Context: an optimization exercise on an open-source flow, tuned for small area. The choices shown serve that exercise and are no tape-out recipe.
Where RTL was checked, it was by simulation tests only, not by an equivalence proof against the original.
Not every run is shown, and edits may drop behaviour that the tests do not exercise.
No functional check of the RTL was part of runs 6 to 8.
No driver is modelled on the clock port, so clocking that relies on it looks cheaper here than on a real chip.
Power figures rest on the tool's default switching activity, not on a simulated workload.

## flow/config.mk

```make
export PLATFORM = sky130hd
export DESIGN_NAME = axi_trim
export DESIGN_NICKNAME = axi_trim
export VERILOG_FILES = /design/flow/design.v
export SDC_FILE = /design/flow/constraint.sdc
export NUM_CORES = 4
export LEC_CHECK = 0
export CAP_MARGIN = 20
export CORE_MARGIN = 2
export CORE_UTILIZATION = 40
export SLEW_MARGIN = 20
```

## flow/design.v

```verilog
module axi_shifter
#(
	parameter DATA_WIDTH = 16,
	parameter SHIFTER = 0,
	parameter SHIFT_VALUE_LEN = 4
)
(
	input logic [DATA_WIDTH*8 -1 : 0] data_in,
        input logic [SHIFT_VALUE_LEN-1:0] shift_value,
	output logic [DATA_WIDTH*8 -1 : 0] data_out
);
always_comb data_out = (SHIFTER ==0) ?  data_in >> (8 * shift_value* 16 ) : data_in >> (8 * shift_value ) ; 
endmodule
module axi_keep_shifter
#(
	parameter DATA_WIDTH = 16,
	parameter SHIFTER = 0,
	parameter SHIFT_VALUE_LEN = 4
)
(
	input logic [DATA_WIDTH*8 -1 : 0] data_in,
        input logic [SHIFT_VALUE_LEN-1:0] shift_value,
	output logic [DATA_WIDTH*8 -1 : 0] data_out
);
always_comb data_out = (SHIFTER ==0) ?  data_in >> ( shift_value* 16 ) : data_in >> ( shift_value ) ; 
endmodule
module axi_trim
#(
	parameter DATA_WIDTH = 8,
	parameter TRIM_LEN = 7
)
(
	input logic         clk,
	input logic         rst_n,
	input logic [DATA_WIDTH*8-1:0] trim_in_tdata,
	input logic [DATA_WIDTH-1:0]   trim_in_tkeep,
	input logic                    trim_in_tlast,
	input logic                    trim_in_tvalid,
	output logic                   trim_in_tready,
	output logic [DATA_WIDTH*8-1:0] trim_out_tdata,
	output logic [DATA_WIDTH-1:0]   trim_out_tkeep,
	output logic                    trim_out_tlast,
	output logic                    trim_out_tvalid,
	input logic                   trim_out_tready,
	input logic [TRIM_LEN-1:0]     trim_len
);
logic [DATA_WIDTH*8*2-1:0] trim_in_tdata_d1;
logic [DATA_WIDTH*8*2-1:0] trim_in_tdata_d1_masked;
logic [DATA_WIDTH*8*2-1:0] trim_in_tdata_d2_in;
logic [DATA_WIDTH*8*2-1:0] trim_in_tdata_d2;
logic [DATA_WIDTH*8*2-1:0] trim_in_tdata_d3_in;
logic [DATA_WIDTH*8*2-1:0] trim_in_tdata_d3;
logic [1:0] d1_valid;
logic d2_valid;
logic d3_valid;
logic d1_out_valid;
logic [1:0] d1_last;
logic d2_last;
logic d3_last;
logic d1_out_last;
logic [7:0] trim_len_d1_in;
logic [7:0] trim_len_d1_0;
logic [7:0] trim_len_d1_1;
logic [7:0] trim_len_d2;
logic [DATA_WIDTH-1:0] keep_in_d1_in;
logic [DATA_WIDTH-1:0] keep_in_d1_0;
logic [DATA_WIDTH-1:0] keep_in_d1_1;
logic [DATA_WIDTH*2-1:0] keep_in_d1_masked;
logic [DATA_WIDTH*2-1:0] keep_in_d2_in;
logic [DATA_WIDTH*2-1:0] keep_in_d2;
logic [DATA_WIDTH*2-1:0] keep_in_d3_in;
logic [DATA_WIDTH*2-1:0] keep_in_d3;
logic d1_push;
always_comb d1_push = (trim_in_tvalid | |d1_last ) & trim_out_tready;
always_ff @(posedge clk or negedge rst_n) begin 
  if (!rst_n)
    trim_in_tdata_d1 <= 'b0;
  else
    if (d1_push)
    begin
	trim_in_tdata_d1[DATA_WIDTH*8-1:0] <= trim_in_tdata_d1[DATA_WIDTH*8+:8*DATA_WIDTH];
	trim_in_tdata_d1[DATA_WIDTH*8+:8*DATA_WIDTH] <= trim_in_tdata;
    end
end
always_ff @(posedge clk or negedge rst_n) begin 
  if (!rst_n)
    d1_valid <= 'b0;
  else
    if (d1_push)
    begin
	d1_valid <= {d1_valid[0],trim_in_tvalid} ;
    end
end
always_ff @(posedge clk or negedge rst_n) begin 
  if (!rst_n)
    d1_last <= 'b0;
  else
    if (d1_push)
    begin
	d1_last <= {d1_last[0],trim_in_tlast} ;
    end
end
always_comb trim_len_d1_in = 8'b0+ trim_len;
always_ff @(posedge clk or negedge rst_n) begin 
  if (!rst_n)
  begin
    trim_len_d1_0 <= 'b0;
    trim_len_d1_1 <= 'b0;
    end
  else
    if (d1_push)
    begin
	trim_len_d1_0 <= trim_len_d1_in ;
	trim_len_d1_1 <= trim_len_d1_0;
    end
end
always_ff @(posedge clk or negedge rst_n) begin 
  if (!rst_n)
  begin
    keep_in_d1_0 <= 'b0;
    keep_in_d1_1 <= 'b0;
    end
  else
    if (d1_push)
    begin
	keep_in_d1_0 <= trim_in_tkeep ;
	keep_in_d1_1 <= keep_in_d1_0;
    end
end
always_comb trim_in_tdata_d1_masked = ( d1_last[1] ) ?  trim_in_tdata_d1 & {DATA_WIDTH*8{1'b1}} : trim_in_tdata_d1 ;
always_comb keep_in_d1_masked = ( d1_last[1] ) ?  {keep_in_d1_0,keep_in_d1_1} & {DATA_WIDTH{1'b1}} : {keep_in_d1_0,keep_in_d1_1} ;
axi_shifter
#( .DATA_WIDTH (8* DATA_WIDTH*2),
  .SHIFTER (0)
  ) u_axi_shifter_0
(
	.data_in ( trim_in_tdata_d1_masked ),
	.data_out ( trim_in_tdata_d2_in ),
	.shift_value (trim_len_d1_1[7:4])
);
axi_keep_shifter
#( .DATA_WIDTH (DATA_WIDTH*2),
   .SHIFTER (0)
  ) u_axi_shifter_keep_0
(
	.data_in ( keep_in_d1_masked),
	.data_out ( keep_in_d2_in ),
	.shift_value (trim_len_d1_1[7:4])
);
always_comb d1_out_valid = d1_valid[1] ;
always_ff @(posedge clk or negedge rst_n) begin 
  if (!rst_n)
    trim_in_tdata_d2 <= 'b0;
  else
    if ( trim_out_tready)
    begin
	trim_in_tdata_d2 <=  d1_out_valid ? trim_in_tdata_d2_in : '0 ;
    end
end
always_ff @(posedge clk or negedge rst_n) begin 
  if (!rst_n)
    keep_in_d2 <= 'b0;
  else
    if ( trim_out_tready)
    begin
	keep_in_d2 <=  d1_out_valid ? keep_in_d2_in : '0 ;
    end
end
always_ff @(posedge clk or negedge rst_n) begin 
  if (!rst_n)
    d2_valid <= 'b0;
  else
    if ( trim_out_tready)
    begin
	d2_valid <= d1_out_valid;
    end
end
always_ff @(posedge clk or negedge rst_n) begin 
  if (!rst_n)
    d2_last <= 'b0;
  else
    if ( trim_out_tready)
    begin
	d2_last <= d1_last[1];
    end
end
always_ff @(posedge clk or negedge rst_n) begin 
  if (!rst_n)
    trim_len_d2 <= 'b0;
  else
    if ( trim_out_tready)
    begin
	trim_len_d2 <= trim_len_d1_1 ;
    end
end
axi_shifter
#( .DATA_WIDTH (8*DATA_WIDTH*2),
  .SHIFTER (1)
  ) u_axi_shifter_1
(
	.data_in ( trim_in_tdata_d2 ),
	.data_out ( trim_in_tdata_d3_in ),
	.shift_value (trim_len_d2[3:0])
);
axi_keep_shifter
#( .DATA_WIDTH (DATA_WIDTH*2),
  .SHIFTER (1)
  ) u_axi_shifter_keep_1
(
	.data_in ( keep_in_d2 ),
	.data_out ( keep_in_d3_in ),
	.shift_value (trim_len_d2[3:0])
);
always_ff @(posedge clk or negedge rst_n) begin 
  if (!rst_n)
    trim_in_tdata_d3 <= 'b1;
  else
    if ( trim_out_tready)
    begin
	trim_in_tdata_d3 <= trim_in_tdata_d3_in;
    end
end
always_ff @(posedge clk or negedge rst_n) begin 
  if (!rst_n)
    keep_in_d3 <= 'b1;
  else
    if ( trim_out_tready)
    begin
	keep_in_d3 <= keep_in_d3_in;
    end
end
always_ff @(posedge clk or negedge rst_n) begin 
  if (!rst_n)
    d3_valid <= 'b0;
  else
    if (trim_out_tready)
    begin
	d3_valid <= d2_valid ;
    end
end
always_ff @(posedge clk or negedge rst_n) begin 
  if (!rst_n)
    d3_last <= 'b0;
  else
    if (trim_out_tready)
    begin
	d3_last <= d2_last ;
    end
end
always_comb trim_out_tdata = trim_in_tdata_d3[DATA_WIDTH*8-1:0];
always_comb trim_out_tkeep = keep_in_d3[DATA_WIDTH-1:0];
always_comb trim_out_tvalid = d3_valid & |(keep_in_d3[DATA_WIDTH-1:0]) ;
always_comb trim_out_tlast = trim_out_tvalid & ((d2_valid & ( |(keep_in_d3_in[DATA_WIDTH-1:0]) == 0)) ? d2_last : d3_last );
always_comb trim_in_tready = trim_out_tready; 
endmodule
```

## flow/constraint.sdc

```tcl
create_clock -name core_clock -period 4.0 [get_ports {clk}]
set_input_delay 0.8000 -clock core_clock [delete_from_list [all_inputs] [get_ports {clk}]]
set_output_delay 0.8000 -clock core_clock [all_outputs]
set_load 0.01 [all_outputs]
```

## flow/run.sh

```bash
#!/bin/bash
# synth_recipe.tcl (not shown) runs the flow's synth.tcl, then flattens the netlist and writes it again
# the make line also repeats each setting of config.mk as NAME=value (left out here)
make -C /OpenROAD-flow-scripts/flow DESIGN_CONFIG=/design/flow/config.mk WORK_HOME=/design/flow/orfs CLKGATE_MAP_FILE= SYNTH_SCRIPT=/design/flow/synth_recipe.tcl finish
```

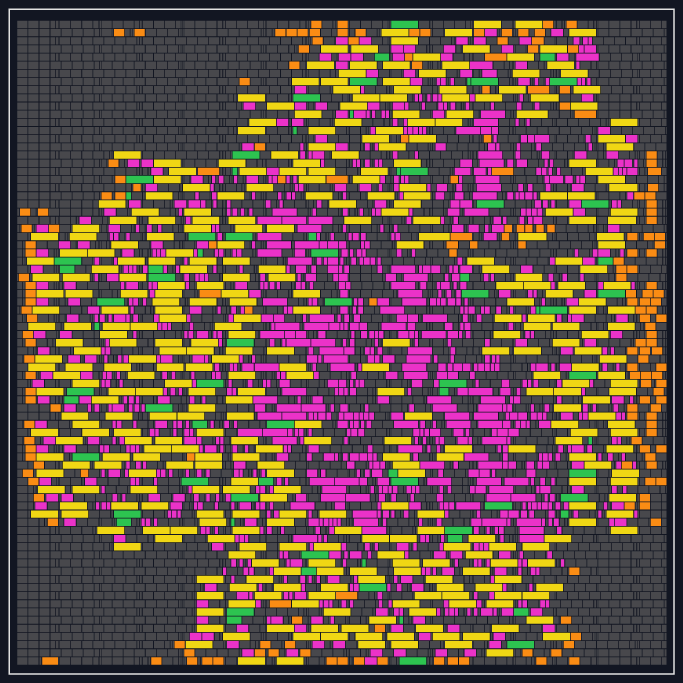
*Cells coloured by class, run 1*
(3 px per um) Fill, decap, tap and diode cells in grey.
remaining buffers and delay cells -> orange  # cells 190, share of their area 9.1%
remaining logic cells -> magenta  # cells 1178, share of their area 40%
clock drivers and dummy loads -> green  # cells 72, share of their area 6.0%
registers -> yellow  # cells 386, share of their area 45%
utilization after layout: 48.02%
area of the core: 46560 um^2
row count: 79

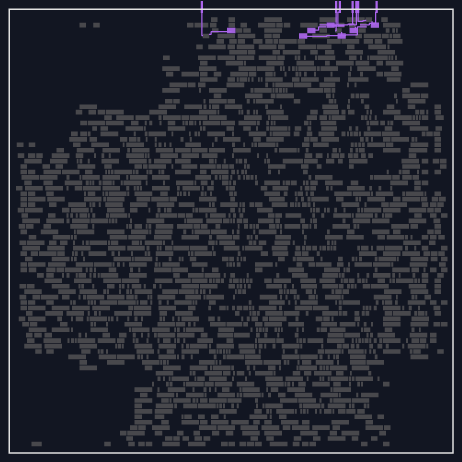
*Nets reached from selected ports, run 1*
(2 px per um)
`trim_len` -> purple  # bits 7, direction input, edge north, end cells 7, buffers 7, wire 160 um
Port Buffer Count: 158
count of pins on the block boundary: 159

==> summary.md, run 1 <==
| Metric | Value |
|---|---|
| Global routing usage on met3 | 4.900% |
| Largest stage delay on the critical path | around 0.45 ns |
| Internal portion of total power | between 7000 and 8000 uW |
| Signal arrival time at the worst endpoint | between 2 and 3 ns |
| Starting density of the core | 40.48% |
| Total net switching power | 3362 uW |
| Launch point of the worst reg-to-reg path | trim_len_d2[0] |
| Synth Area in Compound Gates | 9.865% |
| Largest power group | sequential cells |
| Run status | timing/DRC/antenna clean |
| ANT nets after route | 0 |
| Post-synth cell types | 42 |
| Die X-Extent | 221.1 um |
| Number of failing setup endpoints in the final timing report | 0 |
| Least setup slack across all paths after layout | about 0.41 ns |
| Setup Crit Path Kind | flip-flop to output port |
| Unrepaired setup endpoints after global routing | no |
| Total via count after detailed routing | between 10000 and 15000 |
| Cell family with most CP delay | buffers and inverters |
| Netlist area before placement | 18850 um^2 |
| Clock root buffer | sky130_fd_sc_hd__clkbuf_16 |
| Storage cell area | 9672 um^2 |
| Min cycle time layout | ~3.6 ns |
| Clock latency of the later-clocked register in the worst-skew pair | 0.56 ns |
| Min Hold Slack | 0.2763 ns |
| Clk tree area frac | 5.815% |
| Post-CTS Repair Setup Buffers | 4 |
| Area of the die | 48870 um^2 |
| Most instantiated library cell after synthesis | sky130_fd_sc_hd__dfrtp_1 |
| Maximum number of buffers from clock root to sink | 3 |
| Share of synthesized cell area in and, or, nand and nor gates | 7.681% |
| Detailed Route Iter0 Violations | 1423 |
| Flop pwr share | roughly 44% |
| Number of filler instances in the final layout | between 4000 and 5000 |
| Global-route wire length before repair | between 80000 and 90000 um |
| PD cells | 503.5 nW/um^2 |
| Kind of end point of the critical path | output port |
| Pins Over Slew Limit | 0 |
| Sink Count | 386 |
| Metal1 wirelength | 24710 um |
| Share of cells above drive strength 1 | 22.45% |
| Setup crit end | trim_out_tlast |
| Cell count along the critical path | 9 |
| Global-route layer with the greatest usage | met1 |
| Portion of the post-synthesis area used by sequential elements | 51.26% |
| Total number of H-tree levels | 2 |
| Worst Tran Pin Value | 1.070 ns |
| Clock share of power | 32.8% |
| Count of inserted antenna diode cells | 0 |
| Post-Synthesis Mean Instance Area | around 11 um^2 |
| Commonest non-fill, non-tap cell in the layout | sky130_fd_sc_hd__dfrtp_1 |
| PnR Total Power | roughly 11000 uW |
| Tcrit/Tclk final | approximately 90% |
| Maximum number of pins on one net before global-route repair | 142 |
| Tightest slew margin relative to the limit | 28.66% |
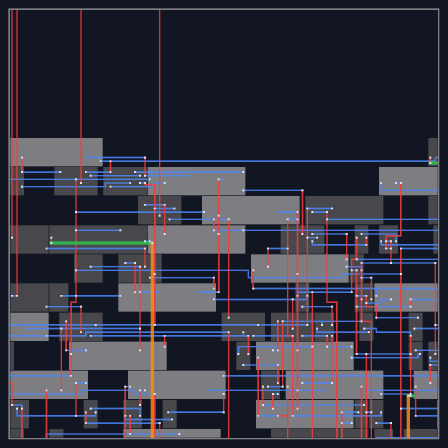
*Zoomed window, run 1*
Region (35, 146) to (75, 186) um. Cells in grey, sequential cells in the stronger grey; small squares are vias.
M3 -> green
M1 -> blue
M2 -> red
M4 -> orange
sequential cells in the window = 14
netlist names of flops here include = `trim_in_tdata_d1` (9), `trim_in_tdata_d2` (5)
most frequent = dfrtp_1 (14), mux2_2 (8), nand2_1 (7)
cells with their middle in the window = 46

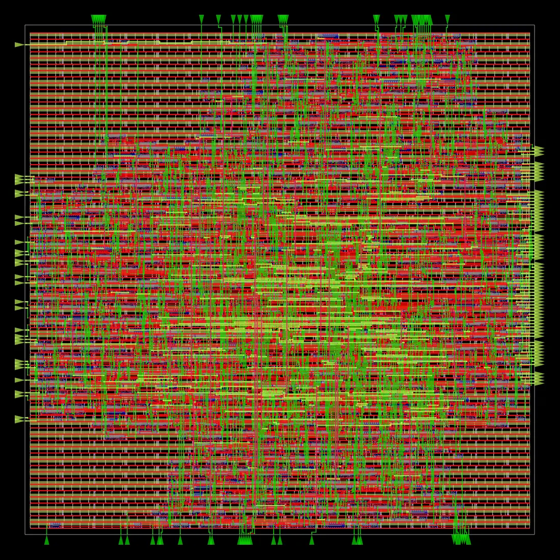
*Routing view, run 1*
metal2 WL: 22340 um
top layer reached by signal wires: met4
detail-routed net length per standard cell: 21.77 um
Post-Route WL: 52960 um
overall routing resource usage: 21.63%

==> inputs of run 2 (changes only) <==
==> flow/design.v (replaced) <==
module axi_trim
#(
	parameter DATA_WIDTH = 8,
	parameter TRIM_LEN = 7
)
(
	input logic         clk,
	input logic         rst_n,
	input logic [DATA_WIDTH*8-1:0] trim_in_tdata,
	input logic [DATA_WIDTH-1:0]   trim_in_tkeep,
	input logic                    trim_in_tlast,
	input logic                    trim_in_tvalid,
	output logic                   trim_in_tready,
	output logic [DATA_WIDTH*8-1:0] trim_out_tdata,
	output logic [DATA_WIDTH-1:0]   trim_out_tkeep,
	output logic                    trim_out_tlast,
	output logic                    trim_out_tvalid,
	input logic                   trim_out_tready,
	input logic [TRIM_LEN-1:0]     trim_len
);
logic [63:0] prev_data;    
logic [7:0]  prev_keep;    
logic [3:0]  t_q;          
logic        in_pkt;       
logic        flush;        
logic [7:0]  sel_prev;     
logic [2:0]  rot;
logic [63:0] merged;
logic [7:0]  merged_keep;
logic        tail;
always_comb begin
	rot = t_q[2:0] & {3{~t_q[3]}};
	for (int i = 0; i < 8; i++)
		sel_prev[i] = (i >= t_q);
	for (int i = 0; i < 8; i++) begin
		merged[8*i +: 8] = sel_prev[i] ? prev_data[8*i +: 8] : trim_in_tdata[8*i +: 8];
		merged_keep[i]   = sel_prev[i] ? prev_keep[i] : (trim_in_tkeep[i] & ~flush);
	end
	trim_out_tdata = 64'({merged, merged} >> (8*rot));
	trim_out_tkeep = 8'({merged_keep, merged_keep} >> rot);
	tail = (trim_len[3] == 1'b0) && trim_in_tkeep[trim_len[2:0]];
end
always_comb trim_out_tvalid = flush | (trim_in_tvalid & in_pkt);
always_comb trim_out_tlast  = flush | (trim_in_tlast & ~tail);
always_comb trim_in_tready  = trim_out_tready;
always_ff @(posedge clk) begin
	if (trim_out_tready) begin
		prev_data <= trim_in_tdata;
		prev_keep <= trim_in_tkeep;
		t_q       <= trim_len[3:0];
	end
end
always_ff @(posedge clk or negedge rst_n) begin
	if (!rst_n) begin
		in_pkt <= 1'b0;
		flush  <= 1'b0;
	end else if (trim_out_tready) begin
		flush <= trim_in_tvalid & trim_in_tlast & tail;
		if (trim_in_tvalid)
			in_pkt <= ~trim_in_tlast;
	end
end
endmodule
==> summary.md, run 2 <==
| Metric | Value |
|---|---|
| Total net switching power | 1074 uW (was 3362 uW) |
| Signal arrival time at the worst endpoint | 3.08 ns (was 2.79 ns) |
| Area of the core | 16470 um^2 (was 46560 um^2) |
| Detail-routed net length per standard cell | 22.76 um (was 21.77 um) |
| Commonest non-fill, non-tap cell in the layout | sky130_fd_sc_hd__clkdlybuf4s50_1 (was sky130_fd_sc_hd__dfrtp_1) |
| Global-route wire length before repair | 38810 um (was 81830 um) |
| Run status | timing/DRC/antenna clean (unchanged) |
| Tightest slew margin relative to the limit | 39.68% (was 28.66%) |
| Netlist area before placement | 6679 um^2 (was 18850 um^2) |
| Number of failing setup endpoints in the final timing report | 0 (unchanged) |
| Global routing usage on met3 | 4.871% (was 4.900%) |
| Area of the die | 17750 um^2 (was 48870 um^2) |
| Largest power group | combinational cells (was sequential cells) |
| Top layer reached by signal wires | met4 (unchanged) |
| Pins Over Slew Limit | 0 (unchanged) |
| PnR Total Power | 3195 uW (was 11260 uW) |
| Metal1 wirelength | 10410 um (was 24710 um) |
| Total via count after detailed routing | 6820 (was 13520) |
| Global-route layer with the greatest usage | met2 (was met1) |
| ANT nets after route | 0 (unchanged) |
| Share of synthesized cell area in and, or, nand and nor gates | 12.65% (was 7.681%) |
| Sink Count | 78 (was 386) |
| Metal2 WL | 11890 um (was 22340 um) |
| Cell family with most CP delay | buffers and inverters (unchanged) |
| Maximum number of pins on one net before global-route repair | 80 (was 142) |
| Largest stage delay on the critical path | 0.49 ns (was 0.45 ns) |
| Die X-Extent | 133.2 um (was 221.1 um) |
| Most instantiated library cell after synthesis | sky130_fd_sc_hd__mux2i_1 (was sky130_fd_sc_hd__dfrtp_1) |
| Maximum number of buffers from clock root to sink | 2 (was 3) |
| Detailed Route Iter0 Violations | 877 (was 1423) |
| Clock latency of the later-clocked register in the worst-skew pair | 0.35 ns (was 0.56 ns) |
| Tcrit/Tclk final | 96.92% (was 89.77%) |
| Count of inserted antenna diode cells | 0 (unchanged) |
| Cell count along the critical path | 8 (was 9) |
| Clk tree area frac | 3.546% (was 5.815%) |
| Setup Crit Path Kind | flip-flop to output port (unchanged) |
| Clock root buffer | sky130_fd_sc_hd__clkbuf_16 (unchanged) |
| Port Buffer Count | 155 (was 158) |
| Utilization after layout | 53.78% (was 48.02%) |
| Storage cell area | 2332 um^2 (was 9672 um^2) |
| Overall routing resource usage | 27.82% (was 21.63%) |
| Portion of the post-synthesis area used by sequential elements | 34.92% (was 51.26%) |
| Launch point of the worst reg-to-reg path | flush (was trim_len_d2[0]) |
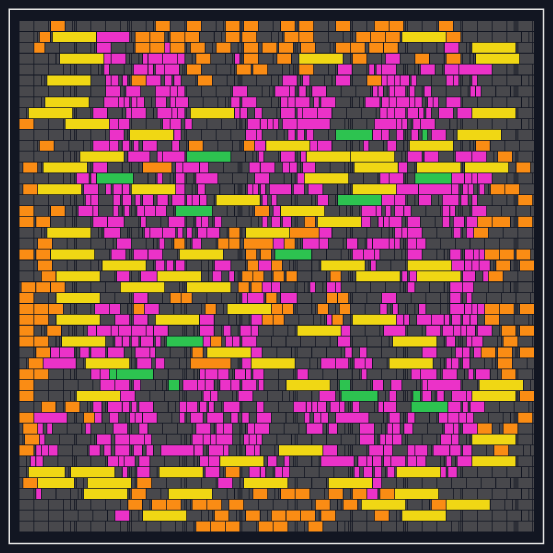
*Cells coloured by class, run 2*
(4 px per um) Fill, decap, tap and diode cells in grey.
clock drivers and dummy loads -> green  # cells 16, share of their area 3.7%
remaining buffers and delay cells -> orange  # cells 195, share of their area 22%
remaining logic cells -> magenta  # cells 580, share of their area 47%
registers -> yellow  # cells 78, share of their area 27%

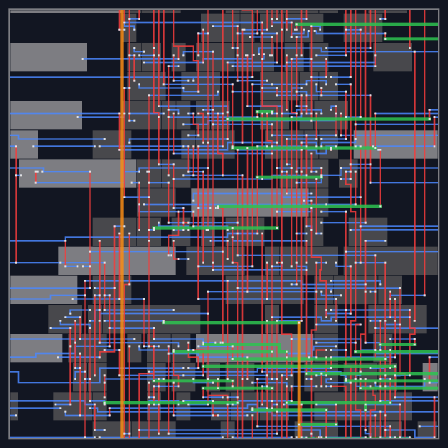
*Zoomed window, run 2*
Region (13, 80) to (53, 120) um. Cells in grey, sequential cells in the stronger grey; small squares are vias.
M3 -> green
M2 -> red
M1 -> blue
M4 -> orange
cells with their middle in the window = 102
netlist names of flops here include = `prev_data` (8)
sequential cells in the window = 8
most frequent = mux2i_1 (14), a21oi_1 (12), nor2_1 (11)

==> inputs of run 3 (changes only) <==
--- a/flow/design.v
+++ b/flow/design.v
@@ -28,4 +28,6 @@
 logic [63:0] merged;
 logic [7:0]  merged_keep;
+logic [63:0] r1, r2;
+logic [7:0]  k1, k2;
 logic        tail;
 always_comb begin
@@ -37,6 +39,10 @@
 		merged_keep[i]   = sel_prev[i] ? prev_keep[i] : (trim_in_tkeep[i] & ~flush);
 	end
-	trim_out_tdata = 64'({merged, merged} >> (8*rot));
-	trim_out_tkeep = 8'({merged_keep, merged_keep} >> rot);
+	r1 = rot[2] ? {merged[31:0], merged[63:32]} : merged;
+	r2 = rot[1] ? {r1[15:0], r1[63:16]} : r1;
+	trim_out_tdata = rot[0] ? {r2[7:0], r2[63:8]} : r2;
+	k1 = rot[2] ? {merged_keep[3:0], merged_keep[7:4]} : merged_keep;
+	k2 = rot[1] ? {k1[1:0], k1[7:2]} : k1;
+	trim_out_tkeep = rot[0] ? {k2[0], k2[7:1]} : k2;
 	tail = (trim_len[3] == 1'b0) && trim_in_tkeep[trim_len[2:0]];
 end
==> summary.md, run 3 <==
| Metric | Value |
|---|---|
| Run status | timing/DRC/antenna clean (unchanged) |
| Count of inserted antenna diode cells | 0 (unchanged) |
| Share of cells above drive strength 1 | 14.29% (was 11.62%) |
| Global routing usage on met3 | 4.049% (was 4.871%) |
| Clk tree area frac | 3.689% (was 3.546%) |
| Unrepaired setup endpoints after global routing | no (unchanged) |
| Flop pwr share | 32.9% (was 31.8%) |
| Global-route wire length before repair | 32210 um (was 38810 um) |
| Port Buffer Count | 155 (unchanged) |
| Sink Count | 78 (unchanged) |
| ANT nets after route | 0 (unchanged) |
| Detailed Route Iter0 Violations | 626 (was 877) |
| Maximum number of buffers from clock root to sink | 2 (unchanged) |
| Launch point of the worst reg-to-reg path | flush (unchanged) |
| Post-Synthesis Mean Instance Area | 9.717 um^2 (was 9.187 um^2) |
| Setup crit end | trim_out_tkeep[0] (was trim_out_tdata[29]) |
| Most instantiated library cell after synthesis | sky130_fd_sc_hd__mux2i_1 (unchanged) |
| Signal arrival time at the worst endpoint | 3.02 ns (was 3.08 ns) |
| Count of pins on the block boundary | 159 (unchanged) |
| Global-route layer with the greatest usage | met2 (unchanged) |
| Largest stage delay on the critical path | 0.60 ns (was 0.49 ns) |
| Clock share of power | 27.9% (was 28.3%) |
| Kind of end point of the critical path | output port (unchanged) |
| Min cycle time layout | 3.818 ns (was 3.877 ns) |
| Metal2 WL | 10420 um (was 11890 um) |
| Share of synthesized cell area in and, or, nand and nor gates | 12.27% (was 12.65%) |
| PD cells | 372.2 nW/um^2 (was 360.8 nW/um^2) |
| Tcrit/Tclk final | 95.45% (was 96.92%) |
| Maximum number of pins on one net before global-route repair | 80 (unchanged) |
| Worst Tran Pin Value | 1.079 ns (was 0.9015 ns) |
| Total number of H-tree levels | 3 (unchanged) |
| Cell family with most CP delay | buffers and inverters (unchanged) |
| Area of the core | 14640 um^2 (was 16470 um^2) |
| Storage cell area | 2332 um^2 (unchanged) |
| Overall routing resource usage | 25.97% (was 27.82%) |
| Number of filler instances in the final layout | 1318 (was 1501) |
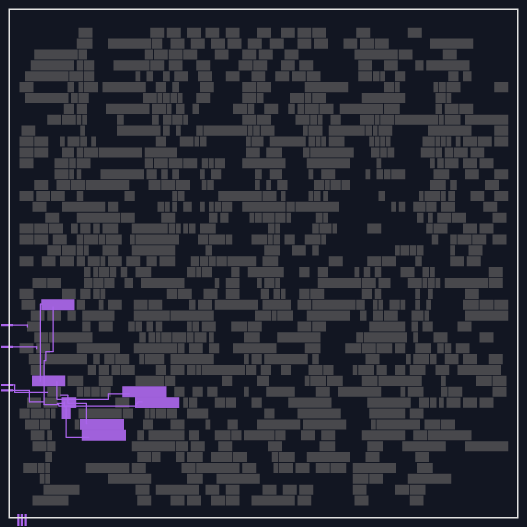
*Nets reached from selected ports, run 3*
(4 px per um)
`trim_len` -> purple  # bits 7, direction input, edge 4 west, 3 south, end cells 8, buffers 4, wire 160 um

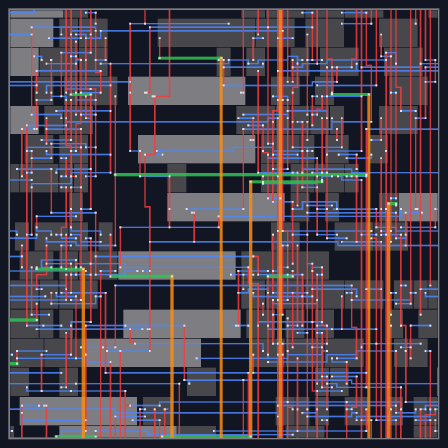
*Zoomed window, run 3*
Region (12, 75) to (52, 115) um. Cells in grey, sequential cells in the stronger grey; small squares are vias.
M3 -> green
M4 -> orange
M2 -> red
M1 -> blue
cells with their middle in the window = 100
most frequent = mux2i_1 (17), a21oi_1 (16), nand2_1 (13)
netlist names of flops here include = `prev_data` (6), `prev_keep` (1)
sequential cells in the window = 7

==> inputs of run 4 (changes only) <==
--- a/flow/config.mk
+++ b/flow/config.mk
@@ -8,4 +8,5 @@
 export CAP_MARGIN = 20
 export CORE_MARGIN = 2
-export CORE_UTILIZATION = 40
+export CORE_UTILIZATION = 70
+export CTS_BUF_LIST = sky130_fd_sc_hd__clkbuf_2 sky130_fd_sc_hd__clkbuf_4
 export SLEW_MARGIN = 20
==> summary.md, run 4 <==
| Metric | Value |
|---|---|
| Most instantiated library cell after synthesis | sky130_fd_sc_hd__mux2i_1 (unchanged) |
| Portion of the post-synthesis area used by sequential elements | 38.71% (unchanged) |
| Row count | 33 (was 44) |
| Number of synthesized register bits | 78 (unchanged) |
| Maximum number of pins on one net before global-route repair | 80 |
| Post-synth cell types | 45 (unchanged) |
| Post-Place Setup Slack | 0.1481 ns (was 0.2428 ns) |
| Netlist area before placement | 6025 um^2 (unchanged) |
| Fraction of synthesized cell area in xor and xnor cells | 0% (unchanged) |
| Starting density of the core | 72.59% (was 41.14%) |
| Error msg | [ERROR GRT-0232] Routing congestion too high. Check the congestion heatmap in the GUI. |
| Post-Synthesis Mean Instance Area | 9.717 um^2 (unchanged) |
| Number of hold buffers added after cts | 0 (unchanged) |
| Stopping stage | global routing |
| Maximum number of buffers from clock root to sink | 2 (unchanged) |
| Sink Count | 78 (unchanged) |
| Fraction of the mapped netlist area in adder cells | 0% (unchanged) |
| Global-route layer with the greatest usage | met2 |
| TritonCTS buffer count | 9 (unchanged) |
| Count of pins on the block boundary | 159 (unchanged) |
| Clock root buffer | sky130_fd_sc_hd__clkbuf_4 (was sky130_fd_sc_hd__clkbuf_16) |
| Synth Area in Compound Gates | 19.79% (unchanged) |
| Half-perimeter wire length after placement | 15300 um (was 15000 um) |
| Port Buffer Count | 155 (unchanged) |
| Multiplexer share of the synthesized area | 24.69% (unchanged) |
| Run status | stopped before the end (was timing/DRC/antenna clean) |
| Global routing usage on met3 | approximately 75% |
| FFs w/ async S/R, synth | 2.564% (unchanged) |
| Share of synthesized cell area in and, or, nand and nor gates | 12.27% (unchanged) |
| Die X-Extent | 96.77 um (was 126.7 um) |
| Total number of H-tree levels | 3 (unchanged) |
| Overall routing resource usage | a little over nine tenths |
| Post-CTS Repair Setup Buffers | 4 (was 0) |
==> inputs of run 5 (changes only) <==
==> flow/flow/run.sh (new file) <==
#!/bin/bash
# Standard ORFS layout with three changes: an area-oriented ABC mapping script
# (abc_area.script here), the smallest buffer on the ports, and clock tree
# synthesis without dummy loads. Each tool's output goes to a log of its own.
set -euo pipefail
here=$(pwd)
rm -rf "$here/scripts"
cp -r "$FLOW_HOME/scripts" "$here/scripts"
cp "$here/flow/abc_area.script" "$here/scripts/abc_area.script"
export SCRIPTS_DIR="$here/scripts"
export BUFFER_PORTS_ARGS="-buffer_cell sky130_fd_sc_hd__buf_1"
export CTS_ARGS="-sink_clustering_enable -repair_clock_nets -dont_use_dummy_load"
bash standard.sh > "$here/standard_flow.log" 2>&1
==> flow/flow/abc_area.script (new file) <==
strash
dch
amap
topo
==> flow/standard.sh (new file) <==
#!/bin/bash
# synth_recipe.tcl (not shown) runs the flow's synth.tcl, then flattens the netlist and writes it again
# the make line also repeats each setting of config.mk as NAME=value (left out here)
make -C /OpenROAD-flow-scripts/flow DESIGN_CONFIG=/design/flow/config.mk WORK_HOME=/design/flow/orfs CLKGATE_MAP_FILE= SYNTH_SCRIPT=/design/flow/synth_recipe.tcl "${@:-finish}"
--- a/flow/config.mk
+++ b/flow/config.mk
@@ -6,7 +6,7 @@
 export NUM_CORES = 4
 export LEC_CHECK = 0
+export ABC_AREA = 1
 export CAP_MARGIN = 20
 export CORE_MARGIN = 2
-export CORE_UTILIZATION = 70
-export CTS_BUF_LIST = sky130_fd_sc_hd__clkbuf_2 sky130_fd_sc_hd__clkbuf_4
+export CORE_UTILIZATION = 40
 export SLEW_MARGIN = 20
removed: flow/run.sh
==> summary.md, run 5 <==
| Metric | Value |
|---|---|
| Count of pins on the block boundary | 159 (unchanged) |
| Clock share of power | 26.4% |
| Area of the core | 11420 um^2 |
| Number of failing setup endpoints in the final timing report | 0 |
| Run status | timing/DRC/antenna clean (was stopped before the end) |
| Clock root buffer | sky130_fd_sc_hd__clkbuf_16 (was sky130_fd_sc_hd__clkbuf_4) |
| Cell count along the critical path | 10 |
| Area of the die | around 13000 um^2 |
| Tightest slew margin relative to the limit | 41.11% |
| Setup Crit Path Kind | flip-flop to output port |
| Number of hold buffers added after cts | 0 (unchanged) |
| Share of synthesized cell area in and, or, nand and nor gates | 2.165% (was 12.27%) |
| Internal portion of total power | 1718 uW |
| Sink Count | 78 (unchanged) |
| Half-perimeter wire length after placement | 11210 um (was 15300 um) |
| Post-Synthesis Mean Instance Area | 11.28 um^2 (was 9.717 um^2) |
| Top layer reached by signal wires | met4 |
| Min cycle time layout | 3.827 ns |
| Global routing usage on met3 | 5.130% |
| Number of synthesized register bits | 78 (unchanged) |
| Global-route wire length before repair | 24230 um |
| Die X-Extent | 112.2 um (was 96.77 um) |
| Post-Route WL | 16480 um |
| Number of filler instances in the final layout | between 1000 and 1500 |
| Share of cells above drive strength 1 | 7.538% |
| TritonCTS buffer count | 9 (unchanged) |
| Fraction of the mapped netlist area in adder cells | 0% (unchanged) |
| Cell family with most CP delay | buffers and inverters |
| Synth Area in Compound Gates | 46.48% (was 19.79%) |
| Worst Tran Pin Value | 0.8823 ns |
| Row count | 39 (was 33) |
| Largest stage delay on the critical path | 0.54 ns |
| Flop pwr share | 38.2% |
| Clock latency of the later-clocked register in the worst-skew pair | 0.33 ns |
| Largest power group | sequential cells |
| Pins Over Slew Limit | 0 |
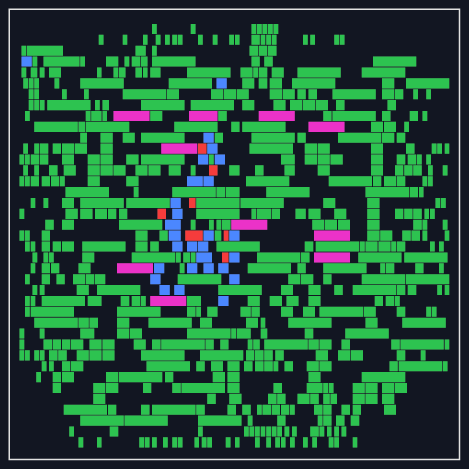
*Cell sizes after repair, run 5*
(4 px per um)
x3 and x4 -> blue  # cells 28, share 4.7%
x6 and larger -> magenta  # cells 10, share 1.7%
x1 and smaller -> green  # cells 552, share 92%
x2 -> red  # cells 7, share 1.2%
least setup slack across all paths after layout: 0.1726 ns
Layout Area Growth over Synthesis: 25.69%
non-clock buffer count: 174

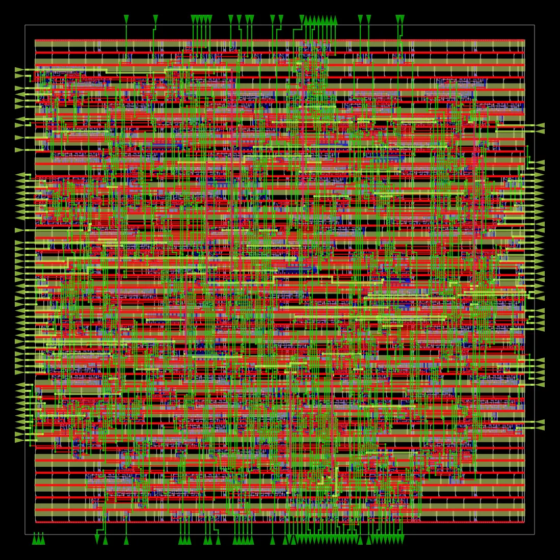
*Routing view, run 5*
metal2 WL: 7630 um
Detail Route met3 WL: 1129 um
metal1 wirelength: 7422 um
detail-routed net length per standard cell: 22.24 um

==> inputs of run 6 (changes only) <==
--- a/flow/design.v
+++ b/flow/design.v
@@ -19,30 +19,27 @@
 	input logic [TRIM_LEN-1:0]     trim_len
 );
-logic [63:0] prev_data;    
-logic [7:0]  prev_keep;    
-logic [3:0]  t_q;          
+logic [63:0] prev_data_n;  
+logic [7:1]  tail_keep;    
 logic        in_pkt;       
 logic        flush;        
-logic [7:0]  sel_prev;     
-logic [2:0]  rot;
-logic [63:0] merged;
-logic [7:0]  merged_keep;
-logic [63:0] r1, r2;
-logic [7:0]  k1, k2;
+logic [2:0]  rot;          
+logic [7:0]  low;          
+logic [63:0] d1, d2, in_rot;
+logic [7:0]  k1, k2, keep_rot;
 logic        tail;
 always_comb begin
-	rot = t_q[2:0] & {3{~t_q[3]}};
-	for (int i = 0; i < 8; i++)
-		sel_prev[i] = (i >= t_q);
-	for (int i = 0; i < 8; i++) begin
-		merged[8*i +: 8] = sel_prev[i] ? prev_data[8*i +: 8] : trim_in_tdata[8*i +: 8];
-		merged_keep[i]   = sel_prev[i] ? prev_keep[i] : (trim_in_tkeep[i] & ~flush);
+	rot = trim_len[2:0];
+	for (int j = 0; j < 8; j++)
+		low[j] = (j + trim_len[3:0] < 8);
+	d1 = rot[2] ? {trim_in_tdata[31:0], trim_in_tdata[63:32]} : trim_in_tdata;
+	d2 = rot[1] ? {d1[15:0], d1[63:16]} : d1;
+	in_rot = rot[0] ? {d2[7:0], d2[63:8]} : d2;
+	k1 = rot[2] ? {trim_in_tkeep[3:0], trim_in_tkeep[7:4]} : trim_in_tkeep;
+	k2 = rot[1] ? {k1[1:0], k1[7:2]} : k1;
+	keep_rot = rot[0] ? {k2[0], k2[7:1]} : k2;
+	for (int j = 0; j < 8; j++) begin
+		trim_out_tdata[8*j +: 8] = (flush | low[j]) ? ~prev_data_n[8*j +: 8] : in_rot[8*j +: 8];
 	end
-	r1 = rot[2] ? {merged[31:0], merged[63:32]} : merged;
-	r2 = rot[1] ? {r1[15:0], r1[63:16]} : r1;
-	trim_out_tdata = rot[0] ? {r2[7:0], r2[63:8]} : r2;
-	k1 = rot[2] ? {merged_keep[3:0], merged_keep[7:4]} : merged_keep;
-	k2 = rot[1] ? {k1[1:0], k1[7:2]} : k1;
-	trim_out_tkeep = rot[0] ? {k2[0], k2[7:1]} : k2;
+	trim_out_tkeep = flush ? {tail_keep, 1'b1} : (low | keep_rot);
 	tail = (trim_len[3] == 1'b0) && trim_in_tkeep[trim_len[2:0]];
 end
@@ -52,7 +49,6 @@
 always_ff @(posedge clk) begin
 	if (trim_out_tready) begin
-		prev_data <= trim_in_tdata;
-		prev_keep <= trim_in_tkeep;
-		t_q       <= trim_len[3:0];
+		prev_data_n <= ~in_rot;
+		tail_keep <= keep_rot[7:1] & low[7:1];
 	end
 end
==> flow/flow/run.sh (replaced) <==
#!/bin/bash
# Standard ORFS layout with these changes: an area-oriented ABC mapping
# (abc_area.script here) that maps 2:1 muxes to inverting o22ai cells (the
# non-inverting mux-like cells are withheld from ABC only), the smallest
# buffer on the ports, and clock tree synthesis with small clock buffers and
# without dummy loads. Each tool's output goes to a log of its own under
# orfs/logs; standard_flow.log has the make output.
set -euo pipefail
here=$(pwd)
rm -rf "$here/scripts"
cp -r "$FLOW_HOME/scripts" "$here/scripts"
cp "$here/flow/abc_area.script" "$here/scripts/abc_area.script"
du=""
for c in o22a_1 o22a_2 o22a_4 a22o_1 a22o_2 a22o_4 mux2_1 mux2_2 mux2_4 mux2_8; do
  du="$du -dont_use sky130_fd_sc_hd__$c"
done
sed -i "s|log_cmd abc {\*}\$abc_args|log_cmd abc {*}\$abc_args$du|" "$here/scripts/synth.tcl"
grep -q "sky130_fd_sc_hd__mux2_8" "$here/scripts/synth.tcl"
export SCRIPTS_DIR="$here/scripts"
export BUFFER_PORTS_ARGS="-buffer_cell sky130_fd_sc_hd__buf_1"
export CTS_ARGS="-sink_clustering_enable -repair_clock_nets -dont_use_dummy_load -buf_list {sky130_fd_sc_hd__clkbuf_8 sky130_fd_sc_hd__clkbuf_16} -sink_clustering_size 40 -sink_clustering_max_diameter 300"
bash standard.sh > "$here/standard_flow.log" 2>&1
==> flow/flow/abc_area.script (replaced) <==
strash
dch
amap -m -F 4 -A 20
topo
==> summary.md, run 6 <==
| Metric | Value |
|---|---|
| Number of failing setup endpoints in the final timing report | 0 (unchanged) |
| Post-Route WL | 15110 um (was 16480 um) |
| Setup crit end | trim_out_tdata[12] (was trim_out_tkeep[7]) |
| Largest stage delay on the critical path | 0.31 ns (was 0.54 ns) |
| Total via count after detailed routing | 4882 (was 4921) |
| Commonest non-fill, non-tap cell in the layout | sky130_fd_sc_hd__o22ai_1 (was sky130_fd_sc_hd__buf_1) |
| Most instantiated library cell after synthesis | sky130_fd_sc_hd__o22ai_1 (unchanged) |
| Unrepaired setup endpoints after global routing | no |
| Synth Area in Compound Gates | 43.24% (was 46.48%) |
| Netlist area before placement | 4213 um^2 (was 4681 um^2) |
| Top layer reached by signal wires | met4 (unchanged) |
| Fraction of synthesized cell area in xor and xnor cells | 0% (unchanged) |
| Maximum number of buffers from clock root to sink | 2 (unchanged) |
| Least setup slack across all paths after layout | 0.2443 ns (was 0.1726 ns) |
| Metal2 WL | 6829 um (was 7630 um) |
| Min cycle time layout | 3.756 ns (was 3.827 ns) |
| Metal1 wirelength | 6403 um (was 7422 um) |
| TritonCTS buffer count | 9 (unchanged) |
| Share of cells above drive strength 1 | 5.500% (was 7.538%) |
| Row count | 37 (was 39) |
| Tightest slew margin relative to the limit | 36.00% (was 41.11%) |
| Portion of the post-synthesis area used by sequential elements | 51.80% (was 49.83%) |
| Cell family with most CP delay | buffers and inverters (unchanged) |
| Storage cell area | 2182 um^2 (was 2332 um^2) |
| Launch point of the worst reg-to-reg path | flush (unchanged) |
| PnR Total Power | 2069 uW (was 2603 uW) |
| Cell count along the critical path | 10 (unchanged) |
| Overall routing resource usage | 26.00% (was 24.69%) |
| Run status | timing/DRC/antenna clean (unchanged) |
| Total number of H-tree levels | 3 (unchanged) |
| Die X-Extent | 106.6 um (was 112.2 um) |
| Layout Area Growth over Synthesis | 24.29% (was 25.69%) |
| Share of synthesized cell area in and, or, nand and nor gates | 3.000% (was 2.165%) |
| Starting density of the core | 40.99% (about the same) |
| Area of the die | 11370 um^2 (was 12580 um^2) |
| Number of synthesized register bits | 73 (was 78) |
| Count of pins on the block boundary | 159 (unchanged) |
| Post-Place Setup Slack | 0.2864 ns (was 0.3608 ns) |
| Total net switching power | 703.6 uW (was 884.3 uW) |
| Port Buffer Count | 155 (unchanged) |
| Post-CTS Repair Setup Buffers | 0 (unchanged) |
| PD cells | 395.1 nW/um^2 (was 442.4 nW/um^2) |
| Global-route layer with the greatest usage | met2 (unchanged) |
| Half-perimeter wire length after placement | 11090 um (was 11210 um) |
| Worst Tran Pin Value | 0.9601 ns (was 0.8823 ns) |
| Utilization after layout | 50.95% (was 51.52%) |
| Internal portion of total power | 1365 uW (was 1718 uW) |
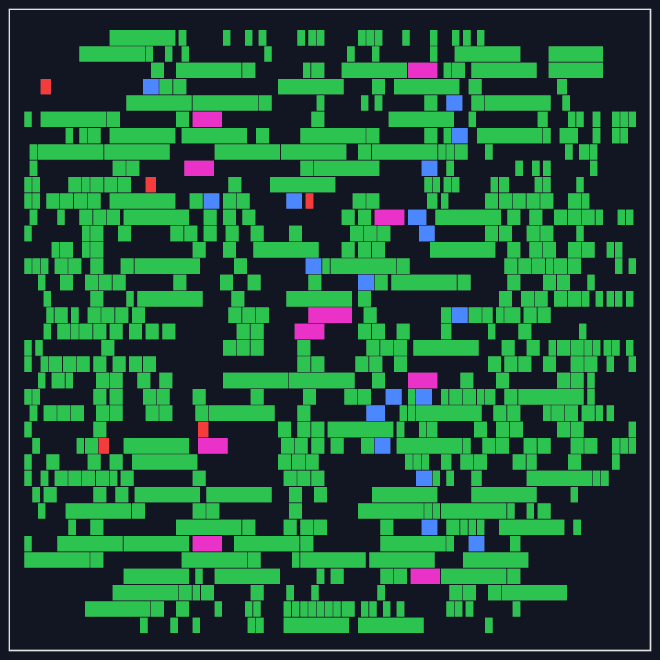
*Cell sizes after repair, run 6*
(6 px per um)
x1 and smaller -> green  # cells 567, share 95%
x2 -> red  # cells 5, share 0.83%
x6 and larger -> magenta  # cells 10, share 1.7%
x3 and x4 -> blue  # cells 18, share 3.0%

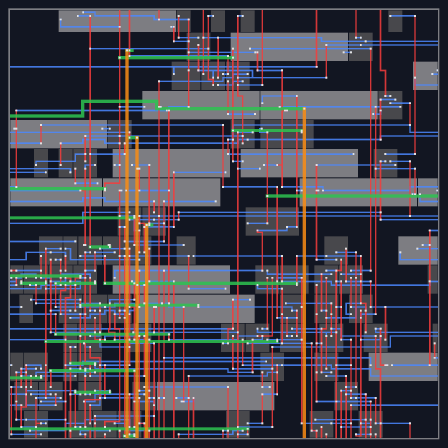
*Zoomed window, run 6*
Region (7, 60) to (47, 100) um. Cells in grey, sequential cells in the stronger grey; small squares are vias.
M4 -> orange
M2 -> red
M3 -> green
M1 -> blue
sequential cells in the window = 14
cells with their middle in the window = 82
netlist names of flops here include = `prev_data_n` (14)
most frequent = o22ai_1 (52), edfxtp_1 (14), buf_1 (11)

==> inputs of run 7 (changes only) <==
--- a/flow/flow/run.sh
+++ b/flow/flow/run.sh
@@ -19,4 +19,4 @@
 export SCRIPTS_DIR="$here/scripts"
 export BUFFER_PORTS_ARGS="-buffer_cell sky130_fd_sc_hd__buf_1"
-export CTS_ARGS="-sink_clustering_enable -repair_clock_nets -dont_use_dummy_load -buf_list {sky130_fd_sc_hd__clkbuf_8 sky130_fd_sc_hd__clkbuf_16} -sink_clustering_size 40 -sink_clustering_max_diameter 300"
+export CTS_ARGS="-sink_clustering_enable -repair_clock_nets -dont_use_dummy_load -buf_list {sky130_fd_sc_hd__clkbuf_4 sky130_fd_sc_hd__clkbuf_8}"
 bash standard.sh > "$here/standard_flow.log" 2>&1
--- a/flow/config.mk
+++ b/flow/config.mk
@@ -7,6 +7,6 @@
 export LEC_CHECK = 0
 export ABC_AREA = 1
-export CAP_MARGIN = 20
+export CAP_MARGIN = 0
 export CORE_MARGIN = 2
 export CORE_UTILIZATION = 40
-export SLEW_MARGIN = 20
+export SLEW_MARGIN = 0
==> summary.md, run 7 <==
| Metric | Value |
|---|---|
| Clock share of power | 21.8% (about the same) |
| ANT nets after route | 0 (unchanged) |
| Unrepaired setup endpoints after global routing | no (unchanged) |
| Global-route layer with the greatest usage | met2 (unchanged) |
| Starting density of the core | 40.99% (unchanged) |
| Metal2 WL | 6829 um (unchanged) |
| Total via count after detailed routing | 4882 (unchanged) |
| Total net switching power | 703.6 uW (unchanged) |
| Min cycle time layout | 3.756 ns (unchanged) |
| Top layer reached by signal wires | met4 (unchanged) |
| Clock root buffer | sky130_fd_sc_hd__clkbuf_8 (unchanged) |
| Detail-routed net length per standard cell | 20.53 um (unchanged) |
| Area of the core | 10280 um^2 (unchanged) |
| Share of synthesized cell area in and, or, nand and nor gates | 3.000% (unchanged) |
| Post-Place Setup Slack | 0.2864 ns (unchanged) |
| Share of cells above drive strength 1 | 5.500% (unchanged) |
| Portion of the post-synthesis area used by sequential elements | 51.80% (unchanged) |
| Row count | 37 (unchanged) |
| Clock latency of the later-clocked register in the worst-skew pair | 0.36 ns (about the same) |
| Maximum number of buffers from clock root to sink | 2 (unchanged) |
| Post-Synthesis Mean Instance Area | 10.03 um^2 (unchanged) |
| Kind of end point of the critical path | output port (unchanged) |
| Pins Over Slew Limit | 0 (unchanged) |
| Launch point of the worst reg-to-reg path | flush (unchanged) |
| TritonCTS buffer count | 9 (unchanged) |
| Worst Tran Pin Value | 0.9601 ns (unchanged) |
| Clk tree area frac | 2.366% (unchanged) |
| Area of the die | 11370 um^2 (unchanged) |
| Number of hold buffers added after cts | 0 (unchanged) |
| Fraction of the mapped netlist area in adder cells | 0% (unchanged) |
| Signal arrival time at the worst endpoint | 2.96 ns (about the same) |
| Tightest slew margin relative to the limit | 36.00% (unchanged) |
| Post-Route WL | 15110 um (unchanged) |
| Cell family with most CP delay | buffers and inverters (unchanged) |
| Run status | timing/DRC/antenna clean (unchanged) |
| Die X-Extent | 106.6 um (unchanged) |
| Min Hold Slack | 0.2164 ns (unchanged) |
| Largest stage delay on the critical path | 0.31 ns (about the same) |
| Number of synthesized register bits | 73 (unchanged) |
| Post-synth cell types | 12 (unchanged) |
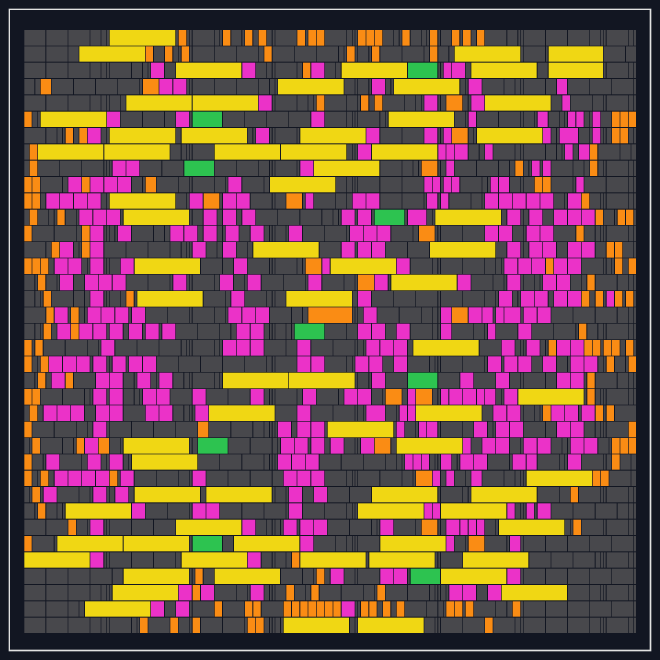
*Cells coloured by class, run 7*
(6 px per um) Fill, decap, tap and diode cells in grey.
remaining buffers and delay cells -> orange  # cells 172, share of their area 14%
registers -> yellow  # cells 73, share of their area 43%
clock-net drivers -> green  # cells 9, share of their area 2.4%
remaining logic cells -> magenta  # cells 346, share of their area 40%

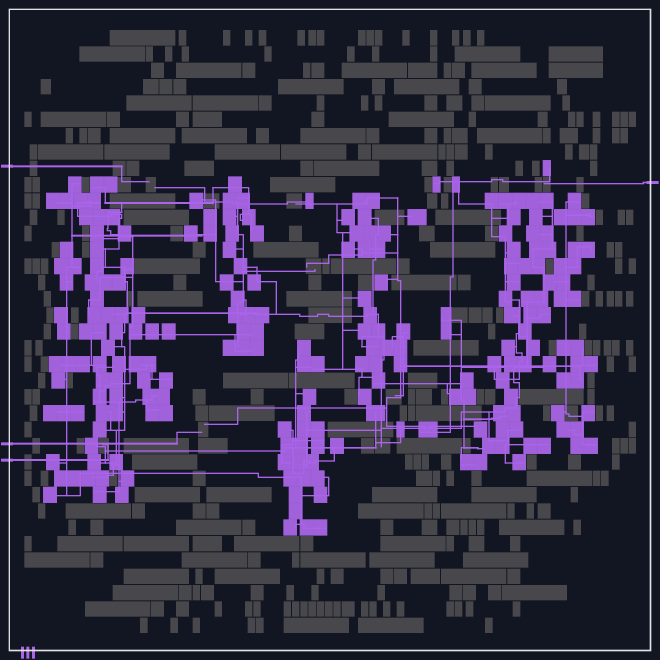
*Nets reached from selected ports, run 7*
(6 px per um)
Port Buffer Count: 155

==> inputs of run 8 (changes only) <==
--- a/flow/config.mk
+++ b/flow/config.mk
@@ -7,6 +7,7 @@
 export LEC_CHECK = 0
 export ABC_AREA = 1
-export CAP_MARGIN = 0
+export CAP_MARGIN = 20
 export CORE_MARGIN = 2
 export CORE_UTILIZATION = 40
-export SLEW_MARGIN = 0
+export GPL_TIMING_DRIVEN = 0
+export SLEW_MARGIN = 20
==> summary.md, run 8 <==
| Metric | Value |
|---|---|
| Run status | timing/DRC/antenna clean (unchanged) |
| Cell count along the critical path | 11 (was 10) |
| Kind of end point of the critical path | output port (unchanged) |
| Total number of H-tree levels | 3 (unchanged) |
| Largest stage delay on the critical path | 0.26 ns (was 0.31 ns) |
| Post-Route WL | 15120 um (was 15110 um) |
| Count of inserted antenna diode cells | 0 (unchanged) |
| Detail-routed net length per standard cell | 20.71 um (was 20.53 um) |
| Clk tree area frac | 2.316% (was 2.366%) |
| Area of the die | 11370 um^2 (unchanged) |
| Largest power group | sequential cells (unchanged) |
| Cell family with most CP delay | buffers and inverters (unchanged) |
| Overall routing resource usage | 25.73% (was 26.00%) |
| Flop pwr share | 46.1% (was 46.5%) |
| Clock latency of the later-clocked register in the worst-skew pair | 0.34 ns (was 0.36 ns) |
| Post-CTS Repair Setup Buffers | 1 (was 0) |
| Launch point of the worst reg-to-reg path | flush (unchanged) |
| Number of filler instances in the final layout | 1008 (was 993) |
| PD cells | 390.3 nW/um^2 (was 395.1 nW/um^2) |
| Detailed Route Iter0 Violations | 302 (was 433) |
| Setup Crit Path Kind | input port to output port (unchanged) |
| Min cycle time layout | 3.810 ns (was 3.756 ns) |
| Netlist area before placement | 4213 um^2 (unchanged) |
| Metal1 wirelength | 6419 um (was 6403 um) |
| Tightest slew margin relative to the limit | 49.30% (was 36.00%) |
| Post-synth cell types | 12 (unchanged) |
| Number of hold buffers added after cts | 0 (unchanged) |
| Top layer reached by signal wires | met4 (unchanged) |
| Storage cell area | 2182 um^2 (unchanged) |
| Global routing usage on met3 | 4.802% (was 4.924%) |
| Fraction of the mapped netlist area in adder cells | 0% (unchanged) |
| Synth Area in Compound Gates | 43.24% (unchanged) |
| Signal arrival time at the worst endpoint | 3.01 ns (was 2.96 ns) |
| Row count | 37 (unchanged) |
| Internal portion of total power | 1373 uW (was 1365 uW) |
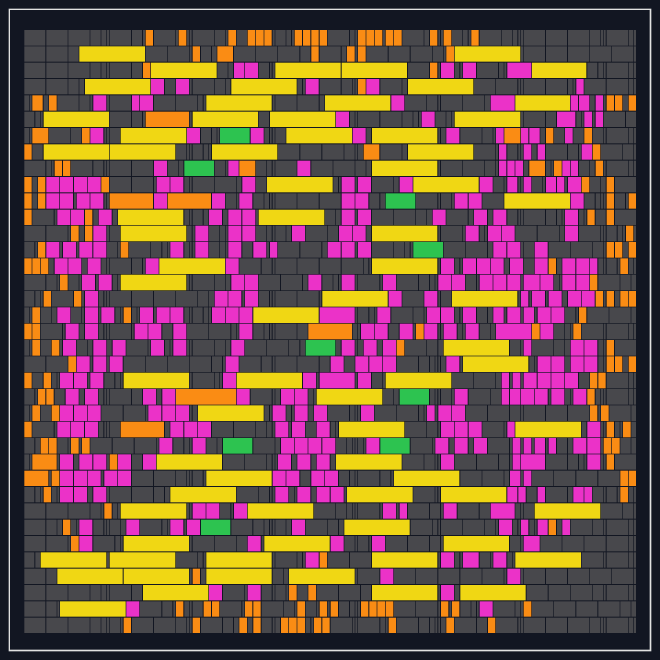
*Cells coloured by class, run 8*
(6 px per um) Fill, decap, tap and diode cells in grey.
remaining logic cells -> magenta  # cells 346, share of their area 41%
registers -> yellow  # cells 73, share of their area 42%
clock-net drivers -> green  # cells 9, share of their area 2.4%
remaining buffers and delay cells -> orange  # cells 166, share of their area 15%
utilization after layout: 52.03%
area of the core: 10280 um^2
post-route cell area: 5348 um^2
proportion of cell area occupied by registers: 40.80%

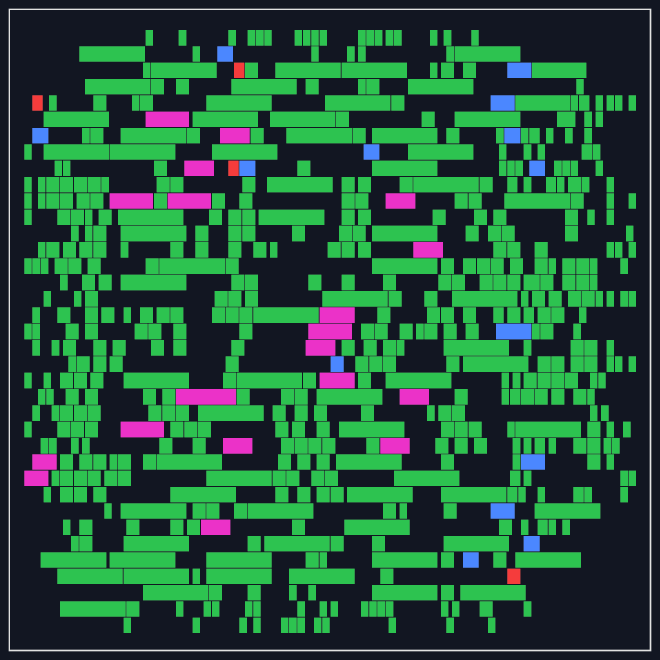
*Cell sizes after repair, run 8*
(6 px per um)
x3 and x4 -> blue  # cells 14, share 2.4%
x2 -> red  # cells 4, share 0.67%
x6 and larger -> magenta  # cells 19, share 3.2%
x1 and smaller -> green  # cells 557, share 94%

==> inputs of run 9 (changes only) <==
--- a/flow/design.v
+++ b/flow/design.v
@@ -20,5 +20,5 @@
 );
 logic [63:0] prev_data_n;  
-logic [7:1]  tail_keep;    
+logic [7:0]  prev_keep;    
 logic        in_pkt;       
 logic        flush;        
@@ -40,6 +40,6 @@
 	for (int j = 0; j < 8; j++) begin
 		trim_out_tdata[8*j +: 8] = (flush | low[j]) ? ~prev_data_n[8*j +: 8] : in_rot[8*j +: 8];
+		trim_out_tkeep[j]        = (flush | low[j]) ? prev_keep[j] : keep_rot[j];
 	end
-	trim_out_tkeep = flush ? {tail_keep, 1'b1} : (low | keep_rot);
 	tail = (trim_len[3] == 1'b0) && trim_in_tkeep[trim_len[2:0]];
 end
@@ -50,5 +50,5 @@
 	if (trim_out_tready) begin
 		prev_data_n <= ~in_rot;
-		tail_keep <= keep_rot[7:1] & low[7:1];
+		prev_keep <= keep_rot & low;
 	end
 end
--- a/flow/flow/run.sh
+++ b/flow/flow/run.sh
@@ -19,4 +19,4 @@
 export SCRIPTS_DIR="$here/scripts"
 export BUFFER_PORTS_ARGS="-buffer_cell sky130_fd_sc_hd__buf_1"
-export CTS_ARGS="-sink_clustering_enable -repair_clock_nets -dont_use_dummy_load -buf_list {sky130_fd_sc_hd__clkbuf_4 sky130_fd_sc_hd__clkbuf_8}"
+export CTS_ARGS="-sink_clustering_enable -repair_clock_nets -dont_use_dummy_load -buf_list {sky130_fd_sc_hd__clkbuf_2 sky130_fd_sc_hd__clkbuf_4}"
 bash standard.sh > "$here/standard_flow.log" 2>&1
--- a/flow/config.mk
+++ b/flow/config.mk
@@ -10,4 +10,3 @@
 export CORE_MARGIN = 2
 export CORE_UTILIZATION = 40
-export GPL_TIMING_DRIVEN = 0
 export SLEW_MARGIN = 20
==> summary.md, run 9 <==
| Metric | Value |
|---|---|
| Global-route layer with the greatest usage | met2 (unchanged) |
| Detail Route met3 WL | 1227 um (was 1244 um) |
| Maximum number of pins on one net before global-route repair | 75 (unchanged) |
| Number of failing setup endpoints in the final timing report | 0 (unchanged) |
| Global-route wire length before repair | 23850 um (was 22390 um) |
| Number of hold buffers added after cts | 0 (unchanged) |
| Total net switching power | 707.6 uW (was 714.3 uW) |
| Detail-routed net length per standard cell | 21.09 um (was 20.71 um) |
| Min cycle time layout | 3.708 ns (was 3.810 ns) |
| Number of filler instances in the final layout | 1013 (was 1008) |
| Most instantiated library cell after synthesis | sky130_fd_sc_hd__o22ai_1 (unchanged) |
| Cell family with most CP delay | buffers and inverters (unchanged) |
| FFs w/ async S/R, synth | 2.703% (was 2.740%) |
| Run status | timing/DRC/antenna clean (unchanged) |
| Non-clock buffer count | 173 (was 166) |
| Fraction of synthesized cell area in xor and xnor cells | 0% (unchanged) |
| Post-Place Setup Slack | 0.3313 ns (was -1.866 ns) |
| Share of synthesized cell area in and, or, nand and nor gates | 2.599% (was 3.000%) |
| Total via count after detailed routing | 4876 (was 4865) |
| Post-CTS Repair Setup Buffers | 0 (was 1) |
| Pins Over Slew Limit | 0 (unchanged) |
| PD cells | 382.1 nW/um^2 (was 390.3 nW/um^2) |
| Metal2 WL | 6821 um (was 7152 um) |
| Least setup slack across all paths after layout | 0.2925 ns (was 0.1905 ns) |
| Clock share of power | 17.5% (was 22.0%) |
| Signal arrival time at the worst endpoint | 2.91 ns (was 3.01 ns) |
| Launch point of the worst reg-to-reg path | flush (unchanged) |
| Post-Route WL | 15500 um (was 15120 um) |
| Setup crit end | trim_out_tdata[24] (was trim_out_tdata[12]) |
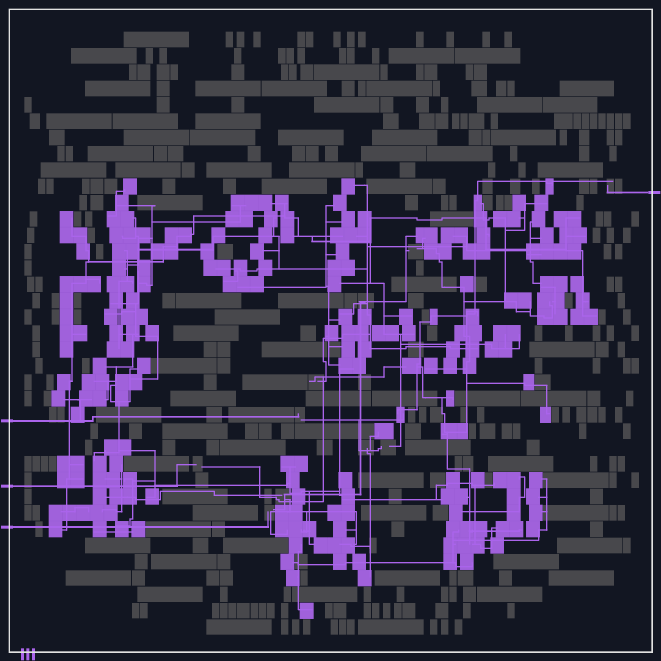
*Nets reached from selected ports, run 9*
(6 px per um)
`trim_len` -> purple  # bits 7, direction input, edge 3 west, 3 south, 1 east, end cells 228, buffers 10, wire 1660 um

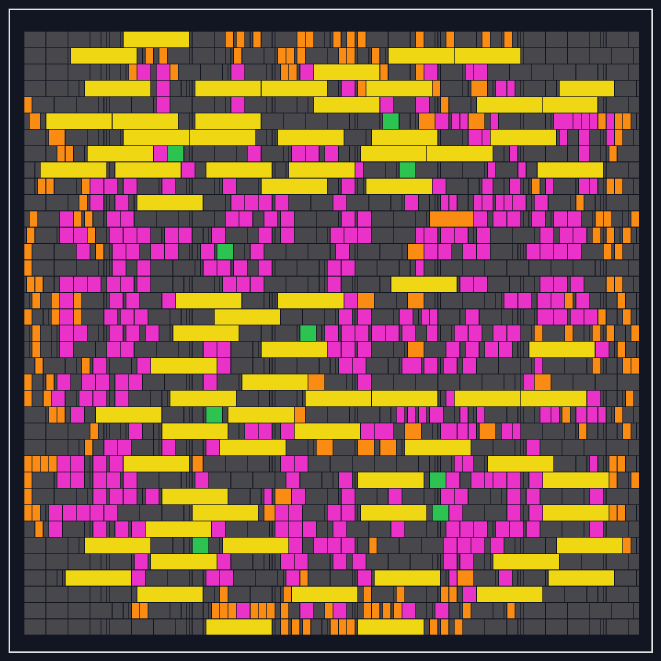
*Cells coloured by class, run 9*
(6 px per um) Fill, decap, tap and diode cells in grey.
registers -> yellow  # cells 74, share of their area 44%
remaining logic cells -> magenta  # cells 343, share of their area 40%
clock-net drivers -> green  # cells 9, share of their area 1.3%
remaining buffers and delay cells -> orange  # cells 173, share of their area 15%
proportion of cell area occupied by registers: 42.43%
post-route cell area: 5214 um^2
utilization after layout: 50.50%
row count: 37

==> inputs of run 10 (changes only) <==
--- a/flow/design.v
+++ b/flow/design.v
@@ -20,5 +20,5 @@
 );
 logic [63:0] prev_data_n;  
-logic [7:0]  prev_keep;    
+logic [2:0]  tail_cnt;     
 logic        in_pkt;       
 logic        flush;        
@@ -28,4 +28,6 @@
 logic [7:0]  k1, k2, keep_rot;
 logic        tail;
+logic [7:0]  tk;           
+logic [7:0]  tail_keep;
 always_comb begin
 	rot = trim_len[2:0];
@@ -40,6 +42,9 @@
 	for (int j = 0; j < 8; j++) begin
 		trim_out_tdata[8*j +: 8] = (flush | low[j]) ? ~prev_data_n[8*j +: 8] : in_rot[8*j +: 8];
-		trim_out_tkeep[j]        = (flush | low[j]) ? prev_keep[j] : keep_rot[j];
 	end
+	for (int j = 0; j < 8; j++)
+		tail_keep[j] = (tail_cnt >= j);
+	trim_out_tkeep = flush ? tail_keep : (low | keep_rot);
+	tk = keep_rot & low;
 	tail = (trim_len[3] == 1'b0) && trim_in_tkeep[trim_len[2:0]];
 end
@@ -50,5 +55,6 @@
 	if (trim_out_tready) begin
 		prev_data_n <= ~in_rot;
-		prev_keep <= keep_rot & low;
+		tail_cnt  <= {tk[4], tk[6] | (tk[2] & ~tk[4]),
+		              tk[7] | (tk[5] & ~tk[6]) | (tk[3] & ~tk[4]) | (tk[1] & ~tk[2])};
 	end
 end
--- a/flow/flow/run.sh
+++ b/flow/flow/run.sh
@@ -19,4 +19,4 @@
 export SCRIPTS_DIR="$here/scripts"
 export BUFFER_PORTS_ARGS="-buffer_cell sky130_fd_sc_hd__buf_1"
-export CTS_ARGS="-sink_clustering_enable -repair_clock_nets -dont_use_dummy_load -buf_list {sky130_fd_sc_hd__clkbuf_2 sky130_fd_sc_hd__clkbuf_4}"
+export CTS_ARGS="-sink_clustering_enable -repair_clock_nets -dont_use_dummy_load -buf_list {sky130_fd_sc_hd__clkbuf_8}"
 bash standard.sh > "$here/standard_flow.log" 2>&1
==> summary.md, run 10 <==
| Metric | Value |
|---|---|
| Number of failing setup endpoints in the final timing report | 0 (unchanged) |
| Port Buffer Count | 155 (unchanged) |
| Share of synthesized cell area in and, or, nand and nor gates | 3.181% (was 2.599%) |
| Run status | timing/DRC/antenna clean (unchanged) |
| Number of hold buffers added after cts | 0 (unchanged) |
| Half-perimeter wire length after placement | 10880 um (was 11100 um) |
| Setup crit end | trim_out_tkeep[7] (was trim_out_tdata[24]) |
| ANT nets after route | 0 (unchanged) |
| Post-Synthesis Mean Instance Area | 9.905 um^2 (was 10.14 um^2) |
| Min Hold Slack | 0.2371 ns (was 0.1307 ns) |
| Storage cell area | 2062 um^2 (was 2212 um^2) |
| Setup Crit Path Kind | input port to output port (unchanged) |
| Number of synthesized register bits | 69 (was 74) |
| Clk tree area frac | 2.406% (was 1.296%) |
| Signal arrival time at the worst endpoint | 2.79 ns (was 2.91 ns) |
| Largest stage delay on the critical path | 0.51 ns (was 0.46 ns) |
| Global-route wire length before repair | 23000 um (was 23850 um) |
| Layout Area Growth over Synthesis | 24.66% (was 23.07%) |
| Worst Tran Pin Value | 0.8845 ns (was 0.9854 ns) |
| Post-synth cell types | 20 (was 12) |
| Maximum number of buffers from clock root to sink | 2 (unchanged) |
| Least setup slack across all paths after layout | 0.4139 ns (was 0.2925 ns) |
| Flop pwr share | 45.3% (was 48.9%) |
| Number of filler instances in the final layout | 997 (was 1013) |
| Pins Over Slew Limit | 0 (unchanged) |
| Count of inserted antenna diode cells | 0 (unchanged) |
| Fraction of synthesized cell area in xor and xnor cells | 0% (unchanged) |
| Starting density of the core | 40.55% (was 41.04%) |
| Non-clock buffer count | 174 (was 173) |
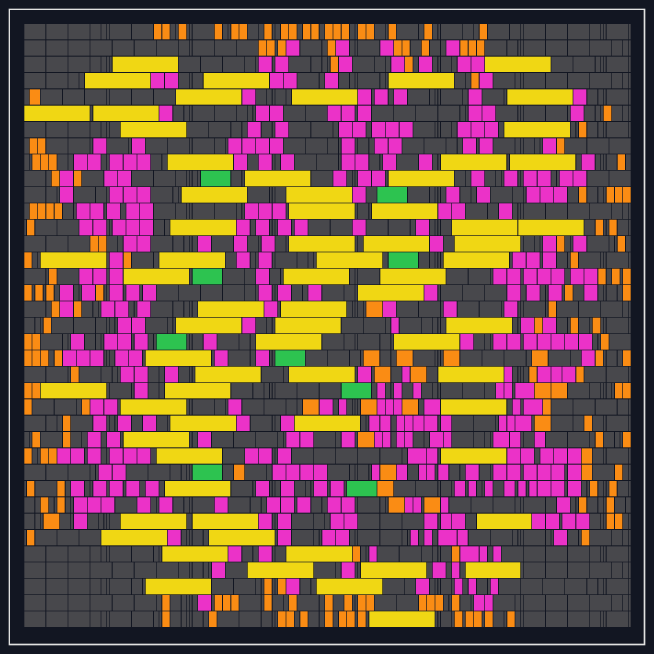
*Cells coloured by class, run 10*
(6 px per um) Fill, decap, tap and diode cells in grey.
proportion of cell area occupied by registers: 40.05%
utilization after layout: 50.55%
area of the core: 10180 um^2
post-route cell area: 5149 um^2

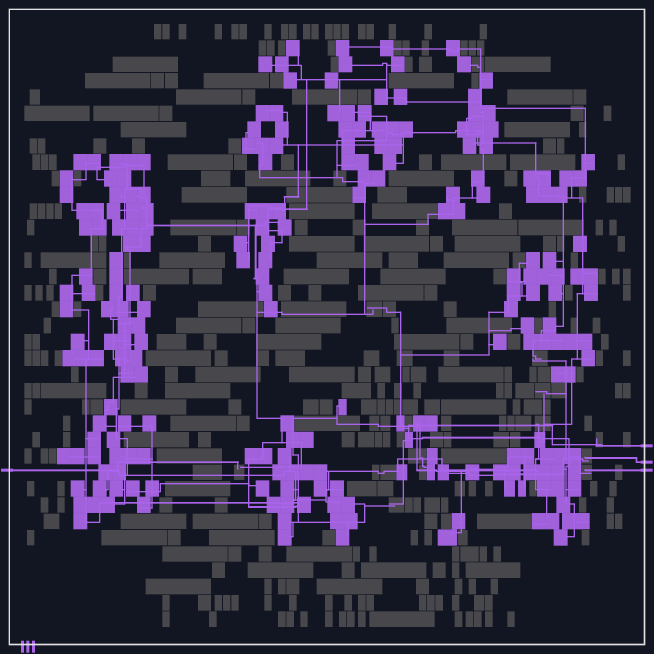
*Nets reached from selected ports, run 10*
(6 px per um)
`trim_len` -> purple  # bits 7, direction input, edge 3 east, 3 south, 1 west, end cells 228, buffers 9, wire 1600 um

==> inputs of run 11 (changes only) <==
--- a/flow/flow/run.sh
+++ b/flow/flow/run.sh
@@ -4,5 +4,6 @@
 # non-inverting mux-like cells are withheld from ABC only), the smallest
 # buffer on the ports, and clock tree synthesis with small clock buffers and
-# without dummy loads. Each tool's output goes to a log of its own under
+# without dummy loads, then smaller clock buffers where the clock slew allows
+# (post_cts.tcl). Each tool's output goes to a log of its own under
 # orfs/logs; standard_flow.log has the make output.
 set -euo pipefail
@@ -19,4 +20,5 @@
 export SCRIPTS_DIR="$here/scripts"
 export BUFFER_PORTS_ARGS="-buffer_cell sky130_fd_sc_hd__buf_1"
+export POST_CTS_TCL="$here/flow/post_cts.tcl"
 export CTS_ARGS="-sink_clustering_enable -repair_clock_nets -dont_use_dummy_load -buf_list {sky130_fd_sc_hd__clkbuf_8}"
 bash standard.sh > "$here/standard_flow.log" 2>&1
==> flow/flow/post_cts.tcl (new file) <==
# After clock tree synthesis: swap each clock buffer for the smaller
# clkbuf_4 where every flip-flop clock pin keeps a slew of at most 100 ps.
proc worst_clk_slew {} {
  set w 0
  foreach p [get_pins -hier */CLK] {
    set s [get_property $p slew_max]
    if {$s > $w} { set w $s }
  }
  return $w
}
estimate_parasitics -placement
puts "post_cts: worst flip-flop clock slew before [worst_clk_slew]"
foreach inst [get_cells clkbuf_*_clk] {
  set old [get_property $inst ref_name]
  if {$old ne "sky130_fd_sc_hd__clkbuf_8"} { continue }
  replace_cell $inst sky130_fd_sc_hd__clkbuf_4
  estimate_parasitics -placement
  set w [worst_clk_slew]
  if {$w > 0.100} {
    replace_cell $inst $old
    estimate_parasitics -placement
    puts "post_cts: kept [get_full_name $inst] as $old ($w)"
  } else {
    puts "post_cts: [get_full_name $inst] now clkbuf_4 ($w)"
  }
}
puts "post_cts: worst flip-flop clock slew after [worst_clk_slew]"
--- a/flow/config.mk
+++ b/flow/config.mk
@@ -9,4 +9,4 @@
 export CAP_MARGIN = 20
 export CORE_MARGIN = 2
-export CORE_UTILIZATION = 40
+export CORE_UTILIZATION = 55
 export SLEW_MARGIN = 20
==> summary.md, run 11 <==
| Metric | Value |
|---|---|
| Share of synthesized cell area in and, or, nand and nor gates | 3.181% (unchanged) |
| Min Hold Slack | 0.1715 ns (was 0.2371 ns) |
| Post-synth cell types | 20 (unchanged) |
| Fraction of the mapped netlist area in adder cells | 0% (unchanged) |
| Metal1 wirelength | 5588 um (was 6554 um) |
| Setup crit end | trim_out_tdata[8] (was trim_out_tkeep[7]) |
| Number of failing setup endpoints in the final timing report | 0 (unchanged) |
| Top layer reached by signal wires | met4 (unchanged) |
| Layout Area Growth over Synthesis | 22.75% (was 24.66%) |
| Cell family with most CP delay | buffers and inverters (unchanged) |
| Metal2 WL | 6605 um (was 6680 um) |
| Half-perimeter wire length after placement | 9889 um (was 10880 um) |
| Tightest slew margin relative to the limit | 46.74% (was 41.03%) |
| ANT nets after route | 0 (unchanged) |
| Run status | timing/DRC/antenna clean (unchanged) |
| Netlist area before placement | 4130 um^2 (unchanged) |
| Internal portion of total power | 1253 uW (was 1318 uW) |
| Count of pins on the block boundary | 159 (unchanged) |
| Clk tree area frac | 1.703% (was 2.406%) |
| Share of cells above drive strength 1 | 5.686% (was 5.843%) |
| Cell count along the critical path | 9 (unchanged) |
| Row count | 31 (was 37) |
| Setup Crit Path Kind | input port to output port (unchanged) |
| Maximum number of pins on one net before global-route repair | 76 (was 69) |
| Signal arrival time at the worst endpoint | 2.90 ns (was 2.79 ns) |
| Min cycle time layout | 3.700 ns (was 3.586 ns) |
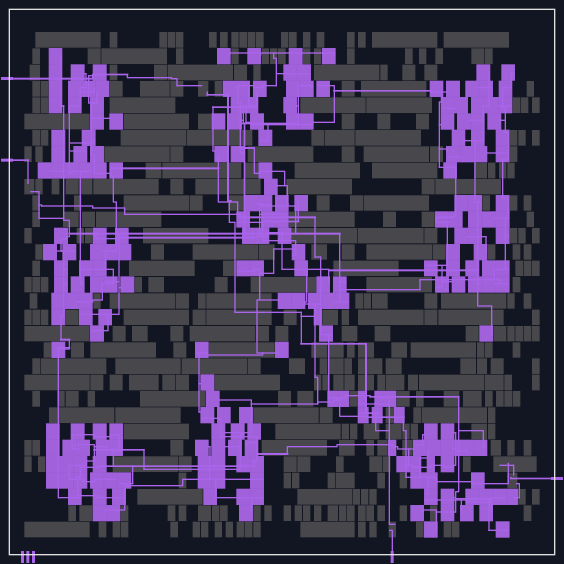
*Nets reached from selected ports, run 11*
(6 px per um)

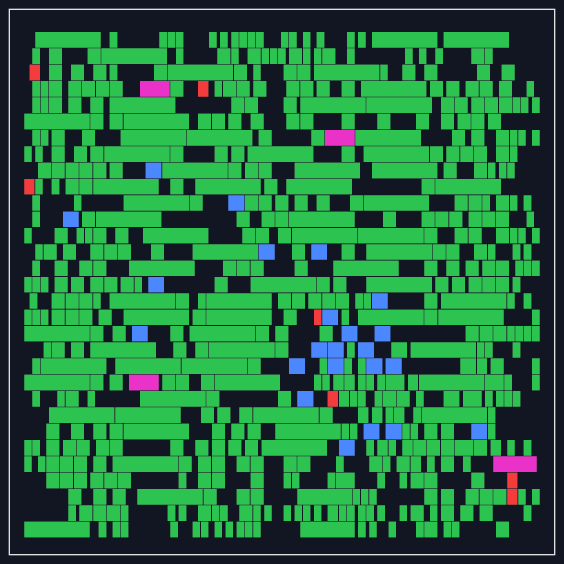
*Cell sizes after repair, run 11*
(6 px per um)
x3 and x4 -> blue  # cells 23, share 3.8%
x6 and larger -> magenta  # cells 4, share 0.67%
x2 -> red  # cells 7, share 1.2%
x1 and smaller -> green  # cells 564, share 94%

==> inputs of run 12 (changes only) <==
--- a/flow/config.mk
+++ b/flow/config.mk
@@ -9,4 +9,4 @@
 export CAP_MARGIN = 20
 export CORE_MARGIN = 2
-export CORE_UTILIZATION = 55
+export CORE_UTILIZATION = 40
 export SLEW_MARGIN = 20
==> summary.md, run 12 <==
| Metric | Value |
|---|---|
| Global routing usage on met3 | 4.329% (was 7.429%) |
| Storage cell area | 2062 um^2 (unchanged) |
| Tcrit/Tclk final | 89.78% (was 92.49%) |
| Clock latency of the later-clocked register in the worst-skew pair | 0.41 ns (was 0.39 ns) |
| Signal arrival time at the worst endpoint | 2.79 ns (was 2.90 ns) |
| Fraction of the mapped netlist area in adder cells | 0% (unchanged) |
| Fraction of synthesized cell area in xor and xnor cells | 0% (unchanged) |
| Post-synth cell types | 20 (unchanged) |
| Setup crit end | trim_out_tkeep[7] (was trim_out_tdata[8]) |
| Post-Synthesis Mean Instance Area | 9.905 um^2 (unchanged) |
| Share of synthesized cell area in and, or, nand and nor gates | 3.181% (unchanged) |
| Cell count along the critical path | 9 (unchanged) |
| Share of cells above drive strength 1 | 5.843% (was 5.686%) |
| Starting density of the core | 40.55% (was 56.94%) |
| Detailed Route Iter0 Violations | 432 (was 692) |
| Non-clock buffer count | 174 (was 173) |
| Total via count after detailed routing | 4898 (was 5052) |
| Count of pins on the block boundary | 159 (unchanged) |
| Clk tree area frac | 1.689% (was 1.703%) |
| Run status | timing/DRC/antenna clean (unchanged) |
| Kind of end point of the critical path | output port (unchanged) |
| Global-route wire length before repair | 23000 um (was 22460 um) |
| Multiplexer share of the synthesized area | 0% (unchanged) |
| Worst Tran Pin Value | 0.8903 ns (was 0.7988 ns) |
| Flop pwr share | 47.1% (was 47.2%) |
| Cell family with most CP delay | buffers and inverters (unchanged) |
| Min cycle time layout | 3.591 ns (was 3.700 ns) |
| Top layer reached by signal wires | met4 (unchanged) |
| Portion of the post-synthesis area used by sequential elements | 49.92% (unchanged) |
| Area of the die | 11150 um^2 (was 8218 um^2) |
| Die X-Extent | 105.6 um (was 90.66 um) |
| Global-route layer with the greatest usage | met2 (unchanged) |
| Post-Place Setup Slack | 0.4681 ns (was 0.3422 ns) |
| Area of the core | 10180 um^2 (was 7253 um^2) |
| Post-Route WL | 15300 um (was 14730 um) |
| Commonest non-fill, non-tap cell in the layout | sky130_fd_sc_hd__o22ai_1 (unchanged) |
| Overall routing resource usage | 26.66% (was 35.00%) |
| Detail-routed net length per standard cell | 20.82 um (was 21.13 um) |
| Most instantiated library cell after synthesis | sky130_fd_sc_hd__o22ai_1 (unchanged) |
| Utilization after layout | 50.18% (was 69.90%) |
| PnR Total Power | 1941 uW (was 1936 uW) |
| Total net switching power | 689.1 uW (was 682.9 uW) |
| Sink Count | 69 (unchanged) |
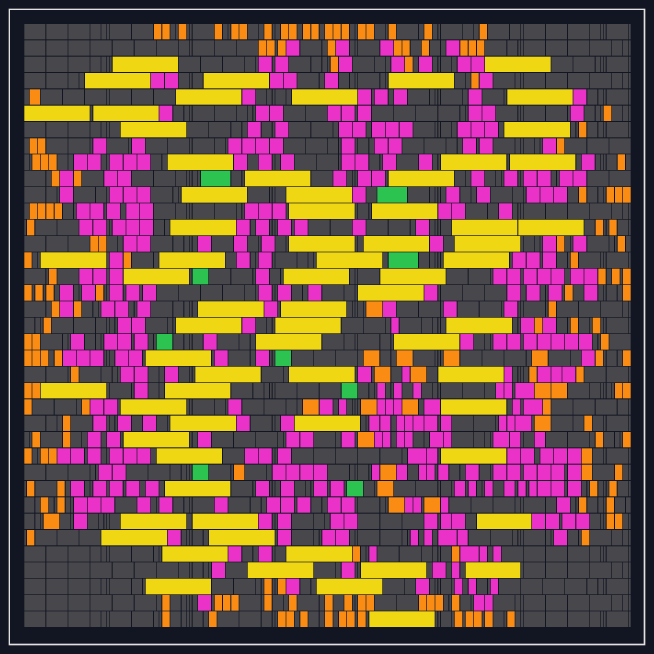
*Cells coloured by class, run 12*
(6 px per um) Fill, decap, tap and diode cells in grey.
clock-net drivers -> green  # cells 9, share of their area 1.7%
registers -> yellow  # cells 69, share of their area 42%
remaining buffers and delay cells -> orange  # cells 174, share of their area 15%
remaining logic cells -> magenta  # cells 347, share of their area 42%
proportion of cell area occupied by registers: 40.34%
post-route cell area: 5111 um^2

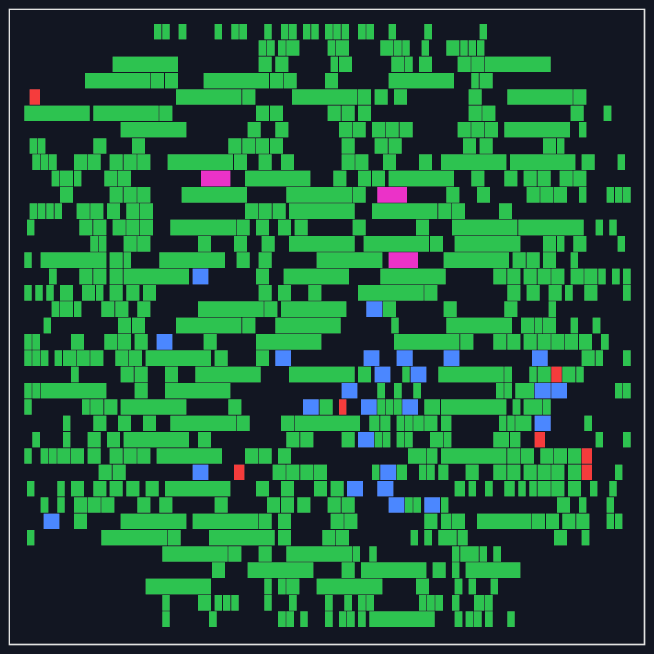
*Cell sizes after repair, run 12*
(6 px per um)
x3 and x4 -> blue  # cells 25, share 4.2%
x6 and larger -> magenta  # cells 3, share 0.50%
x2 -> red  # cells 7, share 1.2%
x1 and smaller -> green  # cells 564, share 94%

==> inputs of run 13 (changes only) <==
==> flow/flow/abc_area.script (replaced) <==
strash
dch
amap
topo
==> summary.md, run 13 <==
| Metric | Value |
|---|---|
| Commonest non-fill, non-tap cell in the layout | sky130_fd_sc_hd__o22ai_1 (unchanged) |
| Global routing usage on met3 | 5.937% (was 4.329%) |
| Post-Route WL | 15430 um (was 15300 um) |
| Post-Synthesis Mean Instance Area | 9.970 um^2 (was 9.905 um^2) |
| Row count | 37 (unchanged) |
| Worst Tran Pin Value | 0.9494 ns (was 0.8903 ns) |
| Fraction of synthesized cell area in xor and xnor cells | 0% (unchanged) |
| Kind of end point of the critical path | output port (unchanged) |
| PnR Total Power | 1957 uW (was 1941 uW) |
| Launch point of the worst reg-to-reg path | flush (unchanged) |
| Cell family with most CP delay | buffers and inverters (unchanged) |
| Synth Area in Compound Gates | 45.52% (was 45.08%) |
| Detailed Route Iter0 Violations | 429 (was 432) |
| Min cycle time layout | 3.579 ns (was 3.591 ns) |
| Portion of the post-synthesis area used by sequential elements | 50.08% (was 49.92%) |
| FFs w/ async S/R, synth | 2.899% (unchanged) |
| Most instantiated library cell after synthesis | sky130_fd_sc_hd__o22ai_1 (unchanged) |
| Count of pins on the block boundary | 159 (unchanged) |
| Post-synth cell types | 18 (was 20) |
| Pins Over Slew Limit | 0 (unchanged) |
| Internal portion of total power | 1261 uW (was 1252 uW) |
| Clk tree area frac | 1.818% (was 1.689%) |
| Run status | timing/DRC/antenna clean (unchanged) |
| Top layer reached by signal wires | met4 (unchanged) |
| Signal arrival time at the worst endpoint | 2.78 ns (was 2.79 ns) |
| Tightest slew margin relative to the limit | 36.70% (was 40.65%) |
| Port Buffer Count | 155 (unchanged) |
| Post-Place Setup Slack | 0.2820 ns (was 0.4681 ns) |
| Starting density of the core | 40.61% (was 40.55%) |
| Global-route layer with the greatest usage | met2 (unchanged) |
| Min Hold Slack | 0.1563 ns (was 0.1476 ns) |
| Netlist area before placement | 4118 um^2 (was 4130 um^2) |
| Share of cells above drive strength 1 | 5.734% (was 5.843%) |
| Unrepaired setup endpoints after global routing | no (unchanged) |
| Number of synthesized register bits | 69 (unchanged) |
| Clock share of power | 19.7% (was 18.9%) |
| PD cells | 384.2 nW/um^2 (was 379.8 nW/um^2) |
| Non-clock buffer count | 172 (was 174) |
| Clock latency of the later-clocked register in the worst-skew pair | 0.41 ns (about the same) |
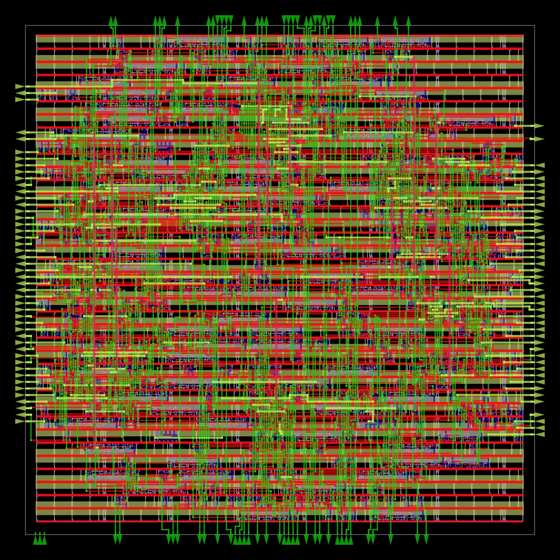
*Routing view, run 13*
overall routing resource usage: 26.71%
detail-routed net length per standard cell: 21.17 um
metal1 wirelength: 6520 um
Detail Route met3 WL: 1261 um
metal2 WL: 7309 um

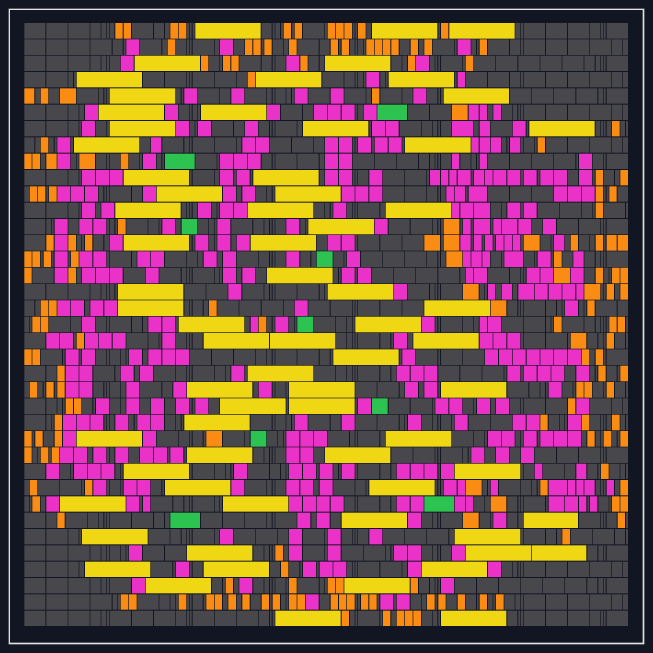
*Cells coloured by class, run 13*
(6 px per um) Fill, decap, tap and diode cells in grey.
remaining logic cells -> magenta  # cells 343, share of their area 42%
remaining buffers and delay cells -> orange  # cells 172, share of their area 15%
clock-net drivers -> green  # cells 9, share of their area 1.9%
registers -> yellow  # cells 69, share of their area 42%
utilization after layout: 50.24%
post-route cell area: 5094 um^2
proportion of cell area occupied by registers: 40.48%

==> inputs of run 14 (changes only) <==
--- a/flow/flow/run.sh
+++ b/flow/flow/run.sh
@@ -5,5 +5,5 @@
 # buffer on the ports, and clock tree synthesis with small clock buffers and
 # without dummy loads, then smaller clock buffers where the clock slew allows
-# (post_cts.tcl). Each tool's output goes to a log of its own under
+# and other buffers smaller where timing and slew allow (post_cts.tcl). Each tool's output goes to a log of its own under
 # orfs/logs; standard_flow.log has the make output.
 set -euo pipefail
--- a/flow/flow/post_cts.tcl
+++ b/flow/flow/post_cts.tcl
@@ -26,2 +26,35 @@
 }
 puts "post_cts: worst flip-flop clock slew after [worst_clk_slew]"
+
+# Then swap each buffer outside the clock tree for the smallest buffer that
+# keeps setup slack of at least 150 ps, hold slack of at least 50 ps and no
+# slew or capacitance violation.
+proc shrink_ok {} {
+  estimate_parasitics -placement
+  if {[sta::worst_slack_cmd max] < 0.15e-9} { return 0 }
+  if {[sta::worst_slack_cmd min] < 0.05e-9} { return 0 }
+  if {[sta::max_slew_violation_count] > 0} { return 0 }
+  if {[sta::max_capacitance_violation_count] > 0} { return 0 }
+  return 1
+}
+set saved 0
+foreach inst [get_cells *] {
+  set m [get_property $inst ref_name]
+  if {![regexp {^sky130_fd_sc_hd__(buf|clkbuf)_(2|4|6|8|12|16)$} $m]} { continue }
+  set n [get_full_name $inst]
+  if {[string match clkbuf_*_clk $n]} { continue }
+  set a0 [get_property [get_lib_cells */$m] area]
+  foreach c {sky130_fd_sc_hd__buf_1 sky130_fd_sc_hd__buf_2 sky130_fd_sc_hd__buf_4} {
+    set a1 [get_property [get_lib_cells */$c] area]
+    if {$a1 >= $a0} { break }
+    replace_cell $inst $c
+    if {[shrink_ok]} {
+      set saved [expr {$saved + $a0 - $a1}]
+      puts "post_cts: $n $m -> $c"
+      break
+    }
+    replace_cell $inst $m
+  }
+}
+estimate_parasitics -placement
+puts "post_cts: buffers shrunk by $saved um2, setup slack [sta::worst_slack_cmd max], hold slack [sta::worst_slack_cmd min]"
==> summary.md, run 14 <==
| Metric | Value |
|---|---|
| Run status | timing/DRC/antenna clean (unchanged) |
| Signal arrival time at the worst endpoint | 2.90 ns (was 2.78 ns) |
| Post-Synthesis Mean Instance Area | 9.970 um^2 (unchanged) |
| Storage cell area | 2062 um^2 (unchanged) |
| Launch point of the worst reg-to-reg path | flush (unchanged) |
| Worst Tran Pin Value | 0.9721 ns (was 0.9494 ns) |
| PD cells | 386.1 nW/um^2 (was 384.2 nW/um^2) |
| Maximum number of pins on one net before global-route repair | 74 (unchanged) |
| Pins Over Slew Limit | 0 (unchanged) |
| Post-synth cell types | 18 (unchanged) |
| Share of synthesized cell area in and, or, nand and nor gates | 2.674% (unchanged) |
| Kind of end point of the critical path | output port (unchanged) |
| Largest stage delay on the critical path | 0.55 ns (was 0.62 ns) |
| Number of filler instances in the final layout | 1005 (was 999) |
| Largest power group | sequential cells (unchanged) |
| Fraction of the mapped netlist area in adder cells | 0% (unchanged) |
| PnR Total Power | 1948 uW (was 1957 uW) |
| Global routing usage on met3 | 5.937% (unchanged) |
| Internal portion of total power | 1254 uW (was 1261 uW) |
| ANT nets after route | 0 (unchanged) |
| Post-route cell area | 5046 um^2 (was 5094 um^2) |
| Global-route wire length before repair | 23100 um (was 23110 um) |
| Setup crit end | trim_out_tdata[27] (was trim_out_tkeep[5]) |
| Global-route layer with the greatest usage | met2 (unchanged) |
| FFs w/ async S/R, synth | 2.899% (unchanged) |
| Total net switching power | 694.3 uW (was 695.7 uW) |
| Portion of the post-synthesis area used by sequential elements | 50.08% (unchanged) |
| Most instantiated library cell after synthesis | sky130_fd_sc_hd__o22ai_1 (unchanged) |
| Half-perimeter wire length after placement | 11000 um (unchanged) |
| Clock share of power | 19.8% (was 19.7%) |
| Tightest slew margin relative to the limit | 35.19% (was 36.70%) |
| Sink Count | 69 (unchanged) |
| Post-Place Setup Slack | 0.2820 ns (unchanged) |
| Min Hold Slack | 0.1603 ns (was 0.1563 ns) |
| Least setup slack across all paths after layout | 0.2979 ns (was 0.4206 ns) |
| Count of inserted antenna diode cells | 0 (unchanged) |
| Starting density of the core | 40.61% (unchanged) |
| Cell count along the critical path | 8 (was 5) |
| Multiplexer share of the synthesized area | 0% (unchanged) |
| Area of the core | 10140 um^2 (unchanged) |
| Count of pins on the block boundary | 159 (unchanged) |
| Commonest non-fill, non-tap cell in the layout | sky130_fd_sc_hd__o22ai_1 (unchanged) |
| Number of synthesized register bits | 69 (unchanged) |
| Netlist area before placement | 4118 um^2 (unchanged) |
| Die X-Extent | 105.5 um (unchanged) |
| Overall routing resource usage | 26.71% (unchanged) |
| Share of cells above drive strength 1 | 3.710% (was 5.734%) |
| Unrepaired setup endpoints after global routing | no (unchanged) |
| Cell family with most CP delay | buffers and inverters (unchanged) |
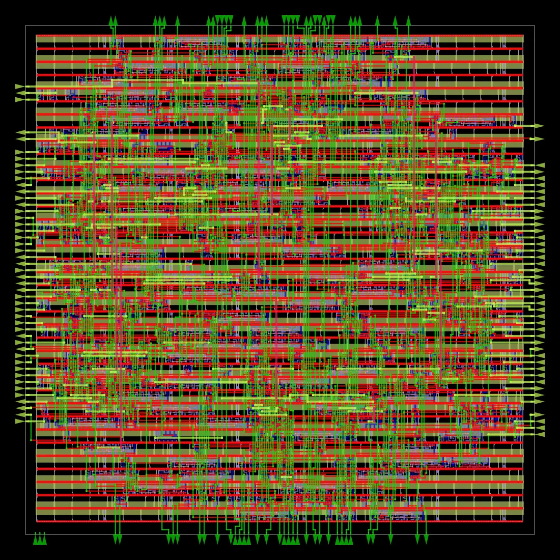
*Routing view, run 14*
detail-routed net length per standard cell: 21.01 um
metal1 wirelength: 6355 um
Detail Route met3 WL: 1308 um
total via count after detailed routing: 4878
Post-Route WL: 15320 um

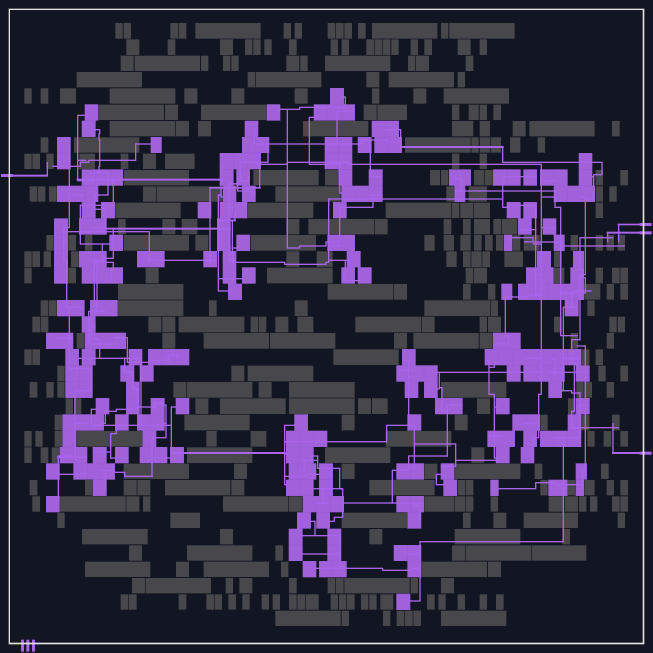
*Nets reached from selected ports, run 14*
(6 px per um)
`trim_len` -> purple  # bits 7, direction input, edge 3 east, 3 south, 1 west, end cells 228, buffers 8, wire 1550 um

==> inputs of run 15 (changes only) <==
--- a/flow/flow/run.sh
+++ b/flow/flow/run.sh
@@ -5,5 +5,5 @@
 # buffer on the ports, and clock tree synthesis with small clock buffers and
 # without dummy loads, then smaller clock buffers where the clock slew allows
-# and other buffers smaller where timing and slew allow (post_cts.tcl). Each tool's output goes to a log of its own under
+# and other gates smaller where timing and slew allow (post_cts.tcl). Each tool's output goes to a log of its own under
 # orfs/logs; standard_flow.log has the make output.
 set -euo pipefail
--- a/flow/flow/post_cts.tcl
+++ b/flow/flow/post_cts.tcl
@@ -14,18 +14,18 @@
   set old [get_property $inst ref_name]
   if {$old ne "sky130_fd_sc_hd__clkbuf_8"} { continue }
-  replace_cell $inst sky130_fd_sc_hd__clkbuf_4
+  foreach c {sky130_fd_sc_hd__clkbuf_4} {
+    replace_cell $inst $c
+    estimate_parasitics -placement
+    set w [worst_clk_slew]
+    if {$w <= 0.100} { break }
+    replace_cell $inst $old
+    set c $old
+  }
   estimate_parasitics -placement
-  set w [worst_clk_slew]
-  if {$w > 0.100} {
-    replace_cell $inst $old
-    estimate_parasitics -placement
-    puts "post_cts: kept [get_full_name $inst] as $old ($w)"
-  } else {
-    puts "post_cts: [get_full_name $inst] now clkbuf_4 ($w)"
-  }
+  puts "post_cts: [get_full_name $inst] is $c ([worst_clk_slew])"
 }
 puts "post_cts: worst flip-flop clock slew after [worst_clk_slew]"
 
-# Then swap each buffer outside the clock tree for the smallest buffer that
+# Then swap each other gate for the smallest drive of the same function that
 # keeps setup slack of at least 150 ps, hold slack of at least 50 ps and no
 # slew or capacitance violation.
@@ -41,11 +41,20 @@
 foreach inst [get_cells *] {
   set m [get_property $inst ref_name]
-  if {![regexp {^sky130_fd_sc_hd__(buf|clkbuf)_(2|4|6|8|12|16)$} $m]} { continue }
+  if {![regexp {^(sky130_fd_sc_hd__[a-z0-9]+)_([0-9]+)$} $m -> base drive]} { continue }
+  if {$drive <= 1 || [string match "*df*" $base] || [string match "*dl*" $base]} { continue }
   set n [get_full_name $inst]
   if {[string match clkbuf_*_clk $n]} { continue }
+  set cands {}
+  if {$base eq "sky130_fd_sc_hd__buf" || $base eq "sky130_fd_sc_hd__clkbuf"} {
+    set cands {sky130_fd_sc_hd__buf_1 sky130_fd_sc_hd__buf_2 sky130_fd_sc_hd__buf_4}
+  } else {
+    foreach d {0 1 2 4} {
+      if {$d < $drive && [llength [get_lib_cells -quiet */${base}_$d]]} { lappend cands ${base}_$d }
+    }
+  }
   set a0 [get_property [get_lib_cells */$m] area]
-  foreach c {sky130_fd_sc_hd__buf_1 sky130_fd_sc_hd__buf_2 sky130_fd_sc_hd__buf_4} {
+  foreach c $cands {
     set a1 [get_property [get_lib_cells */$c] area]
-    if {$a1 >= $a0} { break }
+    if {$a1 >= $a0} { continue }
     replace_cell $inst $c
     if {[shrink_ok]} {
@@ -58,3 +67,3 @@
 }
 estimate_parasitics -placement
-puts "post_cts: buffers shrunk by $saved um2, setup slack [sta::worst_slack_cmd max], hold slack [sta::worst_slack_cmd min]"
+puts "post_cts: gates shrunk by $saved um2, setup slack [sta::worst_slack_cmd max], hold slack [sta::worst_slack_cmd min]"
==> summary.md, run 15 <==
| Metric | Value |
|---|---|
| Run status | timing/DRC/antenna clean (unchanged) |
| Share of synthesized cell area in and, or, nand and nor gates | 2.674% (unchanged) |
| Cell family with most CP delay | buffers and inverters (unchanged) |
| Overall routing resource usage | 26.71% (unchanged) |
| Setup crit end | trim_out_tkeep[5] (was trim_out_tdata[27]) |
| Clock latency of the later-clocked register in the worst-skew pair | 0.41 ns (was 0.40 ns) |
| Clk tree area frac | 1.832% (was 1.835%) |
| Utilization after layout | 49.86% (was 49.77%) |
| Tcrit/Tclk final | 93.17% (was 92.55%) |
| Pins Over Slew Limit | 0 (unchanged) |
| Post-synth cell types | 18 (unchanged) |
| Post-Route WL | 15510 um (was 15320 um) |
| Worst Tran Pin Value | 0.9690 ns (was 0.9721 ns) |
| Post-Place Setup Slack | 0.2820 ns (unchanged) |
| Clock share of power | 19.8% (about the same) |
| Count of pins on the block boundary | 159 (unchanged) |
| Row count | 37 (unchanged) |
| Maximum number of pins on one net before global-route repair | 74 (unchanged) |
| Number of synthesized register bits | 69 (unchanged) |
| ANT nets after route | 0 (unchanged) |
| Layout Area Growth over Synthesis | 22.76% (was 22.55%) |
| Number of failing setup endpoints in the final timing report | 0 (unchanged) |
| Signal arrival time at the worst endpoint | 2.93 ns (was 2.90 ns) |
| Launch point of the worst reg-to-reg path | flush (unchanged) |
| Detailed Route Iter0 Violations | 445 (was 468) |
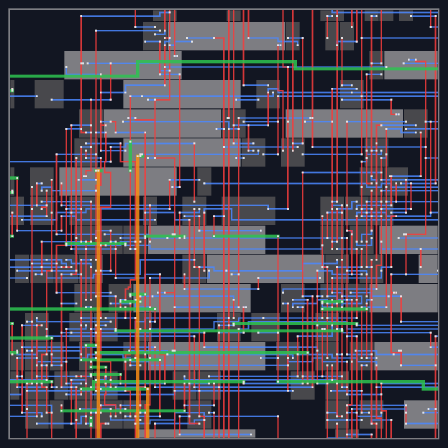
*Zoomed window, run 15*
Region (6, 59) to (46, 99) um. Cells in grey, sequential cells in the stronger grey; small squares are vias.
M4 -> orange
M2 -> red
M1 -> blue
M3 -> green
sequential cells in the window = 13
netlist names of flops here include = `prev_data_n` (13)
cells with their middle in the window = 90
most frequent = o22ai_1 (58), buf_1 (14), edfxtp_1 (13)

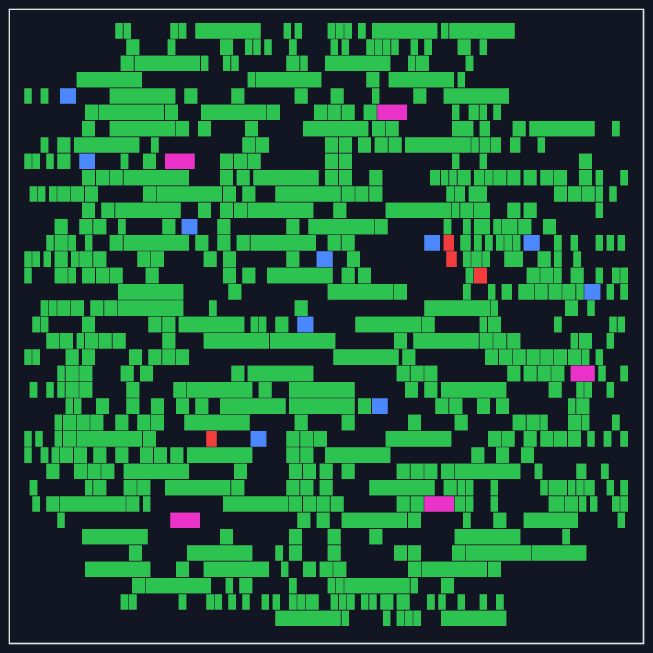
*Cell sizes after repair, run 15*
(6 px per um)
x2 -> red  # cells 4, share 0.67%
x3 and x4 -> blue  # cells 10, share 1.7%
x6 and larger -> magenta  # cells 5, share 0.84%
x1 and smaller -> green  # cells 575, share 97%

==> inputs of run 16 (changes only) <==
==> flow/run.sh (new file) <==
#!/bin/bash
# synth_recipe.tcl (not shown) runs the flow's synth.tcl, then flattens the netlist and writes it again
# the make line also repeats each setting of config.mk as NAME=value (left out here)
make -C /OpenROAD-flow-scripts/flow DESIGN_CONFIG=/design/flow/config.mk WORK_HOME=/design/flow/orfs CLKGATE_MAP_FILE= SYNTH_SCRIPT=/design/flow/synth_recipe.tcl finish
--- a/flow/config.mk
+++ b/flow/config.mk
@@ -10,3 +10,4 @@
 export CORE_MARGIN = 2
 export CORE_UTILIZATION = 40
+export CTS_BUF_LIST = sky130_fd_sc_hd__clkbuf_8
 export SLEW_MARGIN = 20
removed: flow/flow/run.sh
removed: flow/flow/abc_area.script
removed: flow/flow/post_cts.tcl
removed: flow/standard.sh
==> summary.md, run 16 <==
| Metric | Value |
|---|---|
| Maximum number of pins on one net before global-route repair | 72 (was 74) |
| Min Hold Slack | 0.4966 ns (was 0.1532 ns) |
| Global-route layer with the greatest usage | met1 (was met2) |
| Run status | timing/DRC/antenna clean (unchanged) |
| Post-Route WL | 19780 um (was 15510 um) |
| Synth Area in Compound Gates | 14.74% (was 45.52%) |
| Launch point of the worst reg-to-reg path | flush (unchanged) |
| Largest stage delay on the critical path | 0.65 ns (was 0.52 ns) |
| Starting density of the core | 40.48% (was 40.61%) |
| Netlist area before placement | 5839 um^2 (was 4118 um^2) |
| PnR Total Power | 2403 uW (was 1952 uW) |
| Global routing usage on met3 | 4.682% (was 5.937%) |
| Overall routing resource usage | 25.21% (was 26.71%) |
| Worst Tran Pin Value | 0.8767 ns (was 0.9690 ns) |
| Clock share of power | 22.0% (was 19.8%) |
| Tcrit/Tclk final | 94.12% (was 93.17%) |
| Row count | 44 (was 37) |
| Tightest slew margin relative to the limit | 41.56% (was 35.40%) |
| Min cycle time layout | 3.765 ns (was 3.727 ns) |
| Number of hold buffers added after cts | 0 |
| Share of cells above drive strength 1 | 5.888% (was 3.199%) |
| Clk tree area frac | 2.190% (was 1.832%) |
| Storage cell area | 2062 um^2 (unchanged) |
| Signal arrival time at the worst endpoint | 2.96 ns (was 2.93 ns) |
| Portion of the post-synthesis area used by sequential elements | 35.31% (was 50.08%) |
| ANT nets after route | 0 (unchanged) |
| Top layer reached by signal wires | met4 (unchanged) |
| Largest power group | combinational cells (was sequential cells) |
| Commonest non-fill, non-tap cell in the layout | sky130_fd_sc_hd__nand2_1 (was sky130_fd_sc_hd__o22ai_1) |
| Number of synthesized register bits | 69 (unchanged) |
| Most instantiated library cell after synthesis | sky130_fd_sc_hd__nand2_1 (was sky130_fd_sc_hd__o22ai_1) |
| Clock root buffer | sky130_fd_sc_hd__clkbuf_8 |
| Sink Count | 69 (unchanged) |
| Die X-Extent | 124.8 um (was 105.5 um) |
| Pins Over Slew Limit | 0 (unchanged) |
| Detailed Route Iter0 Violations | 533 (was 445) |
| Number of filler instances in the final layout | 1444 (was 1004) |
| Multiplexer share of the synthesized area | 9.085% (was 0%) |
| Post-route cell area | 7599 um^2 (was 5055 um^2) |
| Cell family with most CP delay | buffers and inverters (unchanged) |
| Total number of H-tree levels | 3 |
| Maximum number of buffers from clock root to sink | 2 |
| Share of synthesized cell area in and, or, nand and nor gates | 30.04% (was 2.674%) |
| Number of failing setup endpoints in the final timing report | 0 (unchanged) |
| Count of pins on the block boundary | 159 (unchanged) |
| FFs w/ async S/R, synth | 2.899% (unchanged) |
| Setup crit end | trim_out_tdata[63] (was trim_out_tkeep[5]) |
| Count of inserted antenna diode cells | 0 (unchanged) |
| TritonCTS buffer count | 9 |
| Flop pwr share | 38.0% (was 47.0%) |
| Area of the core | 14420 um^2 (was 10140 um^2) |
| Total net switching power | 861.1 uW (was 697.1 uW) |
| Kind of end point of the critical path | output port (unchanged) |
| Internal portion of total power | 1542 uW (was 1255 uW) |
| Post-CTS Repair Setup Buffers | 0 |
| Post-Synthesis Mean Instance Area | 7.002 um^2 (was 9.970 um^2) |
| PD cells | 316.2 nW/um^2 (was 386.2 nW/um^2) |
| Utilization after layout | 52.68% (was 49.86%) |
| Cell count along the critical path | 8 (was 7) |
| Half-perimeter wire length after placement | 14990 um (was 11000 um) |
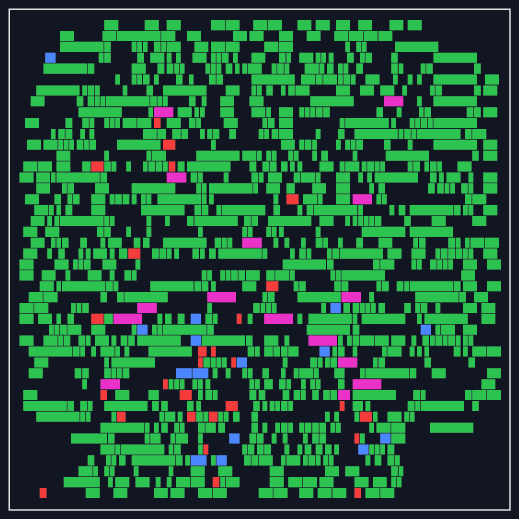
*Cell sizes after repair, run 16*
(4 px per um)
x1 and smaller -> green  # cells 911, share 94%
x3 and x4 -> blue  # cells 15, share 1.5%
x2 -> red  # cells 27, share 2.8%
x6 and larger -> magenta  # cells 15, share 1.5%
least setup slack across all paths after layout: 0.2351 ns
non-clock buffer count: 169
Layout Area Growth over Synthesis: 30.13%

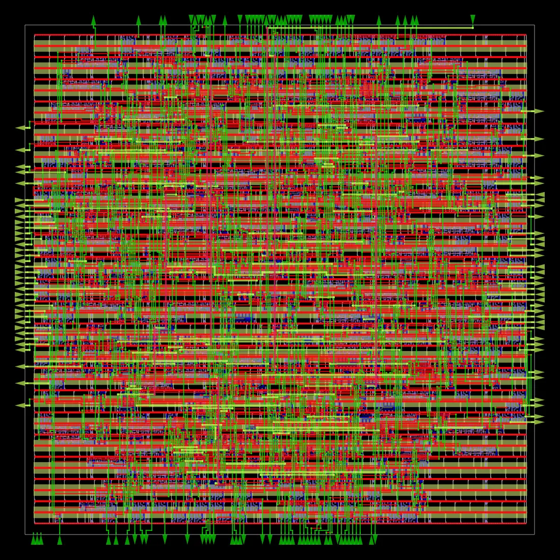
*Routing view, run 16*
detail-routed net length per standard cell: 17.17 um
metal1 wirelength: 9395 um
Detail Route met3 WL: 1546 um
total via count after detailed routing: 5990
metal2 WL: 8469 um


==> screenshots <==
Nets reached from selected ports.
picture 1
(4 px per um)
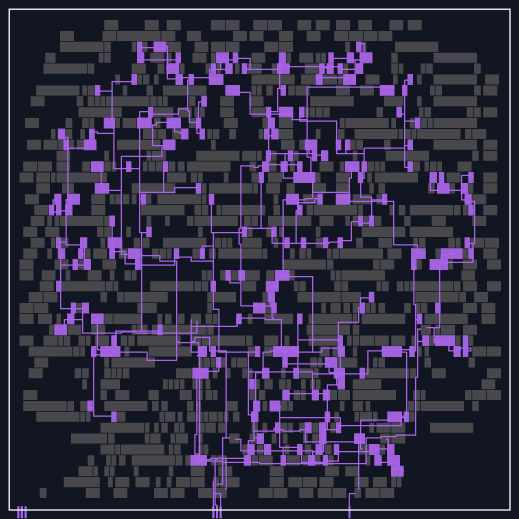
picture 2
(4 px per um)
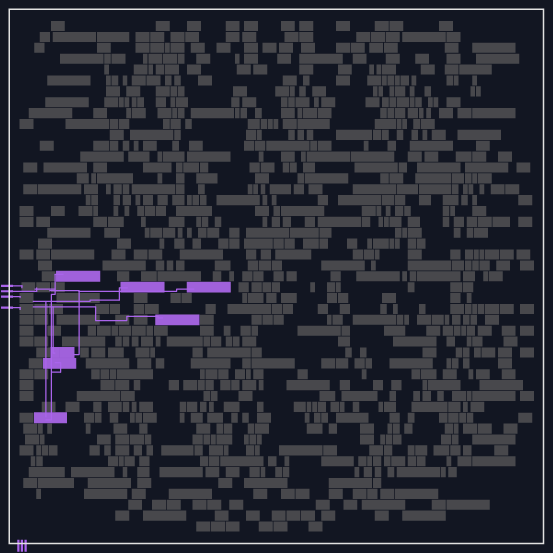
picture 3
(6 px per um)
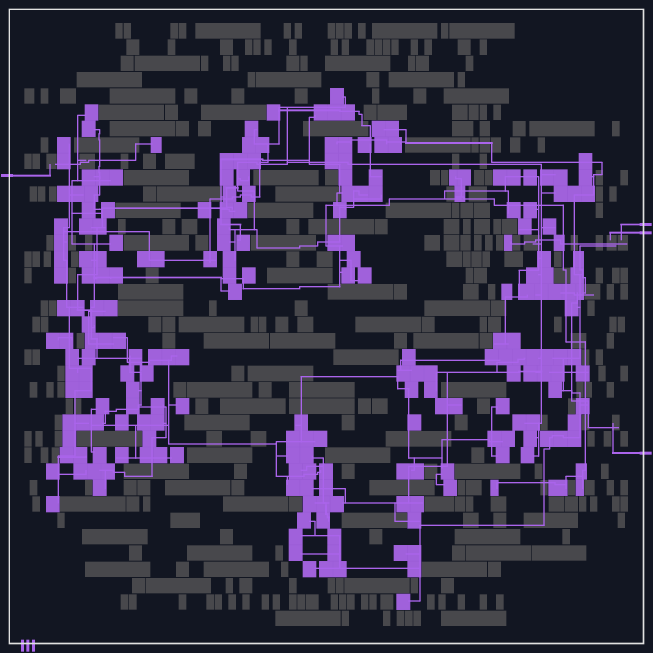
picture 4
(4 px per um)
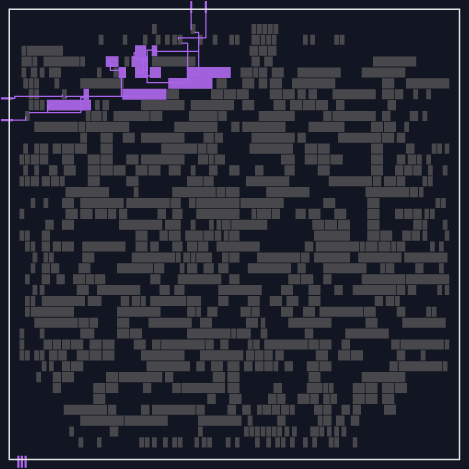
picture 5
(6 px per um)
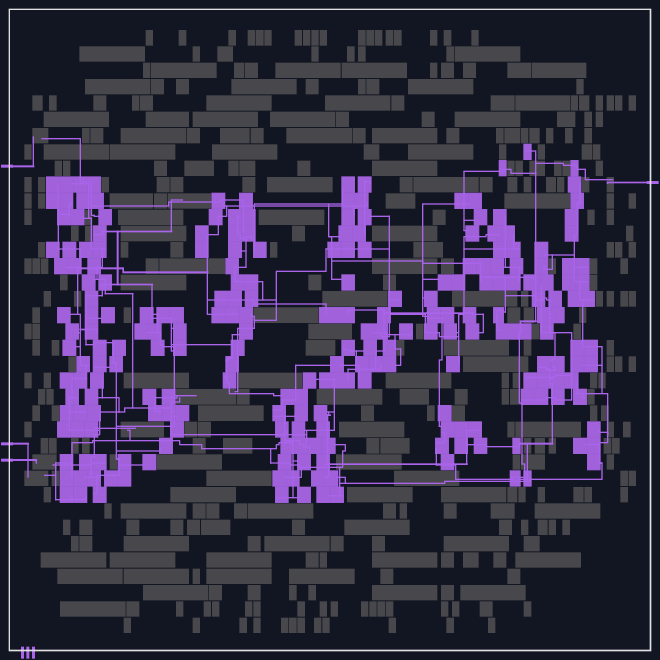
picture 6
(6 px per um)
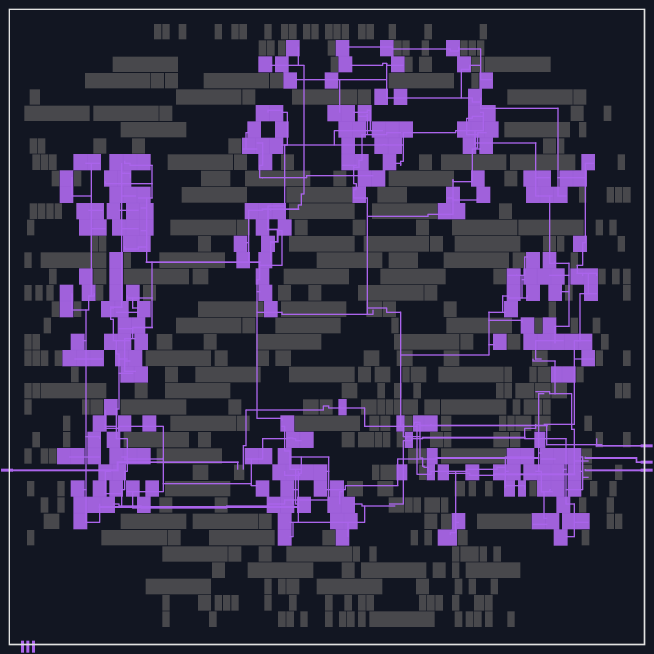
run 12: picture 6
run 5: picture 4
run 16: picture 1
run 2: picture 2
run 13: picture 3
run 8: picture 5

Key to picture 4:
`trim_len` -> purple  # bits 7, direction input, edge 3 south, 2 north, 2 west, end cells 14, buffers 4, wire 156 um


## Gallery

Routing view.
panel A
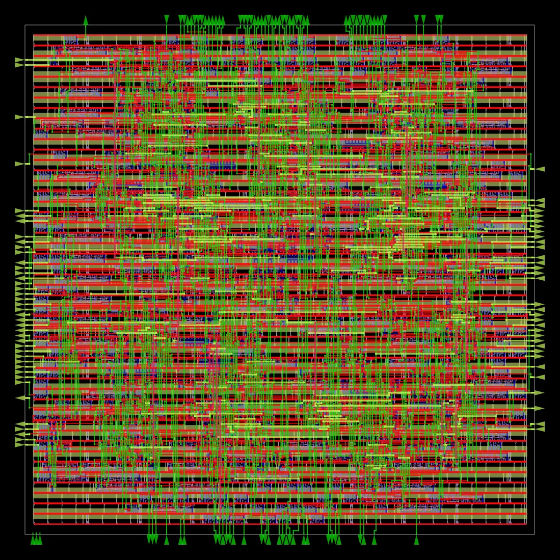
panel B
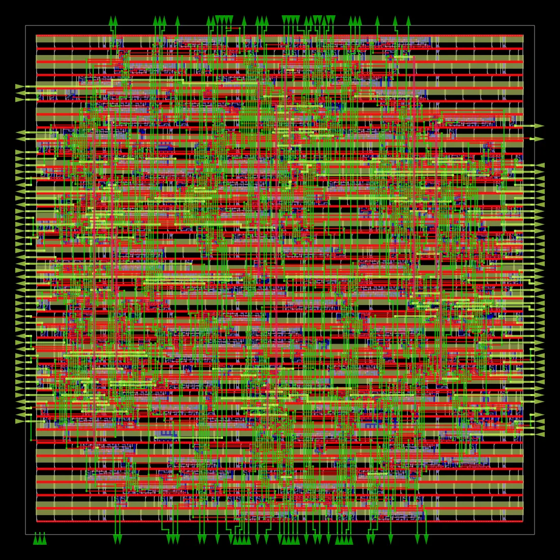
panel C
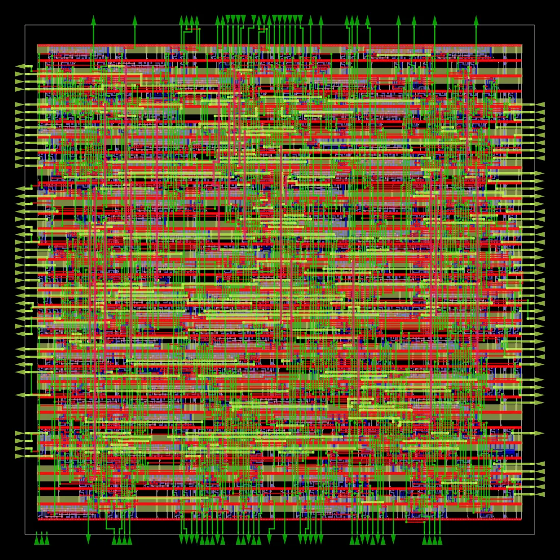
panel D
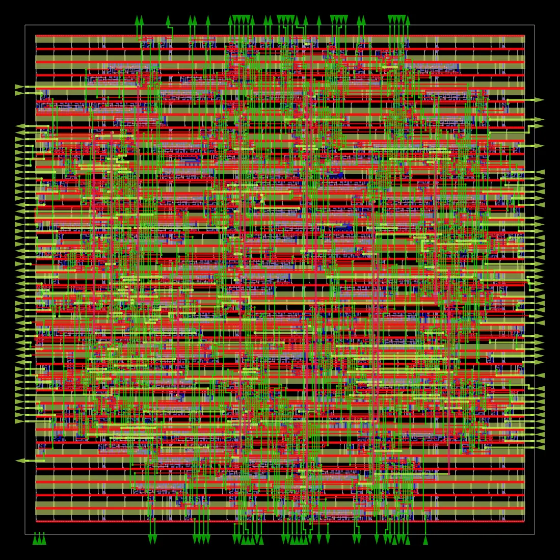
panel E
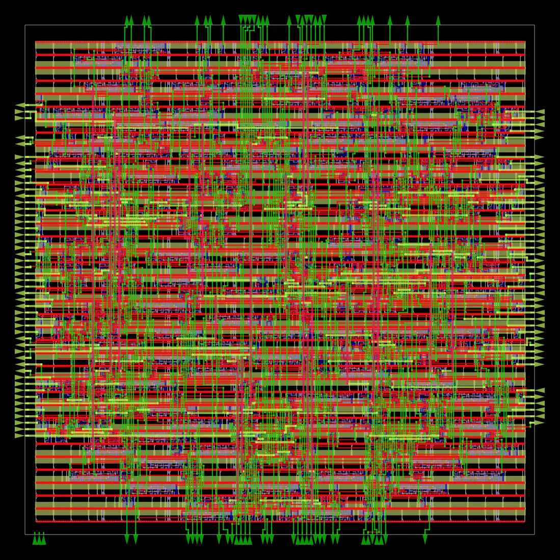
panel F
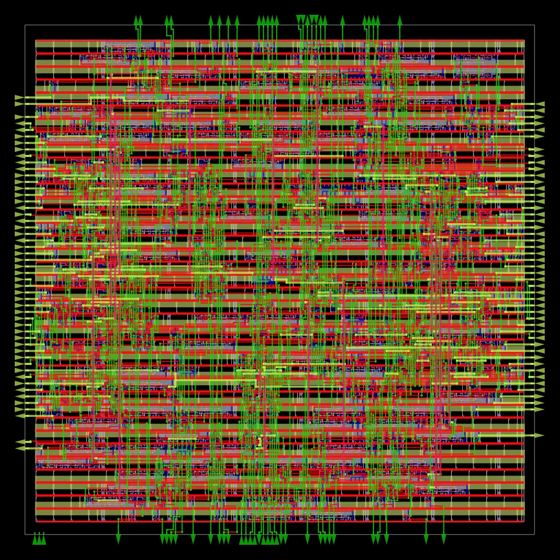
panel D -> run 12
panel C -> run 11
panel E -> run 9
panel B -> run 15
panel A -> run 2
panel F -> run 6

==> static timing again, ports no longer ideal <==
In the flow no input, the clock included, has a driving cell. The finished layouts below were timed again as built, in two steps.
Step 1, drivers: a clkbuf_16 drives clk and a buf_2 each remaining input, both assumed.
Step 2 moves the port delays by t, midway between the first and last clock arrival at a register: inputs arrive t later, outputs are due t later. That takes back most of the time a late clock gives input paths.
a / b / c = no drivers / after step 1 / after step 2; a / b = the first two.
run	shift t [ns]	setup WS [ns]	worst data-port slew with drivers (ns)	pins driven straight from the clock port
run 1	0.604	0.409 / 0.356 / 0.924	0.06	1
run 2	0.393	0.123 / 0.079 / 0.124	0.06	1
run 3	0.391	0.182 / 0.138 / 0.185	0.07	1
run 5	0.364	0.173 / 0.133 / 0.498	0.07	1
run 6	0.383	0.244 / 0.207 / 0.207	0.05	1
run 7	0.383	0.244 / 0.207 / 0.207	0.05	1
run 8	0.372	0.190 / 0.152 / 0.152	0.06	1
run 9	0.449	0.292 / 0.242 / 0.242	0.06	1
run 10	0.373	0.414 / 0.385 / 0.385	0.05	1
run 11	0.416	0.300 / 0.277 / 0.277	0.05	1
run 12	0.432	0.409 / 0.380 / 0.380	0.05	1
run 13	0.452	0.421 / 0.389 / 0.416	0.04	1
run 14	0.450	0.298 / 0.276 / 0.276	0.04	1
run 15	0.453	0.273 / 0.248 / 0.248	0.04	1
run 16	0.402	0.235 / 0.212 / 0.212	0.05	1
After both steps setup and hold are still met in every run listed. The setup slack of run 9, which loses most, moves by -0.050 ns with the drivers and by -0.050 ns with both steps.
